This design comes from an exercise in tuning for small area and a short achievable clock period on the open sky130 flow, not from production work. RTL that was checked went through simulation tests only; none was proved equivalent to the original. Some runs may be left out. An edit can pass the tests and still lose a function that they never use. The RTL of runs 1 to 4 was laid out without a check of its function.

run_1/registers.png
Scale bar: 100 microns. Other sequential cells in the stronger gray, the rest of the logic in the fainter gray.
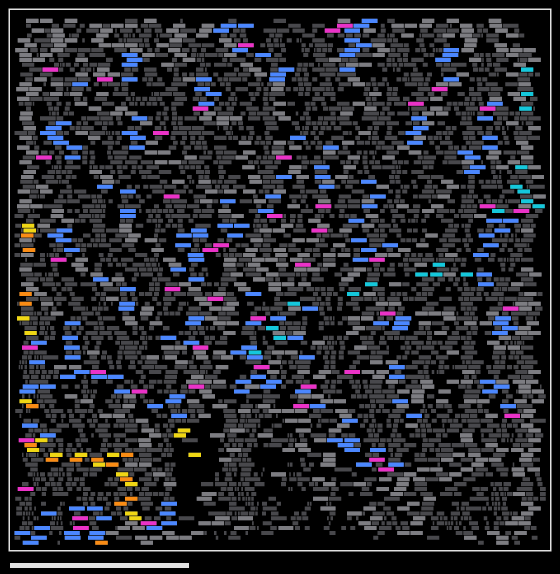
run_1/met3.png
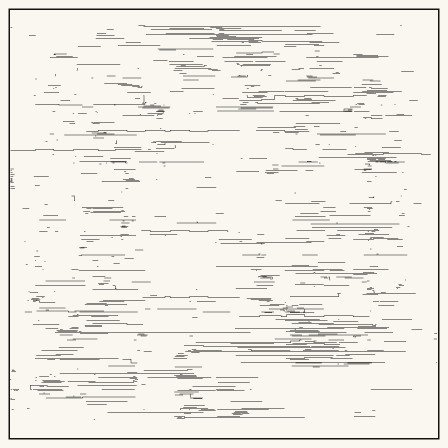
run_1/metal_stack.png
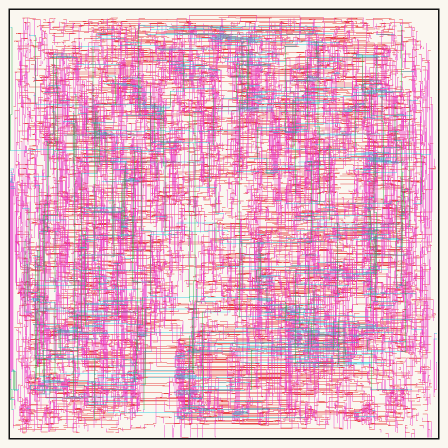
run_1/final_all.png
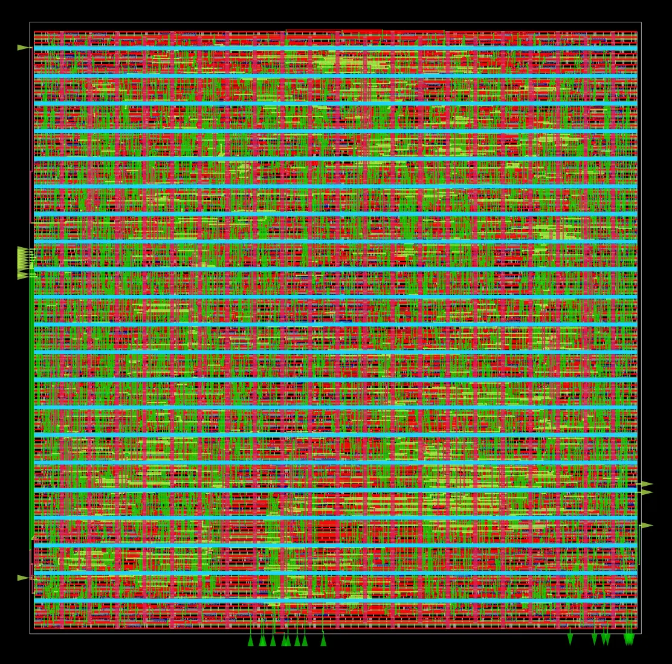
--- flow/design.v: outline only ---
// module fir_gen: 2741 lines
// module fir_fa: 4 lines
// module fir_ha: 4 lines
module fir_gen (
  input clk, input reset, input Load_x,
  input signed [8:0] x_in, input signed [8:0] c_in,
  output signed [10:0] y_out);
  // ...
==> flow/run.sh <==
#!/bin/bash
# synth_recipe.tcl (not shown) runs the flow's synth.tcl, then flattens the netlist and writes it again
# the make line also repeats each setting of config.mk as NAME=value (left out here)
make -C /OpenROAD-flow-scripts/flow DESIGN_CONFIG=/design/flow/config.mk WORK_HOME=/design/flow/orfs CLKGATE_MAP_FILE= SYNTH_SCRIPT=/design/flow/synth_recipe.tcl finish
==> flow/config.mk <==
export PLATFORM = sky130hd
export DESIGN_NAME = fir_gen
export DESIGN_NICKNAME = fir_gen
export VERILOG_FILES = /design/flow/design.v
export SDC_FILE = /design/flow/constraint.sdc
export NUM_CORES = 4
export LEC_CHECK = 0
export CAP_MARGIN = 20
export CORE_MARGIN = 2
export CORE_UTILIZATION = 55
export SETUP_SLACK_MARGIN = 2.6
export SLEW_MARGIN = 20
export SYNTH_HIERARCHICAL = 1
export SYNTH_MINIMUM_KEEP_SIZE = 0
==> flow/constraint.sdc <==
create_clock -name core_clock -period 6.0 [get_ports {clk}]
set_input_delay 1.2000 -clock core_clock [delete_from_list [all_inputs] [get_ports {clk}]]
set_output_delay 1.2000 -clock core_clock [all_outputs]
set_load 0.01 [all_outputs]
==> metrics.md, run 1 <==
| Metric | Value |
|---|---|
| Status | `complete, no violations` |
| Area-dominant class | `multi-input gates` |
| CTS tree | `built` |
| Worst hold path class | `flop to flop` |
| Post-DP HPWL | `86900 microns` |
| Area of the multi-input gates | `29200 sq um` |
| RSZ-0062 raised after global routing | `no` |
| Clock buffer count from CTS | `93` |
| Multi-input gate count | `2580` |
| Cell variety after synth | `53` |
| Clock latency (worst-skew pair) | `680 ps` |
| Biggest cell delay along the critical path | `680 ps` |
| Crit path buf inv count | `1` |
| Synth area leaders | `dfxtp_1, fa_1, dfrtp_1, xnor2_1, ha_1` |
| Crit-path max FO | `11` |
| Startpoint Class | `input port` |
| Pin count of the biggest net entering global routing | `122` |
| Synth Warn # | `11` |
| Area after DPL | `49000 sq um` |
| Tmin final | `3340 ps` |
| Final Instance Area | `52600 sq um` |
| Post-route DRC | `0` |
| Final hold viol count | `0` |
| Post-route insts no fill | `4876` |
| Synth Area in Simple Gates | `0.0100` |
| Share of cell area taken by multi-input logic gates | `0.556` |
| Yosys top cell by area | `dfxtp_1` |
| Seq Cell Count | `813` |
| Share of the yosys chip area belonging to registers | `0.358` |
| Layout clock area frac | `0.0600` |
| Core area | `87200 sq um` |
| CTS sink cnt | `813` |
| Cell family with most CP delay | `adder cells` |
| FP Rows | `108` |
| Rel. slew slack | `0.238` |
| H-tree lvl count | `3` |
| Global-route met1 utilization | `0.411` |
| Clk_skew | `25.8 ps` |
| Setup CP Type | `input port to flop` |
| Most instantiated cells after synthesis | `dfxtp_1, fa_1, xnor2_1` |
| Initial antenna violation count | `7` |
| Overflow after GRT | `0` |
| CP Data Arrival Time | `3950 ps` |
| Post-Synthesis Cells | `3901` |
| CLK BUF | `132` |
| Worst-margin pin slew | `1140 ps` |
| Critical path depth | `8` |
| Root buf cell | `clkbuf_16` |
| Initial core utilization | `0.557` |
| Layout area overhead | `8.28%` |
| Fillcell total | `6944` |
| Diodes inserted | `0` |
| Hold path cells | `0` |
| Main synth FF type | `dfxtp_1` |
| IO Port Bufs | `31` |
| CP required | `6620 ps` |
| Drt via density | `6.52` |
| Fraction of the mapped netlist area in adder cells | `0.287` |
| Reg2Reg Setup Slack | `2680 ps` |
| Largest register FFs | `180` |
| Final ANT Viol Nets | `0` |
| Final hold slack | `321 ps` |
| RD Place Congestion | `0.875` |
| Worst-path clk slew | `60 ps` |
| Inverters | `75` |
| Number of synthesized register bits | `813` |
| Die width | `301 microns` |
| Xor/xnor share of the synthesized area | `0.0982` |
| Vias in the first global route | `33.9k` |
| Critical-path cell list | `clkdlybuf4s50_1, ha_1, nor4_2, nor3_2, a221oi_2, xnor2_1, ha_2, fa_2` |
| Placed Cells | `4679` |
| Share of post-route cells with drive strength above 1 | `0.127` |
| Main combinational cell family by area after synthesis | `adder cells` |
| Most used routing layer | `met2` |
| Critical-path top delay cell | `clkdlybuf4s50_1` |
| Mapped Avg Cell Area | `12.5 sq um` |
| Bufs w/o clock | `77` |
-- registers.png (at the start) --
Key: magenta = cs [sequential cells 45, where spread over the die]; blue = cm [sequential cells 180, where spread over the die]; orange = a14_1 [sequential cells 15, where bottom left]; cyan = a4_0 [sequential cells 19]; yellow = a14_0 [sequential cells 18, where bottom left]
Util after Layout: 0.603
Seq area share: 0.332
register area: 17500 sq um

-- met3.png (at the start) --
The layer holds 7.2% of the routed length. The longest straight run is 155 microns. The wires run mostly horizontal. The layer carries 10200 microns of wire.
Total Wirelength: 141000 microns
Via Count: 31.8k
GR Util met3: 0.0533

-- metal_stack.png (at the start) --
Key: magenta = met2 [wire length 68.0 mm]; green = met4 [wire length 5930 microns]; cyan = met3 [wire length 10200 microns]; red = met1 [wire length 57.2 mm]
Global Route Usage Sum: 0.311
Wirelength per Cell: 29.0 microns

-- final_all.png (at the start) --
Die H: 301 microns
DIE AREA: 90700 sq um

-- run 1: metal layers --
metal | routed length [microns] | part of all wire | up-vias
met5 | 0 | 0 | -
li1 | - | - | 13500
met3 | 10200 | 0.072 | 357
met1 | 57200 | 0.40 | 16600
met2 | 68000 | 0.48 | 1373
met4 | 5930 | 0.042 | 0
-- run 1: layout by cell type (no fill, tap or decap), drive strengths merged, types with 79 or more instances in the layout --
| cell type | netlist | final |
|---|---|---|
| a22o | 297 | 297 |
| inv | 75 | 79 |
| ha | 277 | 277 |
| a221oi | 301 | 301 |
| nand2 | 80 | 80 |
| o21ai | 110 | 110 |
| dfrtp | 225 | 225 |
| dfxtp | 588 | 588 |
| xnor2 | 479 | 479 |
| clkbuf | 299 | 136 |
| fa | 524 | 524 |
| mux2 | 212 | 212 |
-- run 1: repair_timing --
| item | in CTS | in global routing |
|---|---|---|
| gates resized for setup | 22 | 23 |
| buffers inserted | 10 | 11 |
| hold endpoints to repair | 0 | 0 |
| pin swaps | 1 | 11 |
| endpoints found under the setup margin | 231 | 80 |
==> run 2: changes to the inputs <==
--- a/flow/config.mk
+++ b/flow/config.mk
@@ -9,5 +9,4 @@
 export CORE_MARGIN = 2
 export CORE_UTILIZATION = 55
-export SETUP_SLACK_MARGIN = 2.6
 export SLEW_MARGIN = 20
 export SYNTH_HIERARCHICAL = 1
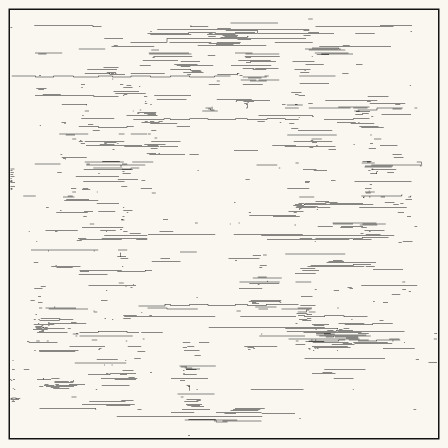
run_2/met3.png
271 nets have wire on it. The layer carries 8850 microns of wire. The layer holds 6.6% of the routed length.
Via Count: 31.5k
Total Wirelength: 135000 microns
GR Util met3: 0.0534

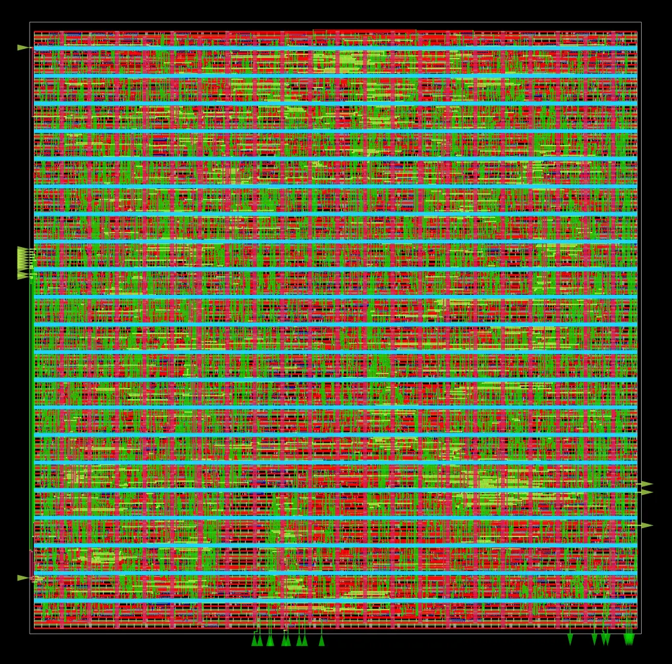
run_2/final_all.png
Util after Layout: 0.598
IO Count: 32

==> metrics.md, run 2 <==
| Metric | Value |
|---|---|
| Xor/xnor share of the synthesized area | `0.0982` |
| Worst-margin pin slew | `1140 ps` |
| Global Route Usage Sum | `0.304` |
| CTS sink cnt | `813` |
| DIE AREA | `90700 sq um` |
| RSZ-0062 raised after global routing | `no` |
| Worst-path clk slew | `60 ps` |
| Overflow after GRT | `0` |
| Yosys top cell by area | `dfxtp_1` |
| Post-Synthesis Cells | `3901` |
| Reg2Reg Setup Slack | `2200 ps` |
| Fillcell total | `7018` |
| Synth Warn # | `11` |
| Status | `complete, no violations` |
| Synth area leaders | `dfxtp_1, fa_1, dfrtp_1, xnor2_1, ha_1` |
| Clock buffer count from CTS | `92` |
| Layout area overhead | `7.34%` |
| Final Instance Area | `52100 sq um` |
| Drt via density | `6.48` |
| Synth Area in Simple Gates | `0.0100` |
| Post-route DRC | `0` |
| Main combinational cell family by area after synthesis | `adder cells` |
| FP Rows | `108` |
| Postcts setup bufs | `0` |
| Most instantiated cells after synthesis | `dfxtp_1, fa_1, xnor2_1` |
| Cell variety after synth | `53` |
| Initial antenna violation count | `5` |
| Main synth FF type | `dfxtp_1` |
| Rel. slew slack | `0.238` |
| Register area | `17500 sq um` |
| Final ANT Viol Nets | `0` |
| Fraction of the mapped netlist area in adder cells | `0.287` |
| Crit-path max FO | `13` |
| Wirelength per Cell | `27.8 microns` |
| IO Port Bufs | `31` |
| Commonest non-fill, non-tap cell in the layout | `dfxtp_1` |
| Commonest cells after routing, fill and taps aside | `dfxtp_1, fa_1, xnor2_1, a221oi_1, a22o_1` |
| Final hold viol count | `0` |
| Die width | `301 microns` |
| Initial core utilization | `0.557` |
| Post-DP HPWL | `87600 microns` |
| Vias in the first global route | `33.5k` |
| H-tree lvl count | `3` |
| Diodes inserted | `0` |
| Die H | `301 microns` |
| Post-route insts no fill | `4857` |
| CTS tree | `built` |
| Worst hold path class | `flop to flop` |
| Largest register FFs | `180` |
| Root buf cell | `clkbuf_16` |
| Share of post-route cells with drive strength above 1 | `0.116` |
| CP Data Arrival Time | `4500 ps` |
| RD Place Congestion | `0.883` |
| CP required | `6540 ps` |
| Core area | `87200 sq um` |
| Clk_skew | `27.1 ps` |
| Hold path cells | `0` |
| Mapped Avg Cell Area | `12.5 sq um` |
| Reg2Reg Depth | `7` |
| Area after DPL | `49000 sq um` |
| Placed Cells | `4683` |
| Tmin final | `3960 ps` |
| Pin count of the biggest net entering global routing | `155` |
| PostCTS Resize Cnt | `0` |
| Clock latency (worst-skew pair) | `680 ps` |
==> run 2: cell counts after synthesis <==
Identical to the previous run, type by type.
==> run 2: per-layer routing <==
layer / part of all wire / GRT usage / vias to the layer above
li1: - / - / 13500
met1: 0.41 / 0.397 / 16400
met2: 0.49 / 0.509 / 1247
met3: 0.066 / 0.0534 / 339
met4: 0.037 / 0.106 / 0
met5: 0 / 0 / -
==> run 2: area by class of cell <==
cell class / count / area share
repair buffers: 61 / 0.0124
inverters: 75 / 0.00547
well taps: 1155 / 0.0277
multi-input cells: 2580 / 0.559
flip-flops and latches: 813 / 0.335
clock buffers: 135 / 0.0520
clock inverters: 38 / 0.00792
==> run 2: worst max-delay path, cell delays in order <==
cell             delay, ps
clkdlybuf4s50_1        660
ha_1                   380
fa_1                   440
a21oi_2                190
o211ai_2               140
nor4_2                 190
nor3_2                 130
a221oi_2               260
xnor2_1                100
ha_1                   360
fa_1                   450
--- run 3: outline of the changes from run 2 ---
flow/design.v: 2749 -> 2323 lines; modules unchanged: 2
  fir_gen: edited, 2741 -> 2315 lines
--- a/flow/config.mk
+++ b/flow/config.mk
@@ -9,4 +9,5 @@
 export CORE_MARGIN = 2
 export CORE_UTILIZATION = 55
+export SETUP_SLACK_MARGIN = 2.8
 export SLEW_MARGIN = 20
 export SYNTH_HIERARCHICAL = 1
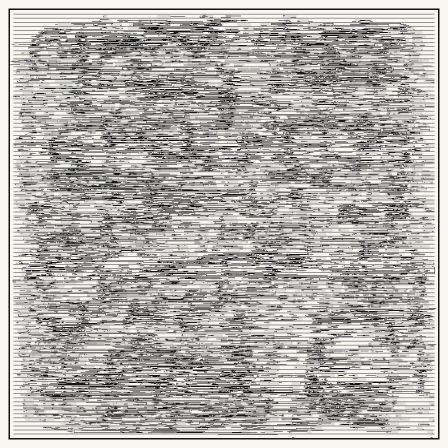
run_3/met1.png
Supply wires on this layer in gray. Cells faint in the background.
The wires run mostly horizontal. The layer holds 39% of the routed length. The longest straight run is 71.8 microns.

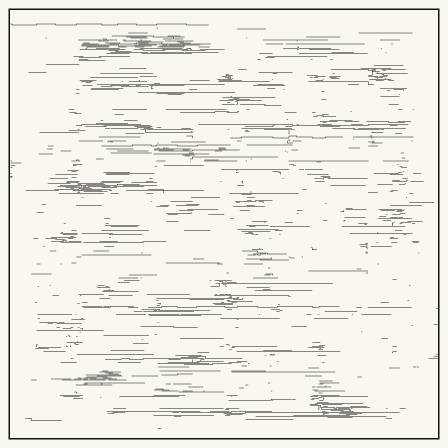
run_3/met3.png
The layer carries 10000 microns of wire. 319 nets have wire on it.

==> metrics.md, run 3 <==
| Metric | Value |
|---|---|
| Post-Synthesis Cells | `3621` |
| Clk_skew | `24.4 ps` |
| Setup CP Type | `input port to flop` |
| CP Data Arrival Time | `3940 ps` |
| Initial core utilization | `0.555` |
| CTS tree | `built` |
| Post-route insts no fill | `4508` |
| Main synth FF type | `dfxtp_1` |
| Root buf cell | `clkbuf_16` |
| Global Route Usage Sum | `0.311` |
| Synth Warn # | `11` |
| Post-DP HPWL | `81400 microns` |
| Initial antenna violation count | `0` |
| GR Util met2 | `0.522` |
| Worst-margin pin slew | `907 ps` |
| DR iter-0 viols | `3038` |
| DIE AREA | `83200 sq um` |
| Util after Layout | `0.605` |
| Tmin final | `3380 ps` |
| Met3 WL post-DR | `10000 microns` |
| IO Port Bufs | `31` |
| Commonest cells after routing, fill and taps aside | `fa_1, dfxtp_1, xnor2_1, a22o_1, a221oi_1` |
| Postcts setup bufs | `13` |
| Pin count of the biggest net entering global routing | `136` |
| Via Count | `30.0k` |
| Diodes inserted | `0` |
| Placed Cells | `4324` |
| Worst-path clk slew | `60 ps` |
| Most used routing layer | `met2` |
| Crit-path max FO | `4` |
| CTS sink cnt | `728` |
| Cell variety after synth | `44` |
| FP Rows | `104` |
| Met2 WL post-DR | `64300 microns` |
| Mapped Avg Cell Area | `12.3 sq um` |
| Global-route met1 utilization | `0.401` |
| Share of post-route cells with drive strength above 1 | `0.140` |
| Final hold viol count | `0` |
| Reg2Reg Depth | `7` |
| Die H | `289 microns` |
| RSZ-0062 raised after global routing | `yes` |
| Final hold slack | `418 ps` |
| Wirelength per Cell | `29.2 microns` |
| Top Layer Used | `met4` |
| Commonest non-fill, non-tap cell in the layout | `fa_1` |
| Number of synthesized register bits | `728` |
| Share of the yosys chip area belonging to registers | `0.353` |
| H-tree lvl count | `3` |
| Status | `complete, no violations` |
| Drt via density | `6.65` |
| Final ANT Viol Nets | `0` |
| Hold path cells | `1` |
| Core area | `80300 sq um` |
| Most instantiated cells after synthesis | `fa_1, dfxtp_1, xnor2_1` |
| PostCTS Resize Cnt | `62` |
| Overflow after GRT | `0` |
| CP required | `6560 ps` |
| Rel. slew slack | `0.395` |
| GR Util met3 | `0.0547` |
| Clock buffer count from CTS | `82` |
| Yosys top cell by area | `fa_1` |
| Largest register FFs | `180` |
| Startpoint Class | `input port` |
[run 3: area by class of cell]
cell class	instances	area, sq um
Sequential cell	728	15800
Multi-Input combinational cell	2398	27200
Inverter	63	240
Clock buffer	128	2510
Timing Repair Buffer	107	1240
Fill cell	6282	31700
Tap cell	1060	1330
Clock inverter	24	305
[run 3: cell families (layout without fill, tap and decap cells)]
logic type | Yosys count | in the layout | synth area share
AND/OR/NAND/NOR | 117 | 117 | 0.0119
AO/OA/AOI/OAI | 901 | 901 | 0.168
buffers and inverters | 495 | 322 | 0.0418
flip-flops | 728 | 728 | 0.353
XOR/XNOR | 538 | 538 | 0.106
adder cells (fa/ha/maj) | 630 | 630 | 0.267
multiplexers | 212 | 212 | 0.0536
[run 3: critical path, stage by stage]
cell and delay (ps):
buf_12 110, ha_4 150, fa_2 330, a21o_1 190
a221o_1 370, nor4_4 210, nor3_4 90, a221oi_2 270
xnor2_1 160, ha_2 320, fa_2 530
[run 3: stage by stage]
| step | setup WS, ps | cell area, sq um |
|---|---|---|
| CTS | 2690 | 48200 |
| detailed placement | 1140 | 45100 |
| finish | 2620 | 48600 |
| global route | 2520 | 48600 |
| floorplan | 1860 | 44600 |
| global placement | 1160 | 45100 |
==> run 4: changes to the inputs <==
--- a/flow/config.mk
+++ b/flow/config.mk
@@ -8,6 +8,6 @@
 export CAP_MARGIN = 20
 export CORE_MARGIN = 2
-export CORE_UTILIZATION = 55
-export SETUP_SLACK_MARGIN = 2.8
+export CORE_UTILIZATION = 60
+export SETUP_SLACK_MARGIN = 3.1
 export SLEW_MARGIN = 20
 export SYNTH_HIERARCHICAL = 1
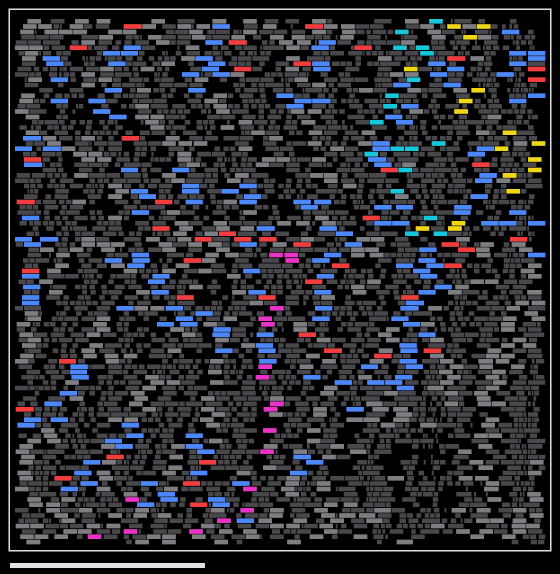
run_4/registers.png
Scale bar: 100 microns. Other sequential cells in the stronger gray, the rest of the logic in the fainter gray.
Key: magenta = a4_0 [sequential cells 19]; yellow = a14_0 [sequential cells 17]; blue = cm [sequential cells 180, where spread over the die]; cyan = a13_0 [sequential cells 18, where top right]; red = cs [sequential cells 45, where spread over the die]
Another 449 sequential cells are not colored.
register area: 15800 sq um
Util after Layout: 0.677

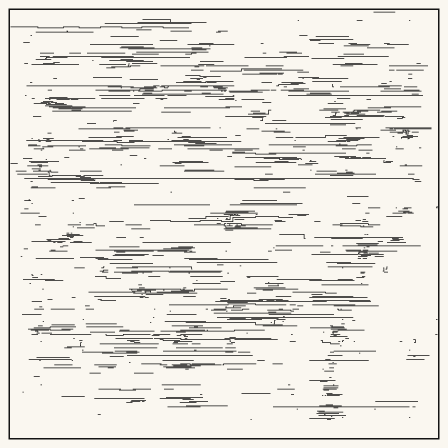
run_4/met3.png
The layer holds 8.6% of the routed length. The longest straight run is 251 microns. The layer carries 11400 microns of wire.
Via Count: 30.5k
GR Util met3: 0.0585

==> metrics.md, run 4 <==
| Metric | Value |
|---|---|
| Most used routing layer | `met2` |
| Worst-margin pin slew | `948 ps` |
| Share of post-route cells with drive strength above 1 | `0.176` |
| CP dominant cell by count | `fa_2` |
| Largest register FFs | `180` |
| Post-DP HPWL | `77400 microns` |
| Post-Synthesis Cells | `3621` |
| Worst hold path class | `flop to flop` |
| Synth Area in Simple Gates | `0.0119` |
| Worst-path clk slew | `60 ps` |
| Most instantiated cells after synthesis | `fa_1, dfxtp_1, xnor2_1` |
| Total Wirelength | `133000 microns` |
| Final setup margin | `2630 ps` |
| DR iter-0 viols | `3388` |
| Area of the multi-input gates | `27700 sq um` |
| Post-route insts no fill | `4457` |
| Main combinational cell family by area after synthesis | `adder cells` |
| CP required | `6570 ps` |
| Status | `complete, no violations` |
| Pin count of the biggest net entering global routing | `149` |
| Post-route DRC | `0` |
| Setup CP Type | `input port to flop` |
| Commonest non-fill, non-tap cell in the layout | `fa_1` |
| Fraction of the mapped netlist area in adder cells | `0.267` |
| Overflow after GRT | `0` |
| Core area | `73200 sq um` |
| Commonest cells after routing, fill and taps aside | `fa_1, dfxtp_1, xnor2_1, a22o_1, a221oi_1` |
| Area after DPL | `45000 sq um` |
| Startpoint Class | `input port` |
| Synth Warn # | `11` |
| Vias in the first global route | `31.4k` |
| Main synth FF type | `dfxtp_1` |
| Setup WS pre-CTS | `1090 ps` |
| Tmin final | `3370 ps` |
| FP Rows | `99` |
| Critical-path top delay cell | `fa_2` |
| Root buf cell | `clkbuf_16` |
| Global Route Usage Sum | `0.347` |
| Share of the yosys chip area belonging to registers | `0.353` |
| Clock buffer count from CTS | `82` |
| Critical-path cell list | `buf_12, ha_4, fa_2, a21o_1, a221o_1, nor4_4, nor3_4, a221oi_2, xnor2_1, ha_2, fa_2` |
==> run 4: changes by cell type in the layout (fill, tap and decap cells not counted), sizes merged <==
cell | previous run | this run
buf | 82 | 127
bufbuf | 0 | 1
bufinv | 7 | 5
clkbuf | 130 | 131
clkinvlp | 3 | 2
diode | 0 | 3
inv | 64 | 67
==> run 4: timing repair <==
action	in CTS	in global routing
setup buffers	59	20
gates cloned	1	2
resized for setup	120	83
setup endpoints to repair	335	112
pin swaps	37	31
==> run 4: final cells by class <==
type,count,area share
multi-input cells,2398,0.559
flip-flops and latches,728,0.319
clock buffers,129,0.0487
repair buffers,153,0.0382
well taps,959,0.0242
clock inverters,24,0.00586
inverters,63,0.00485
diodes,3,0.000152
==> run 4: worst max-delay path: cells and delay by family <==
| kind | cells | cell delay (ps) |
|---|---|---|
| compound gates | 3 | 840 |
| simple gates | 2 | 290 |
| fa+ha+maj | 4 | 1330 |
| buf+inv | 1 | 110 |
| xor+xnor | 1 | 170 |
==> run 4: metal layers <==
metal / vias up / routed length, microns / share of wire
li1: 12600 / - / -
met1: 15800 / 53600 / 0.40
met2: 1655 / 61700 / 0.46
met3: 357 / 11400 / 0.086
met4: 0 / 6040 / 0.046
met5: - / 0 / 0
## Run 5: large edit since run 4, in outline
flow/design.v: 2323 -> 2410 lines; modules unchanged: 2
  fir_gen: edited, 2315 -> 2398 lines
  fir_cpa: new, 4 lines
==> module fir_cpa as of run 5 <==
module fir_cpa (input [18:0] a, input [18:0] b, output [10:0] s);
  wire [18:0] t = a + b;
  assign s = t[18:8];
endmodule
--- a/flow/config.mk
+++ b/flow/config.mk
@@ -8,6 +8,6 @@
 export CAP_MARGIN = 20
 export CORE_MARGIN = 2
-export CORE_UTILIZATION = 60
-export SETUP_SLACK_MARGIN = 3.1
+export CORE_UTILIZATION = 55
+export SETUP_SLACK_MARGIN = 3.2
 export SLEW_MARGIN = 20
 export SYNTH_HIERARCHICAL = 1
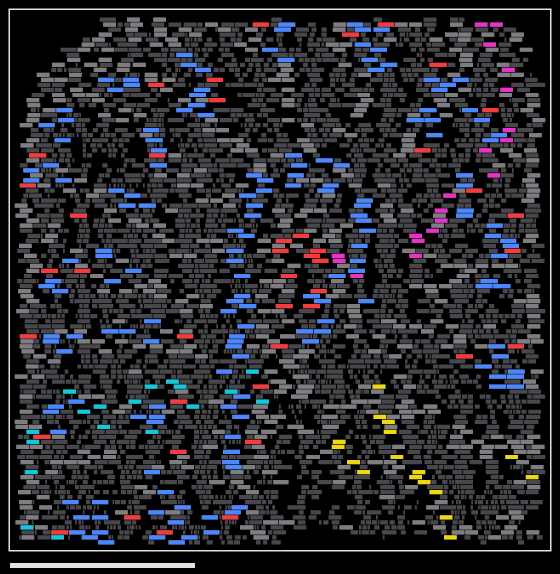
run_5/registers.png
Scale bar: 100 microns. Other sequential cells in the stronger gray, the rest of the logic in the fainter gray.
register area: 16300 sq um
Util after Layout: 0.639
Seq area share: 0.311

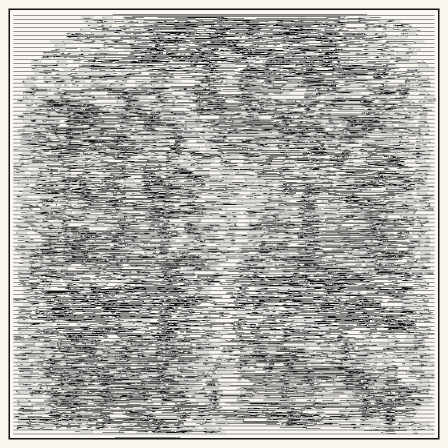
run_5/met1.png
Supply wires on this layer in gray. Cells faint in the background.
The wires run mostly horizontal. The longest straight run is 173 microns. 4112 nets have wire on it.
global-route met1 utilization: 0.425
Total Wirelength: 138000 microns
Via Count: 32.0k

==> metrics.md, run 5 <==
| Metric | Value |
|---|---|
| Layout clock area frac | `0.0592` |
| CLK BUF | `108` |
| Area-dominant class | `multi-input gates` |
| Final hold slack | `429 ps` |
| Area after DPL | `46400 sq um` |
| DIE AREA | `85400 sq um` |
| Bufs w/o clock | `173` |
| Rel. slew slack | `0.374` |
| RD Place Congestion | `0.881` |
| Crit-path max FO | `12` |
| Cell variety after synth | `63` |
| Worst-margin pin slew | `939 ps` |
| # Taps | `1070` |
| Clock buffer count from CTS | `85` |
| Vias in the first global route | `33.5k` |
| RSZ-0062 raised after global routing | `yes` |
| Share of cell area taken by multi-input logic gates | `0.554` |
| Critical-path top delay cell | `fa_1` |
| Mapped Avg Cell Area | `11.8 sq um` |
| Post-Synthesis Cells | `3859` |
| Status | `complete, no violations` |
| Final hold viol count | `0` |
| Inverters | `155` |
| Synth Warn # | `11` |
| Post-route DRC | `0` |
| Die H | `292 microns` |
| Root buf cell | `clkbuf_16` |
| Critical path depth | `8` |
| Cell family with most CP delay | `adder cells` |
| Data buffer area share | `0.0379` |
| Biggest cell delay along the critical path | `560 ps` |
| Initial core utilization | `0.556` |
| Commonest non-fill, non-tap cell in the layout | `fa_1` |
| CP Data Arrival Time | `3510 ps` |
| H-tree lvl count | `3` |
| Most instantiated cells after synthesis | `fa_1, dfxtp_1, xnor2_1` |
| Wirelength per Cell | `28.2 microns` |
| Die width | `292 microns` |
| Drt via density | `6.57` |
| Clock latency (worst-skew pair) | `650 ps` |
| Core area | `82100 sq um` |
| Final ANT Viol Nets | `0` |
| Final Instance Area | `52500 sq um` |
| Overflow after GRT | `0` |
| Post-route insts no fill | `4879` |
| Seq Cell Count | `749` |
| Post-DP HPWL | `82600 microns` |
| Tmin final | `3010 ps` |
| Synth area leaders | `fa_1, dfxtp_1, dfrtp_1, xnor2_1, a221oi_1` |
| Reg2Reg Setup Slack | `2990 ps` |
| Yosys top cell by area | `fa_1` |
| Main synth FF type | `dfxtp_1` |
| Share of post-route cells with drive strength above 1 | `0.217` |
| FP Rows | `105` |
| Crit path buf inv count | `1` |
| Clk_skew | `32.7 ps` |
| Multi-input gate count | `2573` |
| Area of the multi-input gates | `29100 sq um` |
| Startpoint Class | `flop` |
run 5: cell types whose count changed after synthesis, sizes merged, moves of 22 or more:
cell	previous run	this run
a21oi	11	55
a22o	297	154
buf	75	101
clkbuf	357	283
clkinv	0	32
dfxtp	503	525
inv	63	122
mux2	212	158
nand2	78	103
nor2	13	81
o21ai	104	130
o22ai	0	141
o41ai	46	23
xor2	66	109
run 5: cell families (layout without fill, tap and decap cells):
kind of cell / count (synthesis) / in the layout / synth area share
other: 1 / 3 / 0.0000821
adder cells (fa/ha/maj): 666 / 666 / 0.273
AO/OA/AOI/OAI: 952 / 952 / 0.159
AND/OR/NAND/NOR: 228 / 228 / 0.0213
buffers and inverters: 538 / 486 / 0.0450
XOR/XNOR: 565 / 565 / 0.109
flip-flops: 749 / 749 / 0.353
multiplexers: 160 / 160 / 0.0394
run 5: per-layer routing:
layer  track usage  vias up  part of all wire
met1         0.425    16600              0.40
met2         0.520     1563              0.48
met4         0.119        6             0.045
met3        0.0585      410             0.074
li1              -    13400                 -
met5             0        -           0.00027
==> run 6: changes to the inputs <==
--- a/flow/config.mk
+++ b/flow/config.mk
@@ -9,5 +9,5 @@
 export CORE_MARGIN = 2
 export CORE_UTILIZATION = 55
-export SETUP_SLACK_MARGIN = 3.2
+export SETUP_SLACK_MARGIN = 2.9
 export SLEW_MARGIN = 20
 export SYNTH_HIERARCHICAL = 1
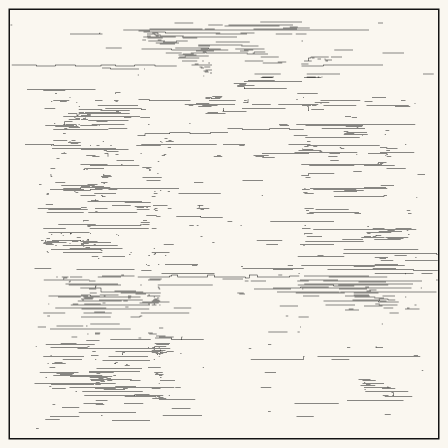
run_6/met3.png
The longest straight run is 167 microns. 309 nets have wire on it. The wires run mostly horizontal. The layer carries 9810 microns of wire. The layer holds 7.6% of the routed length.

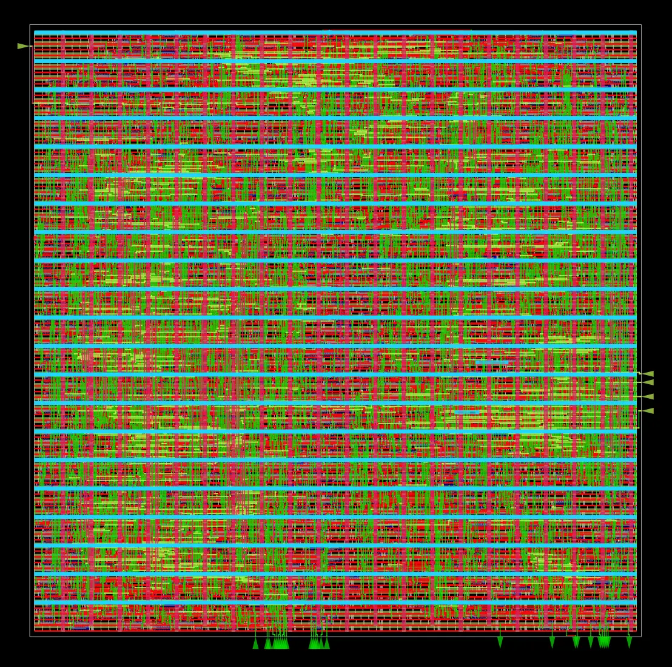
run_6/final_all.png
Die H: 292 microns
FP Rows: 105
post-route insts no fill: 4811

==> metrics.md, run 6 <==
| Metric | Value |
|---|---|
| Reg2Reg Depth | `13` |
| IO Count | `32` |
| Startpoint Class | `flop` |
| Yosys top cell by area | `fa_1` |
| Commonest cells after routing, fill and taps aside | `fa_1, dfxtp_1, xnor2_1, a221oi_1, dfrtp_1` |
| Cell family with most CP delay | `adder cells` |
| Hold path cells | `1` |
| Util after Layout | `0.608` |
| Via Count | `31.0k` |
| RD Place Congestion | `0.885` |
| Core area | `82100 sq um` |
| RSZ-0062 raised after global routing | `yes` |
| Post-DP HPWL | `82600 microns` |
| DR iter-0 viols | `2944` |
| Clock latency (worst-skew pair) | `650 ps` |
| Worst-path clk slew | `60 ps` |
| Initial antenna violation count | `4` |
| CTS sink cnt | `749` |
| CP required | `6510 ps` |
| Status | `complete, no violations` |
| Commonest non-fill, non-tap cell in the layout | `fa_1` |
| Most instantiated cells after synthesis | `fa_1, dfxtp_1, xnor2_1` |
| Post-route DRC | `0` |
| PostCTS Resize Cnt | `65` |
| Tmin final | `3110 ps` |
| Pin count of the biggest net entering global routing | `138` |
| Drt via density | `6.45` |
| Largest register FFs | `168` |
| Global Route Usage Sum | `0.308` |
| Number of synthesized register bits | `749` |
| DIE AREA | `85400 sq um` |
| Synth Warn # | `11` |
| Area of the multi-input gates | `27700 sq um` |
| Total Wirelength | `130000 microns` |
| IO Port Bufs | `31` |
| Worst hold path class | `flop to flop` |
| CP Data Arrival Time | `3620 ps` |
| Initial core utilization | `0.556` |
| Rel. slew slack | `0.327` |
| Synth area leaders | `fa_1, dfxtp_1, dfrtp_1, xnor2_1, a221oi_1` |
| Final ANT Viol Nets | `0` |
| GR Util met2 | `0.502` |
| Critical-path cell list | `or2_4, inv_2, ha_4, ha_4, nand2_1, o21ai_1, ha_1, ha_1, a21o_1, a21oi_2, xnor2_2, xnor3_1, mux2_4` |
| Cell variety after synth | `63` |
| Main synth FF type | `dfxtp_1` |
| Final hold viol count | `0` |
| Layout area overhead | `9.28%` |
| Share of post-route cells with drive strength above 1 | `0.128` |
| Biggest cell delay along the critical path | `450 ps` |
| Wirelength per Cell | `27.0 microns` |
| Post-Synthesis Cells | `3859` |
| Overflow after GRT | `0` |
| Postcts setup bufs | `13` |
| Setup CP Type | `flop to flop` |
| H-tree lvl count | `3` |
| Worst-margin pin slew | `1010 ps` |
| Die width | `292 microns` |
| Most used routing layer | `met2` |
| Share of the yosys chip area belonging to registers | `0.353` |
| Global-route met1 utilization | `0.410` |
| Register area | `16200 sq um` |
| Vias in the first global route | `33.1k` |
| Critical-path top delay cell | `dfrtp_2` |
| Mapped Avg Cell Area | `11.8 sq um` |
| CTS tree | `built` |
[run 6: cells by family after synthesis]
family / count (synthesis) / share of synthesized area
xor gates and xnor gates: 565 / 0.109
muxes: 160 / 0.0394
AOI/OAI and AO/OA: 952 / 0.159
buffers and inverters: 538 / 0.0450
other: 1 / 0.0000821
adders and majority gates: 666 / 0.273
DFF: 749 / 0.353
and+or+nand+nor: 228 / 0.0213
[run 6: metrics by stage]
stage,hold WS (ps),cell area [sq um],std cells,setup WS (ps)
after global placement,419,46400,4625,1830
final,425,49900,4811,2890
after detailed placement,424,46400,4625,1810
after CTS,431,49600,4798,2890
after global routing,442,49900,4809,2800
after floorplan,360,45900,3860,1880
[run 6: layout make-up]
type / count / share of cell area
Antenna cell: 2 / 0.000100
Inverter: 154 / 0.0122
Multi-Input combinational cell: 2573 / 0.556
Tap cell: 1070 / 0.0268
Clock inverter: 44 / 0.00995
Sequential cell: 749 / 0.324
Clock buffer: 116 / 0.0499
Timing Repair Buffer: 103 / 0.0210
[run 6: metal layers]
metal / routed length, microns / vias up
li1: - / 13300
met1: 53000 / 16000
met2: 62200 / 1390
met3: 9810 / 364
met4: 4970 / 4
met5: 23 / -
==> run 7: changes to the inputs <==
--- a/flow/config.mk
+++ b/flow/config.mk
@@ -8,6 +8,6 @@
 export CAP_MARGIN = 20
 export CORE_MARGIN = 2
-export CORE_UTILIZATION = 55
-export SETUP_SLACK_MARGIN = 2.9
+export CORE_UTILIZATION = 68
+export SETUP_SLACK_MARGIN = 3.0
 export SLEW_MARGIN = 20
 export SYNTH_HIERARCHICAL = 1
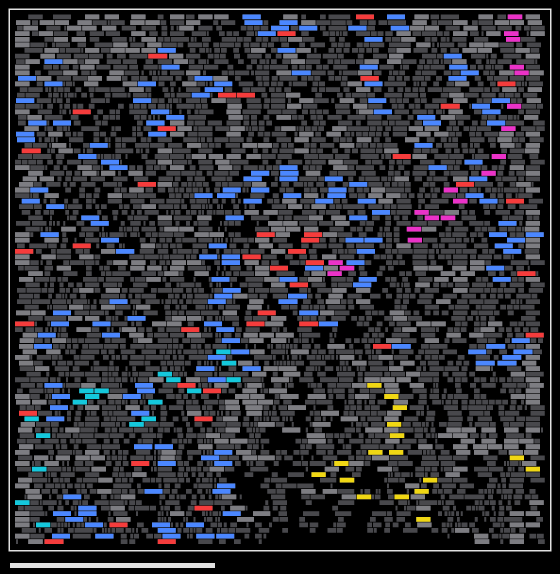
run_7/registers.png
Scale bar: 100 microns. Other sequential cells in the stronger gray, the rest of the logic in the fainter gray.
Key: red = cs [sequential cells 42, where spread over the die]; cyan = a13_0 [sequential cells 18, where bottom left]; magenta = a4_0 [sequential cells 19]; blue = cm [sequential cells 168, where spread over the die]; yellow = q1 [sequential cells 17]
Another 485 sequential cells are not colored.

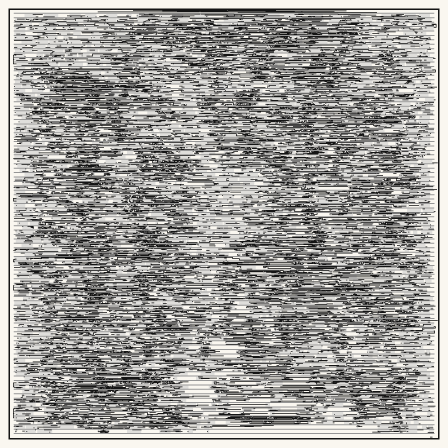
run_7/met1.png
Supply wires on this layer in gray. Cells faint in the background.
The longest straight run is 113 microns. 4053 nets have wire on it. The layer carries 49.0 mm of wire.
Total Wirelength: 128000 microns
global-route met1 utilization: 0.493
Via Count: 31.9k

==> metrics.md, run 7 <==
| Metric | Value |
|---|---|
| Status | `complete, no violations` |
| Clk_skew | `37.4 ps` |
| Compound-Gate Fraction of Synth Area | `0.159` |
| Placed Cells | `4433` |
| Commonest non-fill, non-tap cell in the layout | `fa_1` |
| Number of synthesized register bits | `749` |
| Final Instance Area | `49900 sq um` |
| Area after DPL | `46200 sq um` |
| Most instantiated cells after synthesis | `fa_1, dfxtp_1, xnor2_1` |
| CTS sink cnt | `749` |
| H-tree lvl count | `3` |
| Fillcell total | `4494` |
| Vias in the first global route | `33.7k` |
| Fraction of the mapped netlist area in adder cells | `0.273` |
| Setup CP Type | `flop to flop` |
| Clock buffer count from CTS | `83` |
| PostCTS Resize Cnt | `81` |
| Yosys top cell by area | `fa_1` |
| Critical-path cell list | `or2_4, inv_4, ha_4, ha_4, nand2_1, o21ai_1, ha_1, ha_1, a21o_1, a21oi_2, xnor2_2, xnor3_1, mux2_4` |
| Pin count of the biggest net entering global routing | `131` |
| RD Place Congestion | `0.907` |
| Worst-margin pin slew | `963 ps` |
| DIE AREA | `69200 sq um` |
| Commonest cells after routing, fill and taps aside | `fa_1, dfxtp_1, xnor2_1, a221oi_1, dfrtp_1` |
| Crit-path max FO | `3` |
| Synth Area in Simple Gates | `0.0213` |
| Mapped Avg Cell Area | `11.8 sq um` |
| Post-DP HPWL | `80100 microns` |
| Setup WS pre-CTS | `1810 ps` |
| Hold path cells | `1` |
| CP required | `6510 ps` |
| Clock latency (worst-skew pair) | `650 ps` |
| Synth Warn # | `11` |
| Final hold viol count | `0` |
| Critical-path top delay cell | `dfrtp_2` |
| Die width | `263 microns` |
| Synth area leaders | `fa_1, dfxtp_1, dfrtp_1, xnor2_1, a221oi_1` |
| Area of the multi-input gates | `27900 sq um` |
## run 7: cell counts after synthesis
No cell type changed its count.
## run 7: layout make-up
type                       instances  area share
inverter                         154      0.0122
clock buffer                     119      0.0490
antenna                            3    0.000150
multi-input combinational       2573       0.559
tap                              873      0.0219
clock inverter                    35     0.00810
sequential                       749       0.324
timing repair buffer             120      0.0258
## run 7: worst register-to-register path, stage by stage, from the launching register on
cell	delay, ps
dfrtp_2	430
or2_4	260
inv_4	60
ha_4	130
ha_4	180
nand2_1	50
o21ai_1	70
ha_1	320
ha_1	280
a21o_1	170
a21oi_2	190
xnor2_2	150
xnor3_1	330
mux2_4	270
## run 7: metal layers
layer	global-route usage	vias to the layer above	wire length [microns]	share of wire
li1	-	13300	-	-
met1	0.493	16100	49000	0.38
met2	0.601	1943	60900	0.47
met3	0.0758	494	11900	0.093
met4	0.164	4	6400	0.050
met5	0	-	25	0.00019
==> run 8: changes to the inputs <==
--- a/flow/config.mk
+++ b/flow/config.mk
@@ -9,4 +9,5 @@
 export CORE_MARGIN = 2
 export CORE_UTILIZATION = 68
+export PLACE_DENSITY = 0.75
 export SETUP_SLACK_MARGIN = 3.0
 export SLEW_MARGIN = 20
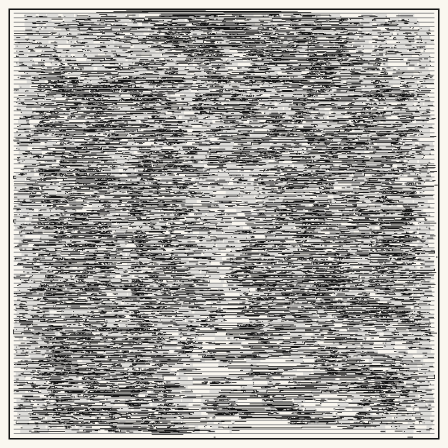
run_8/met1.png
Supply wires on this layer in gray. Cells faint in the background.
The longest straight run is 103 microns. The wires run mostly horizontal. The layer holds 37% of the routed length. The layer carries 48.3 mm of wire.

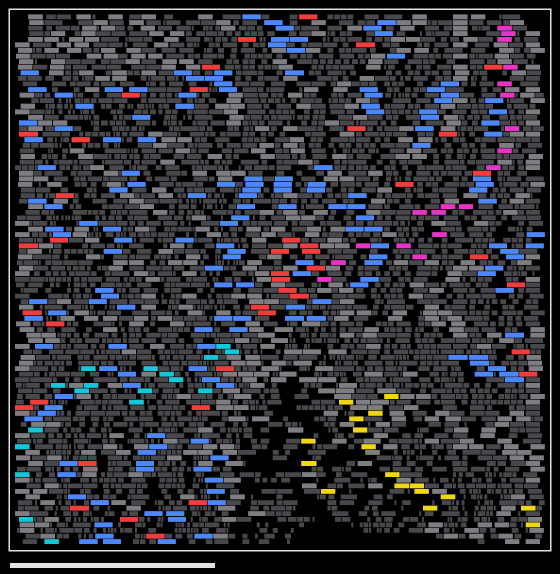
run_8/registers.png
Scale bar: 100 microns. Other sequential cells in the stronger gray, the rest of the logic in the fainter gray.
Util after Layout: 0.749
register area: 16200 sq um

==> metrics.md, run 8 <==
| Metric | Value |
|---|---|
| Status | `complete, no violations` |
| Synthesized area | `45700 sq um` |
| Synth Warn # | `11` |
| Layout area overhead | `9.52%` |
| Final hold viol count | `0` |
| Area of the multi-input gates | `28000 sq um` |
| Area after DPL | `46200 sq um` |
| Seq area share | `0.324` |
| Share of post-route cells with drive strength above 1 | `0.142` |
| CTS tree | `built` |
| FP Rows | `95` |
| Cell variety after synth | `63` |
| Diodes inserted | `1` |
| IO Count | `32` |
| CLK BUF | `123` |
| RSZ-0062 raised after global routing | `yes` |
| Number of synthesized flops with an enable pin | `0` |
| Startpoint Class | `flop` |
| Core area | `66800 sq um` |
| DR iter-0 viols | `3797` |
| Tmin final | `3010 ps` |
| Final Instance Area | `50000 sq um` |
| Worst hold path class | `flop to flop` |
| # Taps | `873` |
| Initial antenna violation count | `1` |
| Clock buffer count from CTS | `82` |
| Fraction of the mapped netlist area in adder cells | `0.273` |
| Critical path depth | `14` |
| Multi-input gate count | `2573` |
| Data buffer area share | `0.0270` |
| Wirelength per Cell | `27.9 microns` |
| Pin count of the biggest net entering global routing | `135` |
| Post-DP HPWL | `79200 microns` |
| Total Wirelength | `129000 microns` |
| Commonest cells after routing, fill and taps aside | `fa_1, dfxtp_1, xnor2_1, a221oi_1, dfrtp_1` |
| Bufs w/o clock | `121` |
| Setup WS pre-CTS | `1790 ps` |
| Compound-Gate Fraction of Synth Area | `0.159` |
| Post-route insts no fill | `4623` |
| Rel. slew slack | `0.377` |
| Post-route DRC | `0` |
| Mux cell area share after synthesis | `0.0394` |
| Vias in the first global route | `34.0k` |
| Drt via density | `6.93` |
| Share of cell area taken by multi-input logic gates | `0.559` |
| Placed Cells | `4430` |
| Reg2Reg Depth | `14` |
| Clock latency (worst-skew pair) | `650 ps` |
| RD Place Congestion | `0.887` |
| Die H | `263 microns` |
| CTS sink cnt | `749` |
| Main combinational cell family by area after synthesis | `adder cells` |
| Number of synthesized register bits | `749` |
| Final setup margin | `2990 ps` |
| Share of the yosys chip area belonging to registers | `0.353` |
| Largest register FFs | `168` |
| Initial core utilization | `0.684` |
| Via Count | `32.0k` |
| Fillcell total | `4390` |
| Biggest cell delay along the critical path | `420 ps` |
| CP Data Arrival Time | `3510 ps` |
| H-tree lvl count | `3` |
| Clk_skew | `34.9 ps` |
| Synth area leaders | `fa_1, dfxtp_1, dfrtp_1, xnor2_1, a221oi_1` |
| Synth Area in Simple Gates | `0.0213` |
| Critical-path cell list | `or2_4, inv_2, ha_4, ha_4, nand2_1, o21ai_1, ha_1, inv_1, fa_2, inv_1, a21o_1, a21oi_2, xnor3_1, mux2_4` |
| Overflow after GRT | `0` |
| Crit path buf inv count | `3` |
| Root buf cell | `clkbuf_16` |
| Seq Cell Count | `749` |
| DIE AREA | `69200 sq um` |
| Global Route Usage Sum | `0.373` |
| Most instantiated cells after synthesis | `fa_1, dfxtp_1, xnor2_1` |
| Final ANT Viol Nets | `0` |
| Setup CP Type | `flop to flop` |
| Hold path cells | `1` |
| Worst-margin pin slew | `935 ps` |
| Reg2Reg Setup Slack | `2990 ps` |
| Cell family with most CP delay | `adder cells` |
| Worst-path clk slew | `60 ps` |
| Critical-path top delay cell | `dfrtp_2` |
| IO Port Bufs | `31` |
| Area-dominant class | `multi-input gates` |
| Die width | `263 microns` |
| Post-Synthesis Cells | `3859` |
| Mapped Avg Cell Area | `11.8 sq um` |
| Final hold slack | `426 ps` |
| Layout clock area frac | `0.0551` |
-- run 8: changes by cell type in the layout (fill, tap and decap cells not counted), sizes merged --
cell / delta
buf: +2
bufbuf: +1
inv: -3
bufinv: -4
clkdlybuf4s18: -2
diode: -2
clkinvlp: +1
clkbuf: +4
-- run 8: kinds of logic (layout without fill, tap and decap cells) --
logic type                 after synthesis  after routing
other                                    1              3
xor gates and xnor gates               565            565
DFF                                    749            749
AOI/OAI and AO/OA                      952            952
muxes                                  160            160
and+or+nand+nor                        228            228
adders and majority gates              666            666
buffers and inverters                  538            427
-- run 8: layer usage --
| layer | global-route usage | wire length, microns | vias up | share of wire |
|---|---|---|---|---|
| li1 | - | - | 13300 | - |
| met1 | 0.486 | 48300 | 16200 | 0.37 |
| met2 | 0.596 | 60500 | 1966 | 0.47 |
| met3 | 0.0839 | 12800 | 591 | 0.099 |
| met4 | 0.183 | 7250 | 2 | 0.056 |
| met5 | 0 | 8 | - | 0.000062 |
-- run 8: timing repair --
action,in CTS,in global routing
gates cloned,3,2
pin swaps,8,12
resized for setup,94,109
hold buffers,0,0
setup endpoints to repair,297,108
buffers inserted,24,13
==> run 9: too many edits to list; what changed since run 8 <==
flow/design.v: 2410 -> 2617 lines; modules unchanged: 2
  fir_gen: edited, 2398 -> 2399 lines
  fir_cpa: edited, 4 -> 210 lines
==> module fir_cpa as of run 9 <==
module fir_cpa (input [18:0] a, input [18:0] b, output [10:0] s);
  wire [18:0] p0 = a ^ b;
  wire [18:0] g0 = a & b;
  wire [18:0] g1, p1;
  assign g1[0] = g0[0];
  assign p1[0] = p0[0];
  assign g1[1] = g0[1] | (p0[1] & g0[0]);
  assign p1[1] = p0[1] & p0[0];
  assign g1[2] = g0[2] | (p0[2] & g0[1]);
  assign p1[2] = p0[2] & p0[1];
  assign g1[3] = g0[3] | (p0[3] & g0[2]);
  assign p1[3] = p0[3] & p0[2];
  assign g1[4] = g0[4] | (p0[4] & g0[3]);
  assign p1[4] = p0[4] & p0[3];
  assign g1[5] = g0[5] | (p0[5] & g0[4]);
  assign p1[5] = p0[5] & p0[4];
  assign g1[6] = g0[6] | (p0[6] & g0[5]);
  assign p1[6] = p0[6] & p0[5];
  assign g1[7] = g0[7] | (p0[7] & g0[6]);
  assign p1[7] = p0[7] & p0[6];
  assign g1[8] = g0[8] | (p0[8] & g0[7]);
  assign p1[8] = p0[8] & p0[7];
  assign g1[9] = g0[9] | (p0[9] & g0[8]);
  assign p1[9] = p0[9] & p0[8];
  assign g1[10] = g0[10] | (p0[10] & g0[9]);
  assign p1[10] = p0[10] & p0[9];
  assign g1[11] = g0[11] | (p0[11] & g0[10]);
  assign p1[11] = p0[11] & p0[10];
  assign g1[12] = g0[12] | (p0[12] & g0[11]);
  assign p1[12] = p0[12] & p0[11];
  assign g1[13] = g0[13] | (p0[13] & g0[12]);
  assign p1[13] = p0[13] & p0[12];
  assign g1[14] = g0[14] | (p0[14] & g0[13]);
  assign p1[14] = p0[14] & p0[13];
  assign g1[15] = g0[15] | (p0[15] & g0[14]);
  assign p1[15] = p0[15] & p0[14];
  assign g1[16] = g0[16] | (p0[16] & g0[15]);
  assign p1[16] = p0[16] & p0[15];
  assign g1[17] = g0[17] | (p0[17] & g0[16]);
  assign p1[17] = p0[17] & p0[16];
  assign g1[18] = g0[18] | (p0[18] & g0[17]);
  assign p1[18] = p0[18] & p0[17];
  wire [18:0] g2, p2;
  assign g2[0] = g1[0];
  assign p2[0] = p1[0];
  assign g2[1] = g1[1];
  assign p2[1] = p1[1];
  assign g2[2] = g1[2] | (p1[2] & g1[0]);
  assign p2[2] = p1[2] & p1[0];
  assign g2[3] = g1[3] | (p1[3] & g1[1]);
  assign p2[3] = p1[3] & p1[1];
  assign g2[4] = g1[4] | (p1[4] & g1[2]);
  assign p2[4] = p1[4] & p1[2];
  assign g2[5] = g1[5] | (p1[5] & g1[3]);
  assign p2[5] = p1[5] & p1[3];
  assign g2[6] = g1[6] | (p1[6] & g1[4]);
  assign p2[6] = p1[6] & p1[4];
  assign g2[7] = g1[7] | (p1[7] & g1[5]);
  assign p2[7] = p1[7] & p1[5];
  assign g2[8] = g1[8] | (p1[8] & g1[6]);
  assign p2[8] = p1[8] & p1[6];
  assign g2[9] = g1[9] | (p1[9] & g1[7]);
  assign p2[9] = p1[9] & p1[7];
  assign g2[10] = g1[10] | (p1[10] & g1[8]);
  assign p2[10] = p1[10] & p1[8];
  assign g2[11] = g1[11] | (p1[11] & g1[9]);
  assign p2[11] = p1[11] & p1[9];
  assign g2[12] = g1[12] | (p1[12] & g1[10]);
  assign p2[12] = p1[12] & p1[10];
  assign g2[13] = g1[13] | (p1[13] & g1[11]);
  assign p2[13] = p1[13] & p1[11];
  assign g2[14] = g1[14] | (p1[14] & g1[12]);
  assign p2[14] = p1[14] & p1[12];
  assign g2[15] = g1[15] | (p1[15] & g1[13]);
  assign p2[15] = p1[15] & p1[13];
  assign g2[16] = g1[16] | (p1[16] & g1[14]);
  assign p2[16] = p1[16] & p1[14];
  assign g2[17] = g1[17] | (p1[17] & g1[15]);
  assign p2[17] = p1[17] & p1[15];
  assign g2[18] = g1[18] | (p1[18] & g1[16]);
  assign p2[18] = p1[18] & p1[16];
  wire [18:0] g3, p3;
  assign g3[0] = g2[0];
  assign p3[0] = p2[0];
  assign g3[1] = g2[1];
  assign p3[1] = p2[1];
  assign g3[2] = g2[2];
  assign p3[2] = p2[2];
  assign g3[3] = g2[3];
  assign p3[3] = p2[3];
  assign g3[4] = g2[4] | (p2[4] & g2[0]);
  assign p3[4] = p2[4] & p2[0];
  assign g3[5] = g2[5] | (p2[5] & g2[1]);
  assign p3[5] = p2[5] & p2[1];
  assign g3[6] = g2[6] | (p2[6] & g2[2]);
  assign p3[6] = p2[6] & p2[2];
  assign g3[7] = g2[7] | (p2[7] & g2[3]);
  assign p3[7] = p2[7] & p2[3];
  assign g3[8] = g2[8] | (p2[8] & g2[4]);
  assign p3[8] = p2[8] & p2[4];
  assign g3[9] = g2[9] | (p2[9] & g2[5]);
  assign p3[9] = p2[9] & p2[5];
  assign g3[10] = g2[10] | (p2[10] & g2[6]);
  assign p3[10] = p2[10] & p2[6];
  assign g3[11] = g2[11] | (p2[11] & g2[7]);
  assign p3[11] = p2[11] & p2[7];
  assign g3[12] = g2[12] | (p2[12] & g2[8]);
  assign p3[12] = p2[12] & p2[8];
  assign g3[13] = g2[13] | (p2[13] & g2[9]);
  assign p3[13] = p2[13] & p2[9];
  assign g3[14] = g2[14] | (p2[14] & g2[10]);
  assign p3[14] = p2[14] & p2[10];
  assign g3[15] = g2[15] | (p2[15] & g2[11]);
  assign p3[15] = p2[15] & p2[11];
  assign g3[16] = g2[16] | (p2[16] & g2[12]);
  assign p3[16] = p2[16] & p2[12];
  assign g3[17] = g2[17] | (p2[17] & g2[13]);
  assign p3[17] = p2[17] & p2[13];
  assign g3[18] = g2[18] | (p2[18] & g2[14]);
  assign p3[18] = p2[18] & p2[14];
  wire [18:0] g4, p4;
  assign g4[0] = g3[0];
  assign p4[0] = p3[0];
  assign g4[1] = g3[1];
  assign p4[1] = p3[1];
  assign g4[2] = g3[2];
  assign p4[2] = p3[2];
  assign g4[3] = g3[3];
  assign p4[3] = p3[3];
  assign g4[4] = g3[4];
  assign p4[4] = p3[4];
  assign g4[5] = g3[5];
  assign p4[5] = p3[5];
  assign g4[6] = g3[6];
  assign p4[6] = p3[6];
  assign g4[7] = g3[7];
  assign p4[7] = p3[7];
  assign g4[8] = g3[8] | (p3[8] & g3[0]);
  assign p4[8] = p3[8] & p3[0];
  assign g4[9] = g3[9] | (p3[9] & g3[1]);
  assign p4[9] = p3[9] & p3[1];
  assign g4[10] = g3[10] | (p3[10] & g3[2]);
  assign p4[10] = p3[10] & p3[2];
  assign g4[11] = g3[11] | (p3[11] & g3[3]);
  assign p4[11] = p3[11] & p3[3];
  assign g4[12] = g3[12] | (p3[12] & g3[4]);
  assign p4[12] = p3[12] & p3[4];
  assign g4[13] = g3[13] | (p3[13] & g3[5]);
  assign p4[13] = p3[13] & p3[5];
  assign g4[14] = g3[14] | (p3[14] & g3[6]);
  assign p4[14] = p3[14] & p3[6];
  assign g4[15] = g3[15] | (p3[15] & g3[7]);
  assign p4[15] = p3[15] & p3[7];
  assign g4[16] = g3[16] | (p3[16] & g3[8]);
  assign p4[16] = p3[16] & p3[8];
  assign g4[17] = g3[17] | (p3[17] & g3[9]);
  assign p4[17] = p3[17] & p3[9];
  assign g4[18] = g3[18] | (p3[18] & g3[10]);
  assign p4[18] = p3[18] & p3[10];
  wire [18:0] g5, p5;
  assign g5[0] = g4[0];
  assign p5[0] = p4[0];
  assign g5[1] = g4[1];
  assign p5[1] = p4[1];
  assign g5[2] = g4[2];
  assign p5[2] = p4[2];
  assign g5[3] = g4[3];
  assign p5[3] = p4[3];
  assign g5[4] = g4[4];
  assign p5[4] = p4[4];
  assign g5[5] = g4[5];
  assign p5[5] = p4[5];
  assign g5[6] = g4[6];
  assign p5[6] = p4[6];
  assign g5[7] = g4[7];
  assign p5[7] = p4[7];
  assign g5[8] = g4[8];
  assign p5[8] = p4[8];
  assign g5[9] = g4[9];
  assign p5[9] = p4[9];
  assign g5[10] = g4[10];
  assign p5[10] = p4[10];
  assign g5[11] = g4[11];
  assign p5[11] = p4[11];
  assign g5[12] = g4[12];
  assign p5[12] = p4[12];
  assign g5[13] = g4[13];
  assign p5[13] = p4[13];
  assign g5[14] = g4[14];
  assign p5[14] = p4[14];
  assign g5[15] = g4[15];
  assign p5[15] = p4[15];
  assign g5[16] = g4[16] | (p4[16] & g4[0]);
  assign p5[16] = p4[16] & p4[0];
  assign g5[17] = g4[17] | (p4[17] & g4[1]);
  assign p5[17] = p4[17] & p4[1];
  assign g5[18] = g4[18] | (p4[18] & g4[2]);
  assign p5[18] = p4[18] & p4[2];
  assign s[0] = p0[8] ^ g5[7];
  assign s[1] = p0[9] ^ g5[8];
  assign s[2] = p0[10] ^ g5[9];
  assign s[3] = p0[11] ^ g5[10];
  assign s[4] = p0[12] ^ g5[11];
  assign s[5] = p0[13] ^ g5[12];
  assign s[6] = p0[14] ^ g5[13];
  assign s[7] = p0[15] ^ g5[14];
  assign s[8] = p0[16] ^ g5[15];
  assign s[9] = p0[17] ^ g5[16];
  assign s[10] = p0[18] ^ g5[17];
endmodule
--- a/flow/config.mk
+++ b/flow/config.mk
@@ -8,7 +8,6 @@
 export CAP_MARGIN = 20
 export CORE_MARGIN = 2
-export CORE_UTILIZATION = 68
-export PLACE_DENSITY = 0.75
-export SETUP_SLACK_MARGIN = 3.0
+export CORE_UTILIZATION = 55
+export SETUP_SLACK_MARGIN = 2.9
 export SLEW_MARGIN = 20
 export SYNTH_HIERARCHICAL = 1
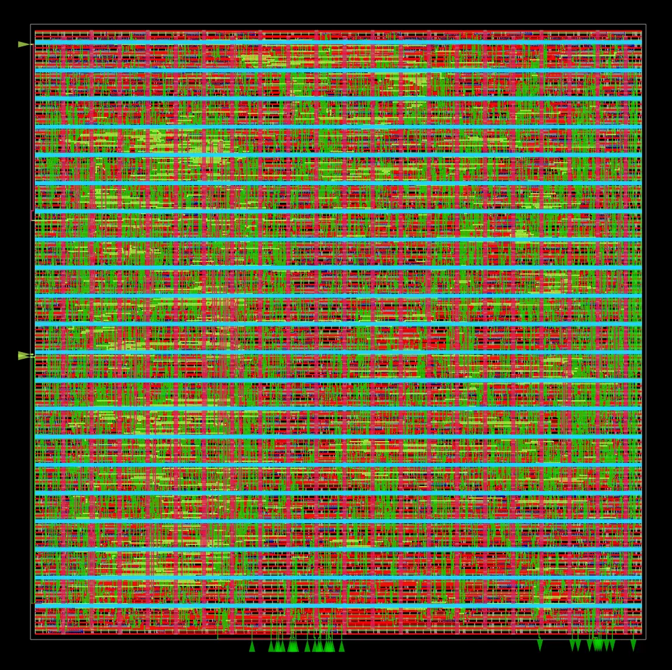
run_9/final_all.png
Total Wirelength: 133000 microns
post-route insts no fill: 4882

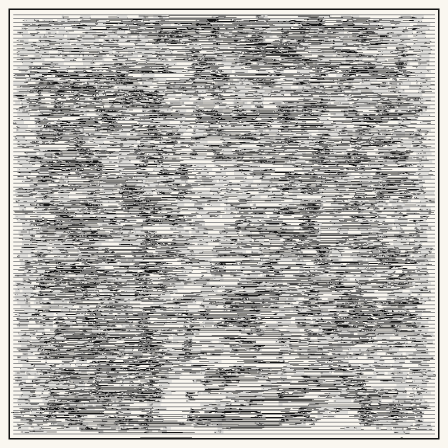
run_9/met1.png
Supply wires on this layer in gray. Cells faint in the background.
Via Count: 31.1k
global-route met1 utilization: 0.418

==> metrics.md, run 9 <==
| Metric | Value |
|---|---|
| Synth Area in Simple Gates | `0.0214` |
| Met2 WL post-DR | `63700 microns` |
| Tmin final | `3110 ps` |
| Clock latency (worst-skew pair) | `660 ps` |
| Diodes inserted | `0` |
| Post-DP HPWL | `86000 microns` |
| Critical path depth | `6` |
| Synthesized area | `47200 sq um` |
| Reg2Reg Depth | `6` |
| Post-route DRC | `0` |
| Area of the multi-input gates | `28600 sq um` |
| Post-Synthesis Cells | `3876` |
| CTS sink cnt | `759` |
| Synth Warn # | `11` |
| IO Count | `32` |
| Final hold viol count | `0` |
| Register area | `16400 sq um` |
| Setup WS pre-CTS | `1470 ps` |
| Reg2Reg Setup Slack | `2890 ps` |
| Mapped Avg Cell Area | `12.2 sq um` |
| Number of synthesized register bits | `759` |
| Met3 WL post-DR | `9270 microns` |
| Compound-Gate Fraction of Synth Area | `0.173` |
| Yosys top cell by area | `fa_1` |
| Xor/xnor share of the synthesized area | `0.0979` |
| Initial antenna violation count | `0` |
| Share of post-route cells with drive strength above 1 | `0.159` |
| Crit path buf inv count | `0` |
| Fraction of the mapped netlist area in adder cells | `0.265` |
| Number of synthesized flops with an enable pin | `0` |
| Die width | `297 microns` |
| Share of the yosys chip area belonging to registers | `0.346` |
| Rel. slew slack | `0.279` |
| Fillcell total | `7019` |
| CP dominant cell by count | `fa_1` |
| Mux cell area share after synthesis | `0.0458` |
| Worst-margin pin slew | `1080 ps` |
| Main synth FF type | `dfxtp_1` |
| Worst hold path class | `flop to flop` |
| GR Util met3 | `0.0535` |
| CTS tree | `built` |
| Util after Layout | `0.598` |
| Status | `complete, no violations` |
| Most instantiated cells after synthesis | `fa_1, dfxtp_1, xnor2_1` |
| Global Route Usage Sum | `0.306` |
| RD Place Congestion | `0.843` |
| Commonest non-fill, non-tap cell in the layout | `fa_1` |
| CTS Hold Bufs | `0` |
| Hold path cells | `1` |
| Setup CP Type | `flop to flop` |
| Pin count of the biggest net entering global routing | `146` |
| Startpoint Class | `flop` |
| Cell variety after synth | `64` |
| Cell family with most CP delay | `adder cells` |
| Top Layer Used | `met4` |
| Initial core utilization | `0.555` |
| Final hold slack | `423 ps` |
| Wirelength per Cell | `27.3 microns` |
| Critical-path cell list | `a22o_1, a221oi_2, xnor2_1, fa_1, fa_1, fa_1` |
| Commonest cells after routing, fill and taps aside | `fa_1, dfxtp_1, xnor2_1, dfrtp_1, mux2_2` |
==> run 9: changes by cell type after synthesis, sizes merged, moves of 17 or more <==
| cell | delta |
|---|---|
| clkbuf | -124 |
| buf | +123 |
| xnor2 | -44 |
| a22oi | -26 |
| o21ai | +21 |
| a221oi | +19 |
| mux2 | +17 |
| mux2i | +17 |
==> run 9: cells by family (layout without fill, tap and decap cells) <==
group / Yosys count / after routing
mux: 194 / 194
compound gates: 961 / 961
xor+xnor: 528 / 528
fa+ha+maj: 668 / 668
buf+inv: 532 / 394
flops: 759 / 759
simple gates: 234 / 234
==> run 9: cell type report <==
cell class,count,area share
inverter,149,0.0121
sequential,759,0.322
clock inverter,33,0.00938
timing repair buffer,83,0.0175
clock buffer,129,0.0505
tap,1144,0.0281
multi-input combinational,2585,0.561
==> run 9: timing repair <==
action,in CTS,in global routing
endpoints found under the setup margin,241,66
gates resized for setup,74,38
gates cloned,1,0
setup buffers,3,1
pin swaps,4,2
==> run 10: changes to the inputs <==
--- a/flow/config.mk
+++ b/flow/config.mk
@@ -8,6 +8,6 @@
 export CAP_MARGIN = 20
 export CORE_MARGIN = 2
-export CORE_UTILIZATION = 55
-export SETUP_SLACK_MARGIN = 2.9
+export CORE_UTILIZATION = 68
+export SETUP_SLACK_MARGIN = 3.0
 export SLEW_MARGIN = 20
 export SYNTH_HIERARCHICAL = 1
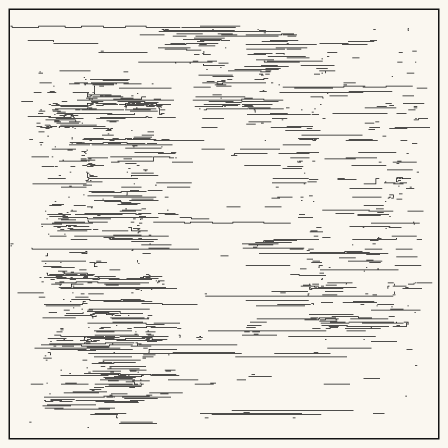
run_10/met3.png
GR Util met3: 0.0739
Total Wirelength: 129000 microns
Via Count: 31.8k

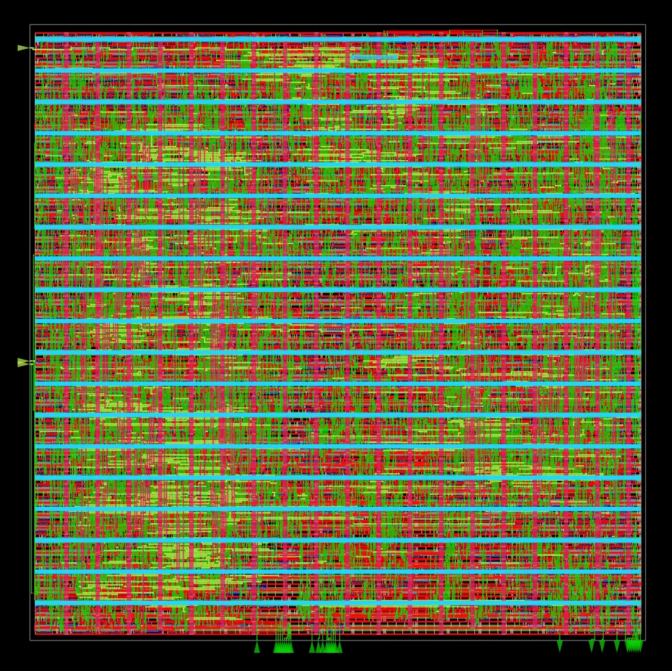
run_10/final_all.png
Util after Layout: 0.743
die width: 268 microns
Final Instance Area: 51000 sq um
DIE AREA: 71600 sq um

==> metrics.md, run 10 <==
| Metric | Value |
|---|---|
| Area of the multi-input gates | `28700 sq um` |
| Yosys top cell by area | `fa_1` |
| Commonest cells after routing, fill and taps aside | `fa_1, dfxtp_1, xnor2_1, dfrtp_1, mux2_2` |
| Synth Warn # | `11` |
| Final setup margin | `2990 ps` |
| Main synth FF type | `dfxtp_1` |
| Rel. slew slack | `0.418` |
| Wirelength per Cell | `27.6 microns` |
| Cell variety after synth | `64` |
| Setup CP Type | `flop to flop` |
| Post-route insts no fill | `4668` |
| Biggest cell delay along the critical path | `520 ps` |
| CTS Hold Bufs | `0` |
| Largest register FFs | `180` |
| Core area | `68700 sq um` |
| Tmin final | `3010 ps` |
| Most instantiated cells after synthesis | `fa_1, dfxtp_1, xnor2_1` |
| Final hold viol count | `0` |
| RSZ-0062 raised after global routing | `no` |
| Clk_skew | `32.7 ps` |
| Pin count of the biggest net entering global routing | `181` |
| IO Count | `32` |
| Vias in the first global route | `34.1k` |
| Number of synthesized register bits | `759` |
| RD Place Congestion | `0.876` |
| Share of post-route cells with drive strength above 1 | `0.170` |
| DR iter-0 viols | `3673` |
| Mapped Avg Cell Area | `12.2 sq um` |
| Overflow after GRT | `0` |
| FP Rows | `96` |
| Number of synthesized flops with an enable pin | `0` |
| Crit path buf inv count | `3` |
| Status | `complete, no violations` |
| Startpoint Class | `flop` |
| CTS sink cnt | `759` |
| Post-route DRC | `0` |
| Synth area leaders | `fa_1, dfxtp_1, dfrtp_1, xnor2_1, a221oi_2` |
| Reg2Reg Setup Slack | `2990 ps` |
| H-tree lvl count | `3` |
| Clock latency (worst-skew pair) | `640 ps` |
| Critical path depth | `9` |
| Diodes inserted | `0` |
| Critical-path top delay cell | `fa_1` |
| Max Root-Sink Buffers | `3` |
| Area after DPL | `47300 sq um` |
| CP Data Arrival Time | `3520 ps` |
| Initial antenna violation count | `2` |
| Post-Synthesis Cells | `3876` |
| Fillcell total | `4646` |
| Critical-path cell list | `buf_12, inv_2, buf_12, a22o_1, a221oi_2, xnor2_1, fa_2, fa_1, fa_1` |
| Worst-path clk slew | `60 ps` |
| Fmax achieved | `0.332 GHz` |
| Worst hold path class | `flop to flop` |
| Cell family with most CP delay | `adder cells` |
| Synthesized area | `47200 sq um` |
| Root buf cell | `clkbuf_16` |
| Reg2Reg Depth | `9` |
| Global Route Usage Sum | `0.366` |
| Layout area overhead | `8.04%` |
| IO Port Bufs | `31` |
| Commonest non-fill, non-tap cell in the layout | `fa_1` |
| Max Cap Violations | `0` |
| CTS tree | `built` |
| Final ANT Viol Nets | `0` |
| Hold path cells | `1` |
| Setup WS pre-CTS | `1410 ps` |
| PostCTS Resize Cnt | `112` |
| Final hold slack | `426 ps` |
| Initial core utilization | `0.687` |
| Postcts setup bufs | `3` |
| Yosys top cell area share | `0.234` |
| CP required | `6500 ps` |
| Worst-margin pin slew | `873 ps` |
| Drt via density | `6.80` |
| Share of the yosys chip area belonging to registers | `0.346` |
| Post-DP HPWL | `81300 microns` |
| Crit-path max FO | `39` |
| Register area | `16400 sq um` |
| Placed Cells | `4495` |
| Clock buffer count from CTS | `82` |
-- run 10: cell counts after synthesis --
Identical to the previous run, type by type.
-- run 10: routing by layer --
layer / global-route usage / part of all wire / vias up
li1: - / - / 13400
met1: 0.477 / 0.39 / 16200
met2: 0.583 / 0.47 / 1716
met3: 0.0739 / 0.086 / 510
met4: 0.194 / 0.057 / 2
met5: 0 / 0.00014 / -
-- run 10: cell families after synthesis --
| logic type | synth area share |
|---|---|
| compound gates | 0.173 |
| xor+xnor | 0.0979 |
| fa+ha+maj | 0.265 |
| buf+inv | 0.0519 |
| flops | 0.346 |
| mux | 0.0458 |
| simple gates | 0.0214 |
-- run 10: final cells by class --
type	instances	share of cell area
clock buffers	117	0.0504
clock inverters	35	0.00741
well taps	931	0.0228
flip-flops and latches	759	0.322
repair buffers	92	0.0214
multi-input cells	2585	0.563
inverters	149	0.0126
==> run 11: changes to the inputs <==
--- a/flow/config.mk
+++ b/flow/config.mk
@@ -8,5 +8,5 @@
 export CAP_MARGIN = 20
 export CORE_MARGIN = 2
-export CORE_UTILIZATION = 68
+export CORE_UTILIZATION = 76
 export SETUP_SLACK_MARGIN = 3.0
 export SLEW_MARGIN = 20
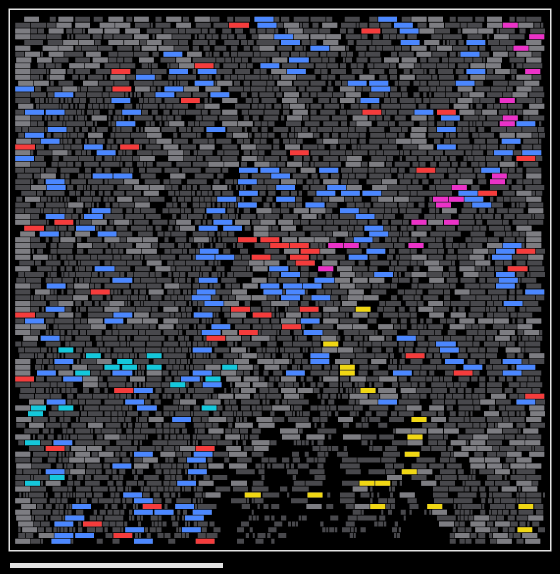
run_11/registers.png
Scale bar: 100 microns. Other sequential cells in the stronger gray, the rest of the logic in the fainter gray.
Key: yellow = q1 [sequential cells 17]; blue = cm [sequential cells 180, where spread over the die]; cyan = a13_0 [sequential cells 18]; magenta = a4_0 [sequential cells 19]; red = cs [sequential cells 45, where spread over the die]
Util after Layout: 0.828
Seq area share: 0.322
register area: 16400 sq um

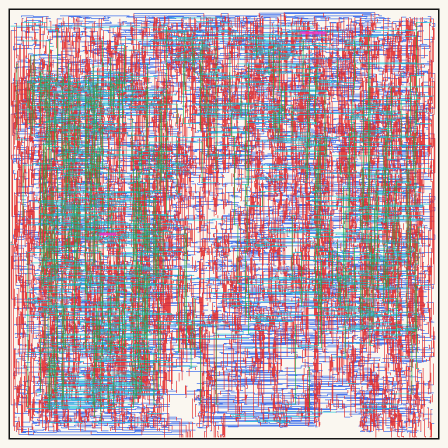
run_11/metal_stack.png
Key: red = met2 [wire length 62.0 mm]; magenta = met5 [wire length 22.1 microns]; blue = met1 [wire length 48.2 mm]; green = met4 [wire length 9690 microns]; cyan = met3 [wire length 15300 microns]

==> metrics.md, run 11 <==
| Metric | Value |
|---|---|
| Status | `complete, no violations` |
| CTS sink cnt | `759` |
| IO Count | `32` |
| Rel. slew slack | `0.395` |
| Root buf cell | `clkbuf_16` |
| Diodes inserted | `1` |
| Mapped Avg Cell Area | `12.2 sq um` |
| CTS Hold Bufs | `0` |
| Largest register FFs | `180` |
| Synth Warn # | `11` |
| Final ANT Viol Nets | `0` |
| M1 wire length | `48200 microns` |
| IO Port Bufs | `31` |
| Crit path buf inv count | `3` |
| Commonest cells after routing, fill and taps aside | `fa_1, dfxtp_1, xnor2_1, dfrtp_1, mux2_2` |
| Biggest cell delay along the critical path | `530 ps` |
| RD Place Congestion | `0.888` |
| Final hold viol count | `0` |
| Yosys top cell by area | `fa_1` |
| Top Layer Used | `met5` |
| Fillcell total | `3198` |
| Share of cell area taken by multi-input logic gates | `0.566` |
| Initial core utilization | `0.767` |
| Post-Synthesis Cells | `3876` |
| Clock latency (worst-skew pair) | `650 ps` |
| Reg2Reg Depth | `9` |
| Number of synthesized register bits | `759` |
| H-tree lvl count | `3` |
| Worst-path clk slew | `60 ps` |
| Via Count | `33.3k` |
| Drt via density | `7.26` |
| Share of post-route cells with drive strength above 1 | `0.175` |
| Tmin final | `3040 ps` |
| Yosys top cell area share | `0.234` |
| Wirelength per Cell | `29.5 microns` |
| CP dominant cell by count | `fa_1` |
| Commonest non-fill, non-tap cell in the layout | `fa_1` |
| Hold path cells | `1` |
| Main synth FF type | `dfxtp_1` |
| Initial antenna violation count | `3` |
| Die width | `253 microns` |
| Most used routing layer | `met2` |
| Area of the multi-input gates | `28900 sq um` |
| Data buffer area share | `0.0254` |
| FP Rows | `91` |
| Worst-margin pin slew | `908 ps` |
| Clk_skew | `25.8 ps` |
| Seq Cell Count | `759` |
| PostCTS Resize Cnt | `127` |
| Post-DP HPWL | `82400 microns` |
| GR Util met2 | `0.651` |
| Bufs w/o clock | `103` |
| GR Util met3 | `0.109` |
| Synthesized area | `47200 sq um` |
| DIE AREA | `64100 sq um` |
| Critical-path top delay cell | `fa_1` |
| Worst hold path class | `flop to flop` |
| RSZ-0062 raised after global routing | `yes` |
| Startpoint Class | `flop` |
| Global-route met1 utilization | `0.534` |
| Reg2Reg Setup Slack | `2960 ps` |
| CLK BUF | `121` |
| Postcts setup bufs | `4` |
| Crit-path max FO | `18` |
| Most instantiated cells after synthesis | `fa_1, dfxtp_1, xnor2_1` |
| Met2 WL post-DR | `62000 microns` |
| Max Cap Violations | `0` |
| Critical path depth | `9` |
| Fmax achieved | `0.329 GHz` |
| Synth area leaders | `fa_1, dfxtp_1, dfrtp_1, xnor2_1, a221oi_2` |
| CTS tree | `built` |
| Inverters | `149` |
| Layout area overhead | `7.95%` |
| Multi-input gate count | `2585` |
| Pin count of the biggest net entering global routing | `139` |
| Vias in the first global route | `34.9k` |
| # Taps | `837` |
| Total Wirelength | `135000 microns` |
| Die H | `253 microns` |
| CP Data Arrival Time | `3560 ps` |
| Critical-path cell list | `buf_12, inv_4, buf_12, o21ai_0, o221ai_1, xor2_1, fa_1, fa_1, fa_1` |
| Global Route Usage Sum | `0.422` |
| Share of the yosys chip area belonging to registers | `0.346` |
| Number of synthesized flops with an enable pin | `0` |
| Setup CP Type | `flop to flop` |
| Overflow after GRT | `0` |
| DR iter-0 viols | `4482` |
| Cell family with most CP delay | `adder cells` |
| Post-route DRC | `0` |
run 11: cell types whose count changed in the layout (fill, tap and decap cells not counted), sizes merged:
cell,change
bufbuf,+1
clkdlybuf4s15,-1
bufinv,-2
diode,+1
clkinvlp,-6
clkbuf,+7
buf,+8
clkinv,-1
inv,+3
run 11: per-stage QoR:
stage	setup WS [ps]	util	hold slack [ps]	cells	instance area, sq um
after floorplan	1860	-	326	3876	47400
after global placement	1490	0.766	414	4410	47200
after detailed placement	1490	0.766	420	4410	47200
after CTS	2950	0.818	429	4566	50400
after global routing	2980	0.828	445	4583	51000
final	2960	0.828	427	4584	51000
run 11: cells by family (layout without fill, tap and decap cells):
| kind of cell | count (synthesis) | count (layout) | share of synthesized area |
|---|---|---|---|
| adders and majority gates | 668 | 668 | 0.265 |
| and+or+nand+nor | 234 | 234 | 0.0214 |
| muxes | 194 | 194 | 0.0458 |
| xor gates and xnor gates | 528 | 528 | 0.0979 |
| other | 0 | 1 | 0 |
| AOI/OAI and AO/OA | 961 | 961 | 0.173 |
| buffers and inverters | 532 | 402 | 0.0519 |
| DFF | 759 | 759 | 0.346 |
==> run 12: changes to the inputs <==
--- a/flow/design.v
+++ b/flow/design.v
@@ -54,7 +54,7 @@
     assign cin_s[j] = cx[3*j+3];
   end endgenerate
-  reg [8:0] c0raw;
+  reg [14:0] c0r;
   wire [9:0] c0_raw;
-  wire [14:0] c0r;
+  wire [14:0] c0_r4;
   generate for (j = 0; j < 3; j = j + 1) begin : raw0
     wire [2:0] mag = {cm[0][4*j+3], cm[0][4*j+1] | cm[0][4*j+2], cm[0][4*j] | cm[0][4*j+2]};
@@ -62,9 +62,9 @@
   end endgenerate
   assign c0_raw = raw0[0].v + (raw0[1].v << 3) + (raw0[2].v << 6);
-  wire [10:0] c0x = {c0raw[8], c0raw, 1'b0};
+  wire [10:0] c0x = {c0_raw[8], c0_raw[8:0], 1'b0};
   generate for (j = 0; j < 5; j = j + 1) begin : rec4
-    assign c0r[3*j]   = c0x[2*j+1] ^ c0x[2*j];
-    assign c0r[3*j+1] = (c0x[2*j+2] & ~c0x[2*j+1] & ~c0x[2*j]) | (~c0x[2*j+2] & c0x[2*j+1] & c0x[2*j]);
-    assign c0r[3*j+2] = c0x[2*j+2];
+    assign c0_r4[3*j]   = c0x[2*j+1] ^ c0x[2*j];
+    assign c0_r4[3*j+1] = (c0x[2*j+2] & ~c0x[2*j+1] & ~c0x[2*j]) | (~c0x[2*j+2] & c0x[2*j+1] & c0x[2*j]);
+    assign c0_r4[3*j+2] = c0x[2*j+2];
   end endgenerate
   reg [10:0] y;
@@ -1913,5 +1913,5 @@
       x <= x_in;
       x3 <= x3_in;
-      c0raw <= c0_raw[8:0];
+      c0r <= c0_r4;
       xn <= ~x_in;
       x3n <= ~x3_in;
@@ -2403,6 +2403,10 @@
 endmodule
 module fir_cpa (input [18:0] a, input [18:0] b, output [10:0] s);
-  wire [18:0] p0 = a ^ b;
-  wire [18:0] g0 = a & b;
+  wire [18:0] p0, g0;
+  genvar i;
+  generate for (i = 0; i < 19; i = i + 1) begin : pg
+    fir_xor2 ux (.a(a[i]), .b(b[i]), .s(p0[i]));
+    fir_and2 ua (.a(a[i]), .b(b[i]), .s(g0[i]));
+  end endgenerate
   wire [18:0] g1, p1;
   assign g1[0] = g0[0];
@@ -2612,4 +2616,10 @@
   assign s[10] = p0[18] ^ g5[17];
 endmodule
+module fir_xor2 (input a, input b, output s);
+  assign s = a ^ b;
+endmodule
+module fir_and2 (input a, input b, output s);
+  assign s = a & b;
+endmodule
 module fir_ha (input a, input b, output s, output co);
   assign s = a ^ b;
--- a/flow/config.mk
+++ b/flow/config.mk
@@ -8,6 +8,6 @@
 export CAP_MARGIN = 20
 export CORE_MARGIN = 2
-export CORE_UTILIZATION = 76
-export SETUP_SLACK_MARGIN = 3.0
+export CORE_UTILIZATION = 68
+export SETUP_SLACK_MARGIN = 3.2
 export SLEW_MARGIN = 20
 export SYNTH_HIERARCHICAL = 1
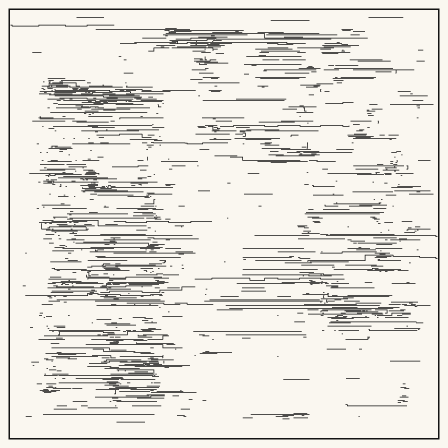
run_12/met3.png
The longest straight run is 102 microns. The layer holds 9.3% of the routed length. The layer carries 12500 microns of wire.

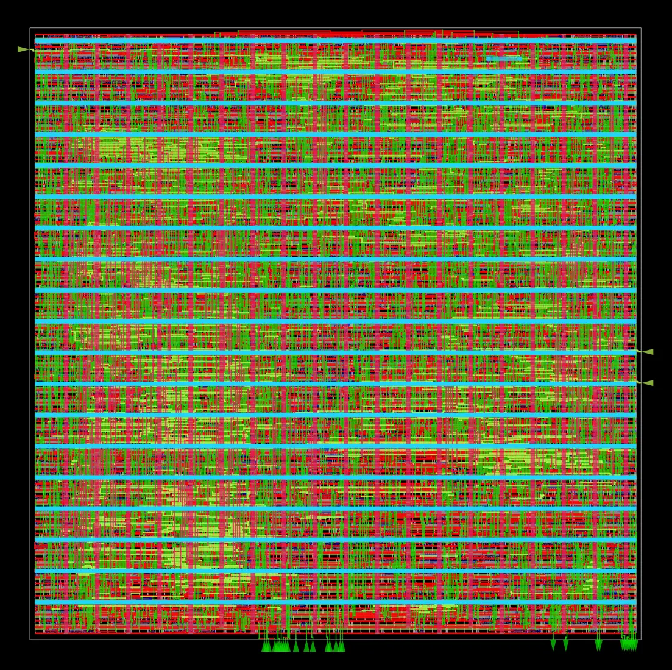
run_12/final_all.png
post-route insts no fill: 4688
DIE AREA: 71200 sq um

==> metrics.md, run 12 <==
| Metric | Value |
|---|---|
| Post-DP HPWL | `80800 microns` |
| Status | `complete, no violations` |
| DR iter-0 viols | `3418` |
| Yosys top cell area share | `0.235` |
| Hold path cells | `1` |
| CTS sink cnt | `764` |
| Synth Warn # | `11` |
| Critical-path top delay cell | `o41ai_2` |
| Setup tns final | `0 ps` |
| Post-route DRC | `0` |
| Post-Synthesis Cells | `3856` |
| Share of the yosys chip area belonging to registers | `0.350` |
| Final Instance Area | `52500 sq um` |
| Overflow after GRT | `0` |
| Root buf cell | `clkbuf_16` |
| Synth area leaders | `fa_1, dfxtp_1, dfrtp_1, xnor2_1, a221oi_2` |
| Crit-path max FO | `11` |
| Cell family with most CP delay | `adder cells` |
| Critical path depth | `6` |
| Clk_skew | `38.1 ps` |
| Area after DPL | `47300 sq um` |
| Initial antenna violation count | `1` |
| Vias in the first global route | `33.9k` |
| Crit path buf inv count | `0` |
| Max Root-Sink Buffers | `3` |
| H-tree lvl count | `3` |
| Die width | `267 microns` |
| Number of synthesized register bits | `764` |
| Clock buffer count from CTS | `84` |
| Final ANT Viol Nets | `0` |
| First-pass GRT wire length | `203000 microns` |
| Commonest cells after routing, fill and taps aside | `fa_1, dfxtp_1, xnor2_1, a221oi_2, mux2_2` |
| IO Count | `32` |
| Global Route Usage Sum | `0.377` |
| Diodes inserted | `0` |
| Worst hold path class | `flop to flop` |
| IO Port Bufs | `31` |
| CP Data Arrival Time | `3390 ps` |
| RD Place Congestion | `0.893` |
| Main synth FF type | `dfxtp_1` |
| Max Cap Violations | `0` |
| Clock latency (worst-skew pair) | `650 ps` |
| Die H | `267 microns` |
| Synthesized area | `46900 sq um` |
| Core area | `68500 sq um` |
| Initial core utilization | `0.686` |
| Yosys top cell by area | `fa_1` |
| CTS tree | `built` |
| Final setup margin | `3100 ps` |
| Final hold slack | `419 ps` |
| Cell variety after synth | `58` |
| FP Rows | `96` |
| Mapped Avg Cell Area | `12.2 sq um` |
| Share of post-route cells with drive strength above 1 | `0.228` |
| RSZ-0062 raised after global routing | `yes` |
| Via Count | `32.2k` |
| Final hold viol count | `0` |
| Util after Layout | `0.767` |
| Reg2Reg Depth | `6` |
| Rel. slew slack | `0.231` |
| Startpoint Class | `flop` |
| Pin count of the biggest net entering global routing | `149` |
| Layout area overhead | `11.9%` |
| CP required | `6490 ps` |
| Critical-path cell list | `o41ai_2, xnor2_2, fa_1, fa_1, xnor2_1, xnor2_2` |
| Worst-margin pin slew | `1150 ps` |
| Placed Cells | `4438` |
| Reg2Reg Setup Slack | `3100 ps` |
| Drt via density | `6.87` |
| Largest register FFs | `180` |
| Total Wirelength | `135000 microns` |
| Biggest cell delay along the critical path | `540 ps` |
| Number of synthesized flops with an enable pin | `0` |
| Worst-path clk slew | `60 ps` |
| Most instantiated cells after synthesis | `fa_1, dfxtp_1, xnor2_1` |
[run 12: repair_timing]
item / CTS / global route
cloned: 2 / 7
hold buffers: 0 / 0
setup endpoints to repair: 376 / 141
resized for setup: 196 / 184
pin swaps: 3 / 21
setup buffers: 25 / 58
[run 12: logic make-up after synthesis]
logic type,count (synthesis),synth area share
adders and majority gates,650,0.261
AOI/OAI and AO/OA,932,0.171
buffers and inverters,534,0.0474
muxes,170,0.0408
and+or+nand+nor,224,0.0208
DFF,764,0.350
xor gates and xnor gates,582,0.109
[run 12: final cells by class]
| class | instances | area, sq um |
|---|---|---|
| Timing Repair inverter | 1 | 5.00 |
| Multi-Input combinational cell | 2558 | 29200 |
| Timing Repair Buffer | 171 | 1950 |
| Sequential cell | 764 | 16600 |
| Inverter | 154 | 662 |
| Clock buffer | 133 | 2680 |
| Clock inverter | 25 | 315 |
| Tap cell | 882 | 1100 |
| Fill cell | 4259 | 15900 |
[run 12: metal layers]
layer  up-vias  share of wire  track usage
met5         -       0.000097            0
met4         2          0.061        0.188
met3       598          0.093       0.0823
met2      1884           0.47        0.611
met1     16300           0.37        0.481
li1      13400              -            -
==> run 13: changes to the inputs <==
--- a/flow/config.mk
+++ b/flow/config.mk
@@ -9,5 +9,5 @@
 export CORE_MARGIN = 2
 export CORE_UTILIZATION = 68
-export SETUP_SLACK_MARGIN = 3.2
+export SETUP_SLACK_MARGIN = 3.4
 export SLEW_MARGIN = 20
 export SYNTH_HIERARCHICAL = 1
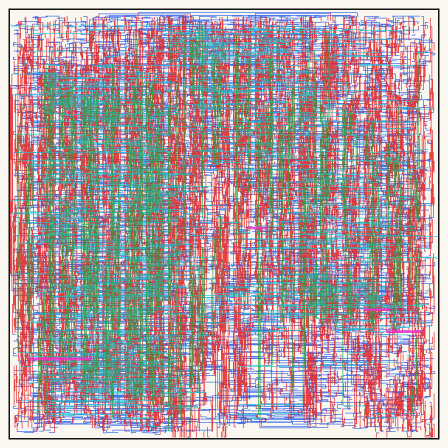
run_13/metal_stack.png
Wirelength per Cell: 34.2 microns
Total Wirelength: 173000 microns
Via Count: 37.1k
Global Route Usage Sum: 0.426

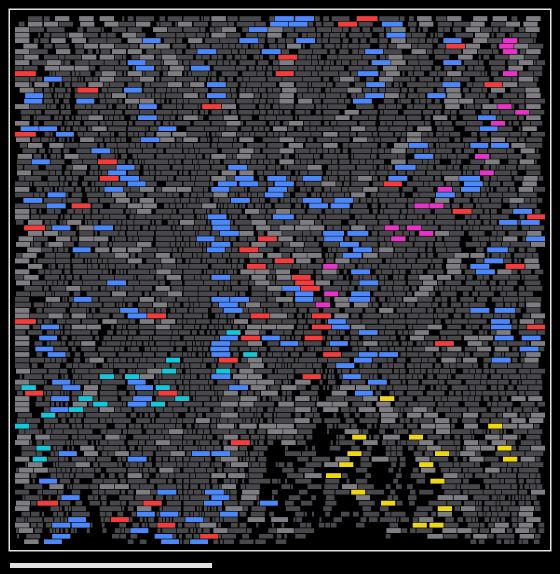
run_13/registers.png
Scale bar: 100 microns. Other sequential cells in the stronger gray, the rest of the logic in the fainter gray.
register area: 16800 sq um

==> metrics.md, run 13 <==
| Metric | Value |
|---|---|
| Status | `complete, no violations` |
| Pin count of the biggest net entering global routing | `148` |
| Seq area share | `0.284` |
| Root buf cell | `clkbuf_16` |
| CP required | `6520 ps` |
| Post-Synthesis Cells | `3856` |
| Final setup margin | `3130 ps` |
| CP Data Arrival Time | `3390 ps` |
| Synthesized area | `46900 sq um` |
| First-pass GRT wire length | `226000 microns` |
| IO Count | `32` |
| Multi-input gate count | `2558` |
| Final hold slack | `426 ps` |
| CLK BUF | `119` |
| Commonest non-fill, non-tap cell in the layout | `dfxtp_1` |
| DR iter-0 viols | `5199` |
| Util after Layout | `0.862` |
| Final Instance Area | `59000 sq um` |
| Vias in the first global route | `36.2k` |
| Core area | `68500 sq um` |
| Mapped Avg Cell Area | `12.2 sq um` |
| Drt via density | `7.35` |
| Number of synthesized register bits | `764` |
| RD Place Congestion | `0.891` |
| Most instantiated cells after synthesis | `fa_1, dfxtp_1, xnor2_1` |
| FP Rows | `96` |
| Fmax achieved | `0.349 GHz` |
| Layout area overhead | `25.7%` |
| Critical-path top delay cell | `fa_2` |
| Placed Cells | `4442` |
| Initial core utilization | `0.686` |
| Met2 WL post-DR | `75300 microns` |
| Biggest cell delay along the critical path | `550 ps` |
| IO Port Bufs | `31` |
| Reg2Reg Depth | `9` |
| Critical-path cell list | `buf_12, buf_4, buf_4, o21ai_0, nand2_2, xor2_2, fa_2, fa_2, fa_1` |
| Initial antenna violation count | `7` |
| Clock latency (worst-skew pair) | `680 ps` |
| Number of synthesized flops with an enable pin | `0` |
| Commonest cells after routing, fill and taps aside | `dfxtp_1, xnor2_1, fa_1, buf_4, fa_2` |
| Synth area leaders | `fa_1, dfxtp_1, dfrtp_1, xnor2_1, a221oi_2` |
| Worst-margin pin slew | `1220 ps` |
| Bufs w/o clock | `524` |
| Max Cap Violations | `0` |
| Post-DP HPWL | `80600 microns` |
| Inverters | `157` |
| CTS sink cnt | `764` |
| Yosys top cell area share | `0.235` |
| Setup CP Type | `flop to flop` |
| GR Util met3 | `0.113` |
| Clk_skew | `29.6 ps` |
| Setup tns final | `0 ps` |
| Die H | `267 microns` |
| M1 wire length | `57000 microns` |
| Yosys top cell by area | `fa_1` |
| Post-route DRC | `0` |
| # Taps | `882` |
| Max Root-Sink Buffers | `3` |
| Hold path cells | `1` |
| Final ANT Viol Nets | `0` |
| Seq Cell Count | `764` |
| Largest register FFs | `180` |
| Share of the yosys chip area belonging to registers | `0.350` |
| Share of cell area taken by multi-input logic gates | `0.533` |
| Setup WS pre-CTS | `1650 ps` |
| Global-route met1 utilization | `0.526` |
| Fillcell total | `3024` |
| DIE AREA | `71200 sq um` |
| Startpoint Class | `flop` |
| H-tree lvl count | `3` |
| Cell variety after synth | `58` |
| GR Util met2 | `0.655` |
[run 13: logic make-up (layout without fill, tap and decap cells)]
| family | Yosys count | after routing | synth area share |
|---|---|---|---|
| adder cells (fa/ha/maj) | 650 | 650 | 0.261 |
| AO/OA/AOI/OAI | 932 | 932 | 0.171 |
| flip-flops | 764 | 764 | 0.350 |
| other | 0 | 5 | 0 |
| XOR/XNOR | 582 | 582 | 0.109 |
| buffers and inverters | 534 | 837 | 0.0474 |
| AND/OR/NAND/NOR | 224 | 224 | 0.0208 |
| multiplexers | 170 | 170 | 0.0408 |
[run 13: timing repair]
item,4_1_cts,5_1_grt
cloned,29,7
endpoints found under the setup margin,439,285
pin swaps,164,262
resized for setup,662,449
buffers inserted,211,196
hold buffers,0,0
endpoints found under the hold margin,0,0
[run 13: critical path, delay by kind of cell, from the launching register on]
| kind | cells | cell delay (ps) |
|---|---|---|
| buffers and inverters | 3 | 440 |
| AO/OA/AOI/OAI | 1 | 150 |
| XOR/XNOR | 1 | 180 |
| adder cells (fa/ha/maj) | 3 | 1370 |
| AND/OR/NAND/NOR | 1 | 130 |
| flip-flops | 1 | 450 |
==> run 14: changes to the inputs <==
--- a/flow/config.mk
+++ b/flow/config.mk
@@ -9,5 +9,6 @@
 export CORE_MARGIN = 2
 export CORE_UTILIZATION = 68
-export SETUP_SLACK_MARGIN = 3.4
+export CTS_BUF_LIST = sky130_fd_sc_hd__clkbuf_8
+export SETUP_SLACK_MARGIN = 3.2
 export SLEW_MARGIN = 20
 export SYNTH_HIERARCHICAL = 1
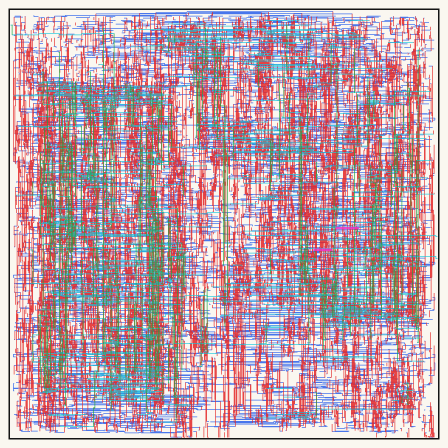
run_14/metal_stack.png
Key: blue = met1 [wire length 49.6 mm]; green = met4 [wire length 9080 microns]; red = met2 [wire length 62.8 mm]; magenta = met5 [wire length 23.0 microns]; cyan = met3 [wire length 13200 microns]

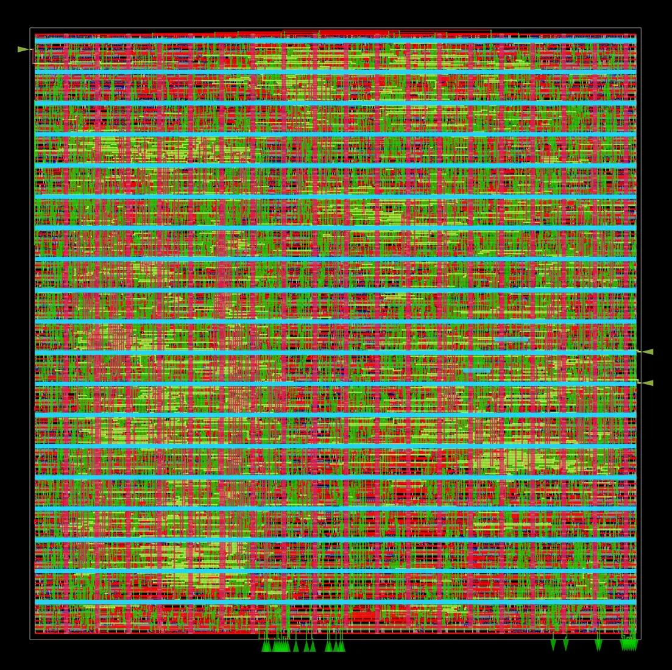
run_14/final_all.png
post-route insts no fill: 4767
Total Wirelength: 135000 microns
die width: 267 microns
Die H: 267 microns

==> metrics.md, run 14 <==
| Metric | Value |
|---|---|
| Post-route DRC | `0` |
| PostCTS Resize Cnt | `186` |
| Root buf cell | `clkbuf_8` |
| Hold path cells | `1` |
| Post-Synthesis Cells | `3856` |
| Top Layer Used | `met5` |
| Startpoint Class | `flop` |
| Tmin final | `2870 ps` |
| Layout area overhead | `11.2%` |
| Area after DPL | `47300 sq um` |
| IO Count | `32` |
| Crit path buf inv count | `1` |
| CP required | `6680 ps` |
| Synth area leaders | `fa_1, dfxtp_1, dfrtp_1, xnor2_1, a221oi_2` |
| FP Rows | `96` |
| Commonest non-fill, non-tap cell in the layout | `fa_1` |
| Max Cap Violations | `0` |
| Max Root-Sink Buffers | `3` |
| CP Data Arrival Time | `3550 ps` |
| Postcts setup bufs | `29` |
| Critical path depth | `7` |
| Final setup margin | `3130 ps` |
| Initial antenna violation count | `6` |
| Status | `complete, no violations` |
| First-pass GRT wire length | `202000 microns` |
| Final hold viol count | `0` |
| Clock latency (worst-skew pair) | `790 ps` |
| Register area | `16600 sq um` |
| Yosys top cell area share | `0.235` |
| Final ANT Viol Nets | `0` |
| Met2 WL post-DR | `62800 microns` |
| Global Route Usage Sum | `0.376` |
| H-tree lvl count | `4` |
| Vias in the first global route | `34.2k` |
| Area of the multi-input gates | `29100 sq um` |
| Critical-path top delay cell | `fa_1` |
| Via Count | `32.6k` |
| Synthesized area | `46900 sq um` |
| Critical-path cell list | `buf_4, o22ai_1, a221oi_1, xnor2_1, fa_1, fa_1, fa_1` |
| Placed Cells | `4438` |
| Largest register FFs | `180` |
| Setup tns final | `0 ps` |
| Initial core utilization | `0.686` |
| Main synth FF type | `dfxtp_1` |
| GR Util met2 | `0.602` |
| IO Port Bufs | `31` |
| CTS sink cnt | `764` |
| Pin count of the biggest net entering global routing | `149` |
| Setup WS pre-CTS | `1730 ps` |
| Worst-path clk slew | `60 ps` |
| Most used routing layer | `met2` |
| Final hold slack | `419 ps` |
| RD Place Congestion | `0.893` |
| Setup CP Type | `flop to flop` |
| Drt via density | `6.83` |
| CP dominant cell by count | `fa_1` |
| Clk_skew | `50.6 ps` |
| Worst-margin pin slew | `1110 ps` |
| Global-route met1 utilization | `0.480` |
| Cell variety after synth | `58` |
| Number of synthesized register bits | `764` |
| Reg2Reg Setup Slack | `3130 ps` |
| Synth Warn # | `11` |
| CTS Hold Bufs | `0` |
| Fmax achieved | `0.348 GHz` |
| Met3 WL post-DR | `13200 microns` |
| Commonest cells after routing, fill and taps aside | `fa_1, dfxtp_1, xnor2_1, mux2_2, clkbuf_8` |
| Wirelength per Cell | `28.2 microns` |
| Share of the yosys chip area belonging to registers | `0.350` |
| Util after Layout | `0.762` |
| RSZ-0062 raised after global routing | `yes` |
| GR Util met3 | `0.0806` |
| Overflow after GRT | `0` |
| CTS tree | `built` |
| Crit-path max FO | `21` |
| Final Instance Area | `52200 sq um` |
| Worst hold path class | `flop to flop` |
==> run 14: cell counts after synthesis <==
Identical to the previous run, type by type.
==> run 14: logic make-up after synthesis <==
| group | synth area share |
|---|---|
| flip-flops | 0.350 |
| adder cells (fa/ha/maj) | 0.261 |
| AO/OA/AOI/OAI | 0.171 |
| XOR/XNOR | 0.109 |
| buffers and inverters | 0.0474 |
| AND/OR/NAND/NOR | 0.0208 |
| multiplexers | 0.0408 |
==> run 14: cell type report <==
class                   instances  area share
flip-flops and latches        764       0.318
well taps                     882      0.0211
inverters                     154      0.0127
clock buffers                 169      0.0446
multi-input cells            2558       0.558
diodes                          1   0.0000480
repair buffers                165      0.0372
clock inverters                74     0.00774
==> run 15: changes to the inputs <==
--- a/flow/config.mk
+++ b/flow/config.mk
@@ -9,7 +9,7 @@
 export CORE_MARGIN = 2
 export CORE_UTILIZATION = 68
-export CTS_BUF_LIST = sky130_fd_sc_hd__clkbuf_8
 export SETUP_SLACK_MARGIN = 3.2
 export SLEW_MARGIN = 20
 export SYNTH_HIERARCHICAL = 1
 export SYNTH_MINIMUM_KEEP_SIZE = 0
+export TNS_END_PERCENT = 5
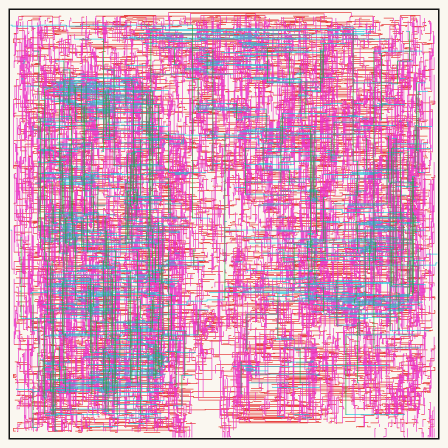
run_15/metal_stack.png
Key: red = met1 [wire length 49.1 mm]; cyan = met3 [wire length 12700 microns]; magenta = met2 [wire length 61.3 mm]; green = met4 [wire length 7510 microns]
Global Route Usage Sum: 0.369
Wirelength per Cell: 28.1 microns
Total Wirelength: 131000 microns

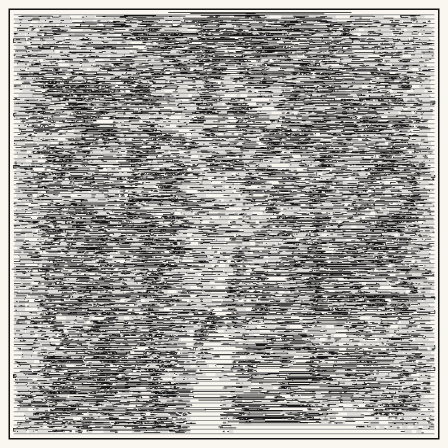
run_15/met1.png
Supply wires on this layer in gray. Cells faint in the background.
Via Count: 31.9k
global-route met1 utilization: 0.480

==> metrics.md, run 15 <==
| Metric | Value |
|---|---|
| Share of the yosys chip area belonging to registers | `0.350` |
| Share of post-route cells with drive strength above 1 | `0.186` |
| RSZ-0062 raised after global routing | `yes` |
| Die width | `267 microns` |
| Crit-path max FO | `21` |
| Clock latency (worst-skew pair) | `650 ps` |
| Die H | `267 microns` |
| IO Port Bufs | `31` |
| Final hold slack | `424 ps` |
| Area of the multi-input gates | `28800 sq um` |
| Cell variety after synth | `58` |
| Biggest cell delay along the critical path | `920 ps` |
| Main synth FF type | `dfxtp_1` |
| Post-Synthesis Cells | `3856` |
| Commonest cells after routing, fill and taps aside | `fa_1, dfxtp_1, xnor2_1, dfrtp_1, mux2_2` |
| Core area | `68500 sq um` |
| Tmin final | `3000 ps` |
| Diodes inserted | `0` |
| Post-route insts no fill | `4647` |
| Pin count of the biggest net entering global routing | `154` |
| Postcts setup bufs | `12` |
| Util after Layout | `0.752` |
| Root buf cell | `clkbuf_16` |
| Reg2Reg Depth | `6` |
| Startpoint Class | `flop` |
| Critical path depth | `6` |
| CTS Hold Bufs | `0` |
| Register area | `16500 sq um` |
| Clk_skew | `23.1 ps` |
| Rel. slew slack | `0.339` |
| Reg2Reg Setup Slack | `3000 ps` |
| Synth area leaders | `fa_1, dfxtp_1, dfrtp_1, xnor2_1, a221oi_2` |
| Max Root-Sink Buffers | `3` |
| Worst-margin pin slew | `991 ps` |
| Synthesized area | `46900 sq um` |
| FP Rows | `96` |
| Yosys top cell by area | `fa_1` |
| Vias in the first global route | `33.8k` |
| Largest register FFs | `180` |
| Final Instance Area | `51500 sq um` |
| CTS tree | `built` |
| Initial core utilization | `0.686` |
| Mapped Avg Cell Area | `12.2 sq um` |
| Worst-path clk slew | `60 ps` |
| Overflow after GRT | `0` |
| Synth Warn # | `11` |
| First-pass GRT wire length | `200000 microns` |
| CP Data Arrival Time | `3490 ps` |
| Setup CP Type | `flop to flop` |
| Commonest non-fill, non-tap cell in the layout | `fa_1` |
| DIE AREA | `71200 sq um` |
| Area after DPL | `47200 sq um` |
| Fillcell total | `4400` |
| Critical-path top delay cell | `dfxtp_2` |
| PostCTS Resize Cnt | `146` |
| Setup tns final | `0 ps` |
| Status | `complete, no violations` |
| H-tree lvl count | `3` |
| Critical-path cell list | `a22o_1, a221oi_2, xnor2_1, fa_1, fa_1, fa_1` |
| CP dominant cell by count | `fa_1` |
| Placed Cells | `4440` |
| Drt via density | `6.87` |
| Final hold viol count | `0` |
| Number of synthesized flops with an enable pin | `0` |
| Post-route DRC | `0` |
## run 15: cells by family (layout without fill, tap and decap cells)
family | Yosys count | count (layout) | synth area share
xor gates and xnor gates | 582 | 582 | 0.109
and+or+nand+nor | 224 | 224 | 0.0208
buffers and inverters | 534 | 443 | 0.0474
muxes | 170 | 170 | 0.0408
DFF | 764 | 764 | 0.350
adders and majority gates | 650 | 650 | 0.261
AOI/OAI and AO/OA | 932 | 932 | 0.171
## run 15: worst register-to-register path, stage by stage, from the launching register on
cell	delay, ps
dfxtp_2	920
a22o_1	280
a221oi_2	50
xnor2_1	180
fa_1	450
fa_1	530
fa_1	450
## run 15: final cells by class
cell class / instances / share of cell area
multi-input cells: 2558 / 0.559
repair buffers: 134 / 0.0295
flip-flops and latches: 764 / 0.321
inverters: 154 / 0.0125
clock inverters: 42 / 0.0104
clock buffers: 113 / 0.0459
well taps: 882 / 0.0214
## run 15: routing by layer
layer | up-vias | track usage | part of all wire | routed length [microns]
li1 | 13300 | - | - | -
met1 | 16200 | 0.480 | 0.38 | 49100
met2 | 1881 | 0.583 | 0.47 | 61300
met3 | 566 | 0.0899 | 0.097 | 12700
met4 | 0 | 0.181 | 0.057 | 7510
met5 | - | 0 | 0 | 0
==> run 16: changes to the inputs <==
--- a/flow/config.mk
+++ b/flow/config.mk
@@ -9,5 +9,5 @@
 export CORE_MARGIN = 2
 export CORE_UTILIZATION = 68
-export SETUP_SLACK_MARGIN = 3.2
+export SETUP_SLACK_MARGIN = 3.3
 export SLEW_MARGIN = 20
 export SYNTH_HIERARCHICAL = 1
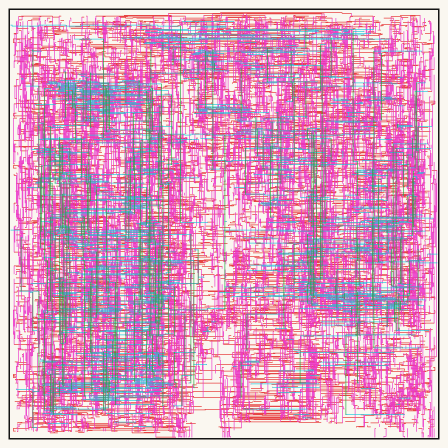
run_16/metal_stack.png
Key: cyan = met3 [wire length 12800 microns]; green = met4 [wire length 8000 microns]; magenta = met2 [wire length 62.9 mm]; red = met1 [wire length 50.1 mm]

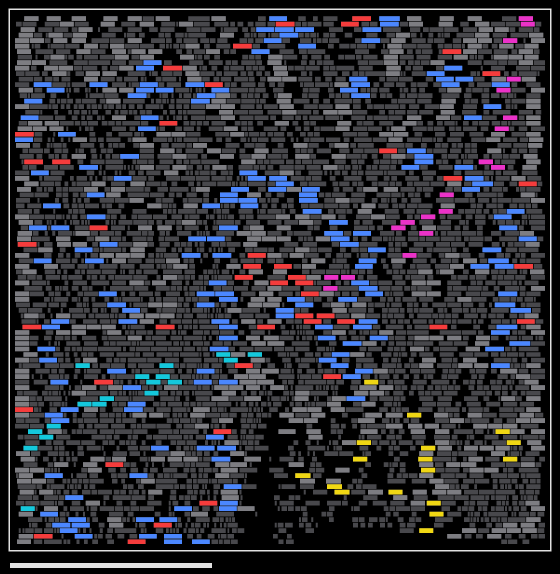
run_16/registers.png
Scale bar: 100 microns. Other sequential cells in the stronger gray, the rest of the logic in the fainter gray.
Key: red = cs [sequential cells 45, where spread over the die]; blue = cm [sequential cells 180, where spread over the die]; yellow = q1 [sequential cells 17, where bottom right]; cyan = a13_0 [sequential cells 18]; magenta = a4_0 [sequential cells 19]
Another 485 sequential cells are not colored.

==> metrics.md, run 16 <==
| Metric | Value |
|---|---|
| Post-route insts no fill | `4722` |
| Die H | `267 microns` |
| Worst-margin pin slew | `986 ps` |
| Max Root-Sink Buffers | `3` |
| Synth Warn # | `11` |
| Synthesized area | `46900 sq um` |
| Fmax achieved | `0.355 GHz` |
| Cell family with most CP delay | `adder cells` |
| Share of post-route cells with drive strength above 1 | `0.233` |
| Yosys top cell area share | `0.235` |
| Global Route Usage Sum | `0.372` |
| Most used routing layer | `met2` |
| CP Data Arrival Time | `3330 ps` |
| Post-route DRC | `0` |
| Post-Synthesis Cells | `3856` |
| Overflow after GRT | `0` |
| Crit path buf inv count | `2` |
| Reg2Reg Setup Slack | `3190 ps` |
| Critical path depth | `8` |
| Via Count | `32.5k` |
| Reg2Reg Depth | `8` |
| Final ANT Viol Nets | `0` |
| Final hold viol count | `0` |
| Fillcell total | `4206` |
| Setup CP Type | `flop to flop` |
| Total Wirelength | `134000 microns` |
| Cell variety after synth | `58` |
| CTS Hold Bufs | `0` |
| Die width | `267 microns` |
| GR Util met2 | `0.586` |
| Worst-path clk slew | `70 ps` |
| Vias in the first global route | `33.9k` |
| Final hold slack | `424 ps` |
| Critical-path cell list | `buf_12, inv_12, a22o_1, a221oi_2, xnor2_1, fa_2, fa_1, fa_1` |
| Final Instance Area | `52700 sq um` |
| IO Port Bufs | `31` |
| Util after Layout | `0.770` |
| Biggest cell delay along the critical path | `520 ps` |
| Status | `complete, no violations` |
| Rel. slew slack | `0.343` |
| Mux cell area share after synthesis | `0.0408` |
| Commonest cells after routing, fill and taps aside | `fa_1, dfxtp_1, xnor2_1, a221oi_2, mux2_2` |
| IO Count | `32` |
| Placed Cells | `4440` |
| CP dominant cell by count | `fa_1` |
| Mapped Avg Cell Area | `12.2 sq um` |
| CP required | `6520 ps` |
| Largest register FFs | `180` |
| Met2 WL post-DR | `62900 microns` |
| Clock latency (worst-skew pair) | `640 ps` |
| M1 wire length | `50100 microns` |
| Core area | `68500 sq um` |
| Setup WS pre-CTS | `1630 ps` |
| RD Place Congestion | `0.887` |
| First-pass GRT wire length | `202000 microns` |
| Most instantiated cells after synthesis | `fa_1, dfxtp_1, xnor2_1` |
| Synth area leaders | `fa_1, dfxtp_1, dfrtp_1, xnor2_1, a221oi_2` |
| Met3 WL post-DR | `12800 microns` |
| Crit-path max FO | `40` |
| Commonest non-fill, non-tap cell in the layout | `fa_1` |
| Final setup margin | `3190 ps` |
| Pin count of the biggest net entering global routing | `154` |
| Root buf cell | `clkbuf_16` |
| Main combinational cell family by area after synthesis | `adder cells` |
| Number of synthesized register bits | `764` |
| Fraction of the mapped netlist area in adder cells | `0.261` |
| Initial core utilization | `0.686` |
| DIE AREA | `71200 sq um` |
| Top Layer Used | `met4` |
| Post-DP HPWL | `80500 microns` |
-- run 16: cell types whose count changed in the layout (fill, tap and decap cells not counted), sizes merged --
cell,delta
buf,+69
clkinvlp,+5
bufbuf,+1
clkdlybuf4s15,+1
clkbuf,+2
diode,+3
dlygate4sd2,-1
clkinv,-5
-- run 16: final cells by class --
type	instances	area, sq um	share of cell area
inverters	154	666	0.0126
clock buffers	113	2360	0.0448
flip-flops and latches	764	16600	0.316
clock inverters	42	536	0.0102
diodes	3	7.51	0.000142
multi-input cells	2558	29100	0.553
well taps	882	1100	0.0209
repair buffers	206	2230	0.0424
-- run 16: kinds of logic (layout without fill, tap and decap cells) --
kind of cell | Yosys count | count (layout)
flip-flops | 764 | 764
AND/OR/NAND/NOR | 224 | 224
other | 0 | 3
buffers and inverters | 534 | 515
multiplexers | 170 | 170
XOR/XNOR | 582 | 582
adder cells (fa/ha/maj) | 650 | 650
AO/OA/AOI/OAI | 932 | 932
-- run 16: repair_timing --
action                                  CTS  global route
gates resized for setup                 166           253
endpoints found under the hold margin     0             0
gates cloned                              2             7
buffers inserted                         28            87
pin swaps                                 3            58
endpoints found under the setup margin  397           317

==> screenshots <==
Register map, names as in the netlist.
Scale bar: 100 microns. Other sequential cells in the stronger gray, the rest of the logic in the fainter gray.
Plate I
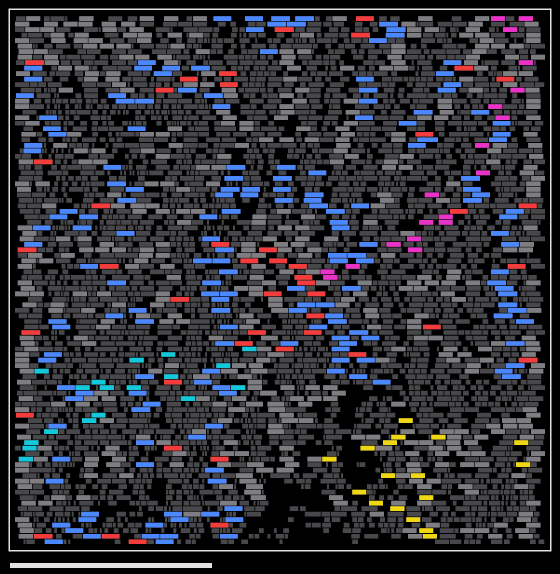
Plate II
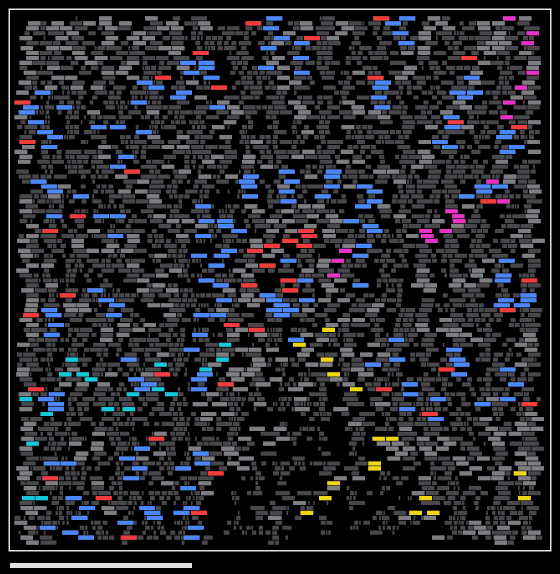
Plate III
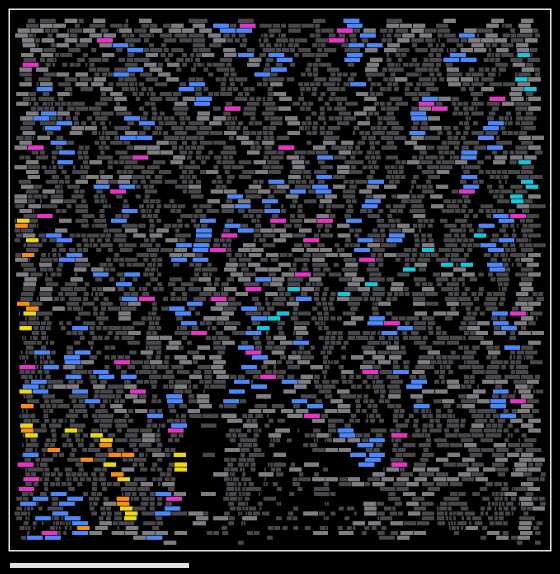
Plate IV
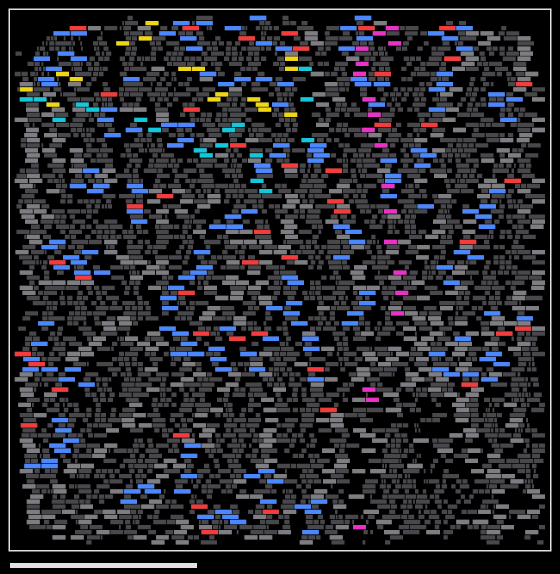
The one with the smallest die is Plate I.
- Plate IV = run 3
- Plate III = run 2
- Plate II = run 9
- Plate I = run 14

Key to Plate II:
Key: blue = cm [sequential cells 180, where spread over the die]; magenta = a4_0 [sequential cells 19]; cyan = a13_0 [sequential cells 18]; red = cs [sequential cells 45, where spread over the die]; yellow = q1 [sequential cells 17]


==> layout pictures side by side <==
Final layout.
panel A
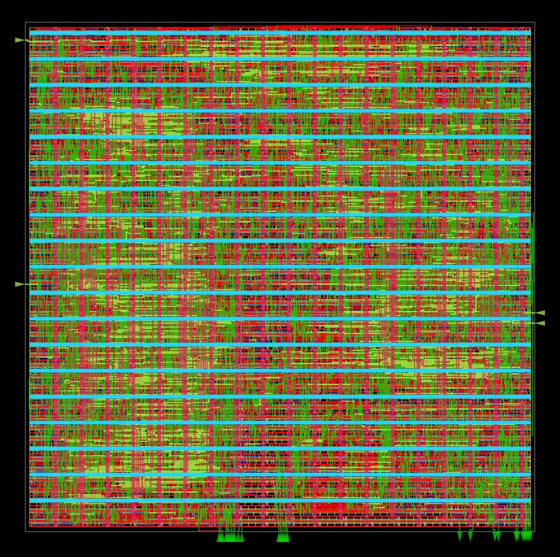
panel B
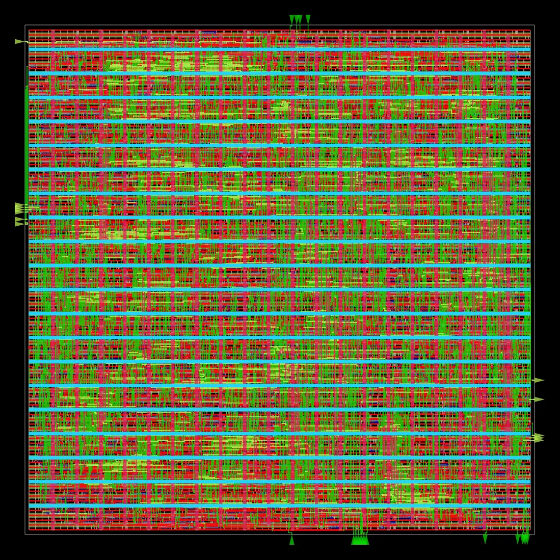
panel C
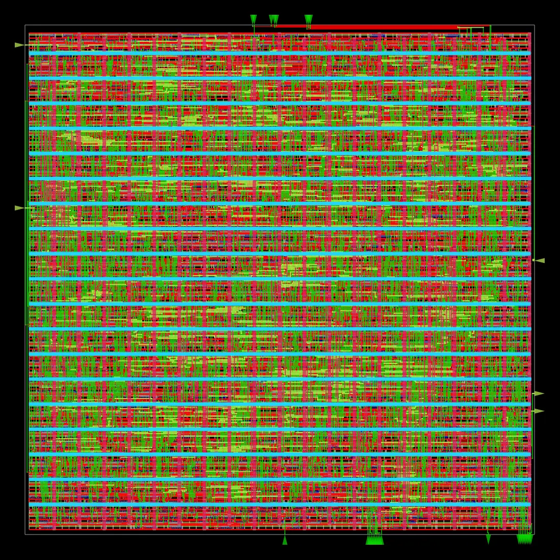
Run 16 is panel A.
Run 4 is panel C.
Run 3 is panel B.

[what the ideal ports hide]
Ports are ideal in the flow. The routed layouts listed here were re-timed in OpenROAD.
Step 1, drivers: a clkbuf_16 drives clk and a buf_2 each remaining input, both assumed.
Step 2 moves the port delays by t, midway between the first and last clock arrival at a register: inputs arrive t later, outputs are due t later. That takes back most of the time a late clock gives input paths.
Slacks: ideal ports / drivers / drivers and shift; pairs: ideal ports / drivers.
run	t, ns	setup WS [ns]	clock arrival spread, ns	cell pins on the clock port's net
run 1	0.731	2.664 / 2.681 / 1.963	0.025 / 0.026	1
run 2	0.739	2.037 / 2.086 / 1.347	0.029 / 0.028	1
run 3	0.693	2.618 / 2.628 / 1.936	0.025 / 0.025	1
run 4	0.699	2.628 / 2.645 / 1.946	0.033 / 0.033	1
run 5	0.700	2.988 / 2.988 / 2.556	0.036 / 0.036	1
run 6	0.705	2.893 / 2.893 / 2.274	0.038 / 0.038	1
run 7	0.701	2.977 / 2.977 / 2.392	0.039 / 0.039	1
run 8	0.704	2.991 / 2.991 / 2.374	0.044 / 0.043	1
run 9	0.716	2.891 / 2.891 / 2.314	0.031 / 0.030	1
run 10	0.688	2.989 / 2.989 / 2.426	0.035 / 0.035	1
run 11	0.699	2.959 / 2.959 / 2.437	0.027 / 0.027	1
run 12	0.704	3.099 / 3.099 / 2.543	0.039 / 0.040	1
run 13	0.724	3.132 / 3.132 / 2.599	0.052 / 0.052	1
run 14	0.837	3.128 / 3.128 / 2.430	0.059 / 0.060	1
run 15	0.697	2.997 / 2.997 / 2.508	0.028 / 0.028	1
run 16	0.697	3.185 / 3.185 / 2.562	0.027 / 0.026	1
After both steps every run listed still meets setup and hold. For run 1, which loses most, drivers alone change the setup slack by +0.017 ns; drivers and shift together by -0.701 ns.
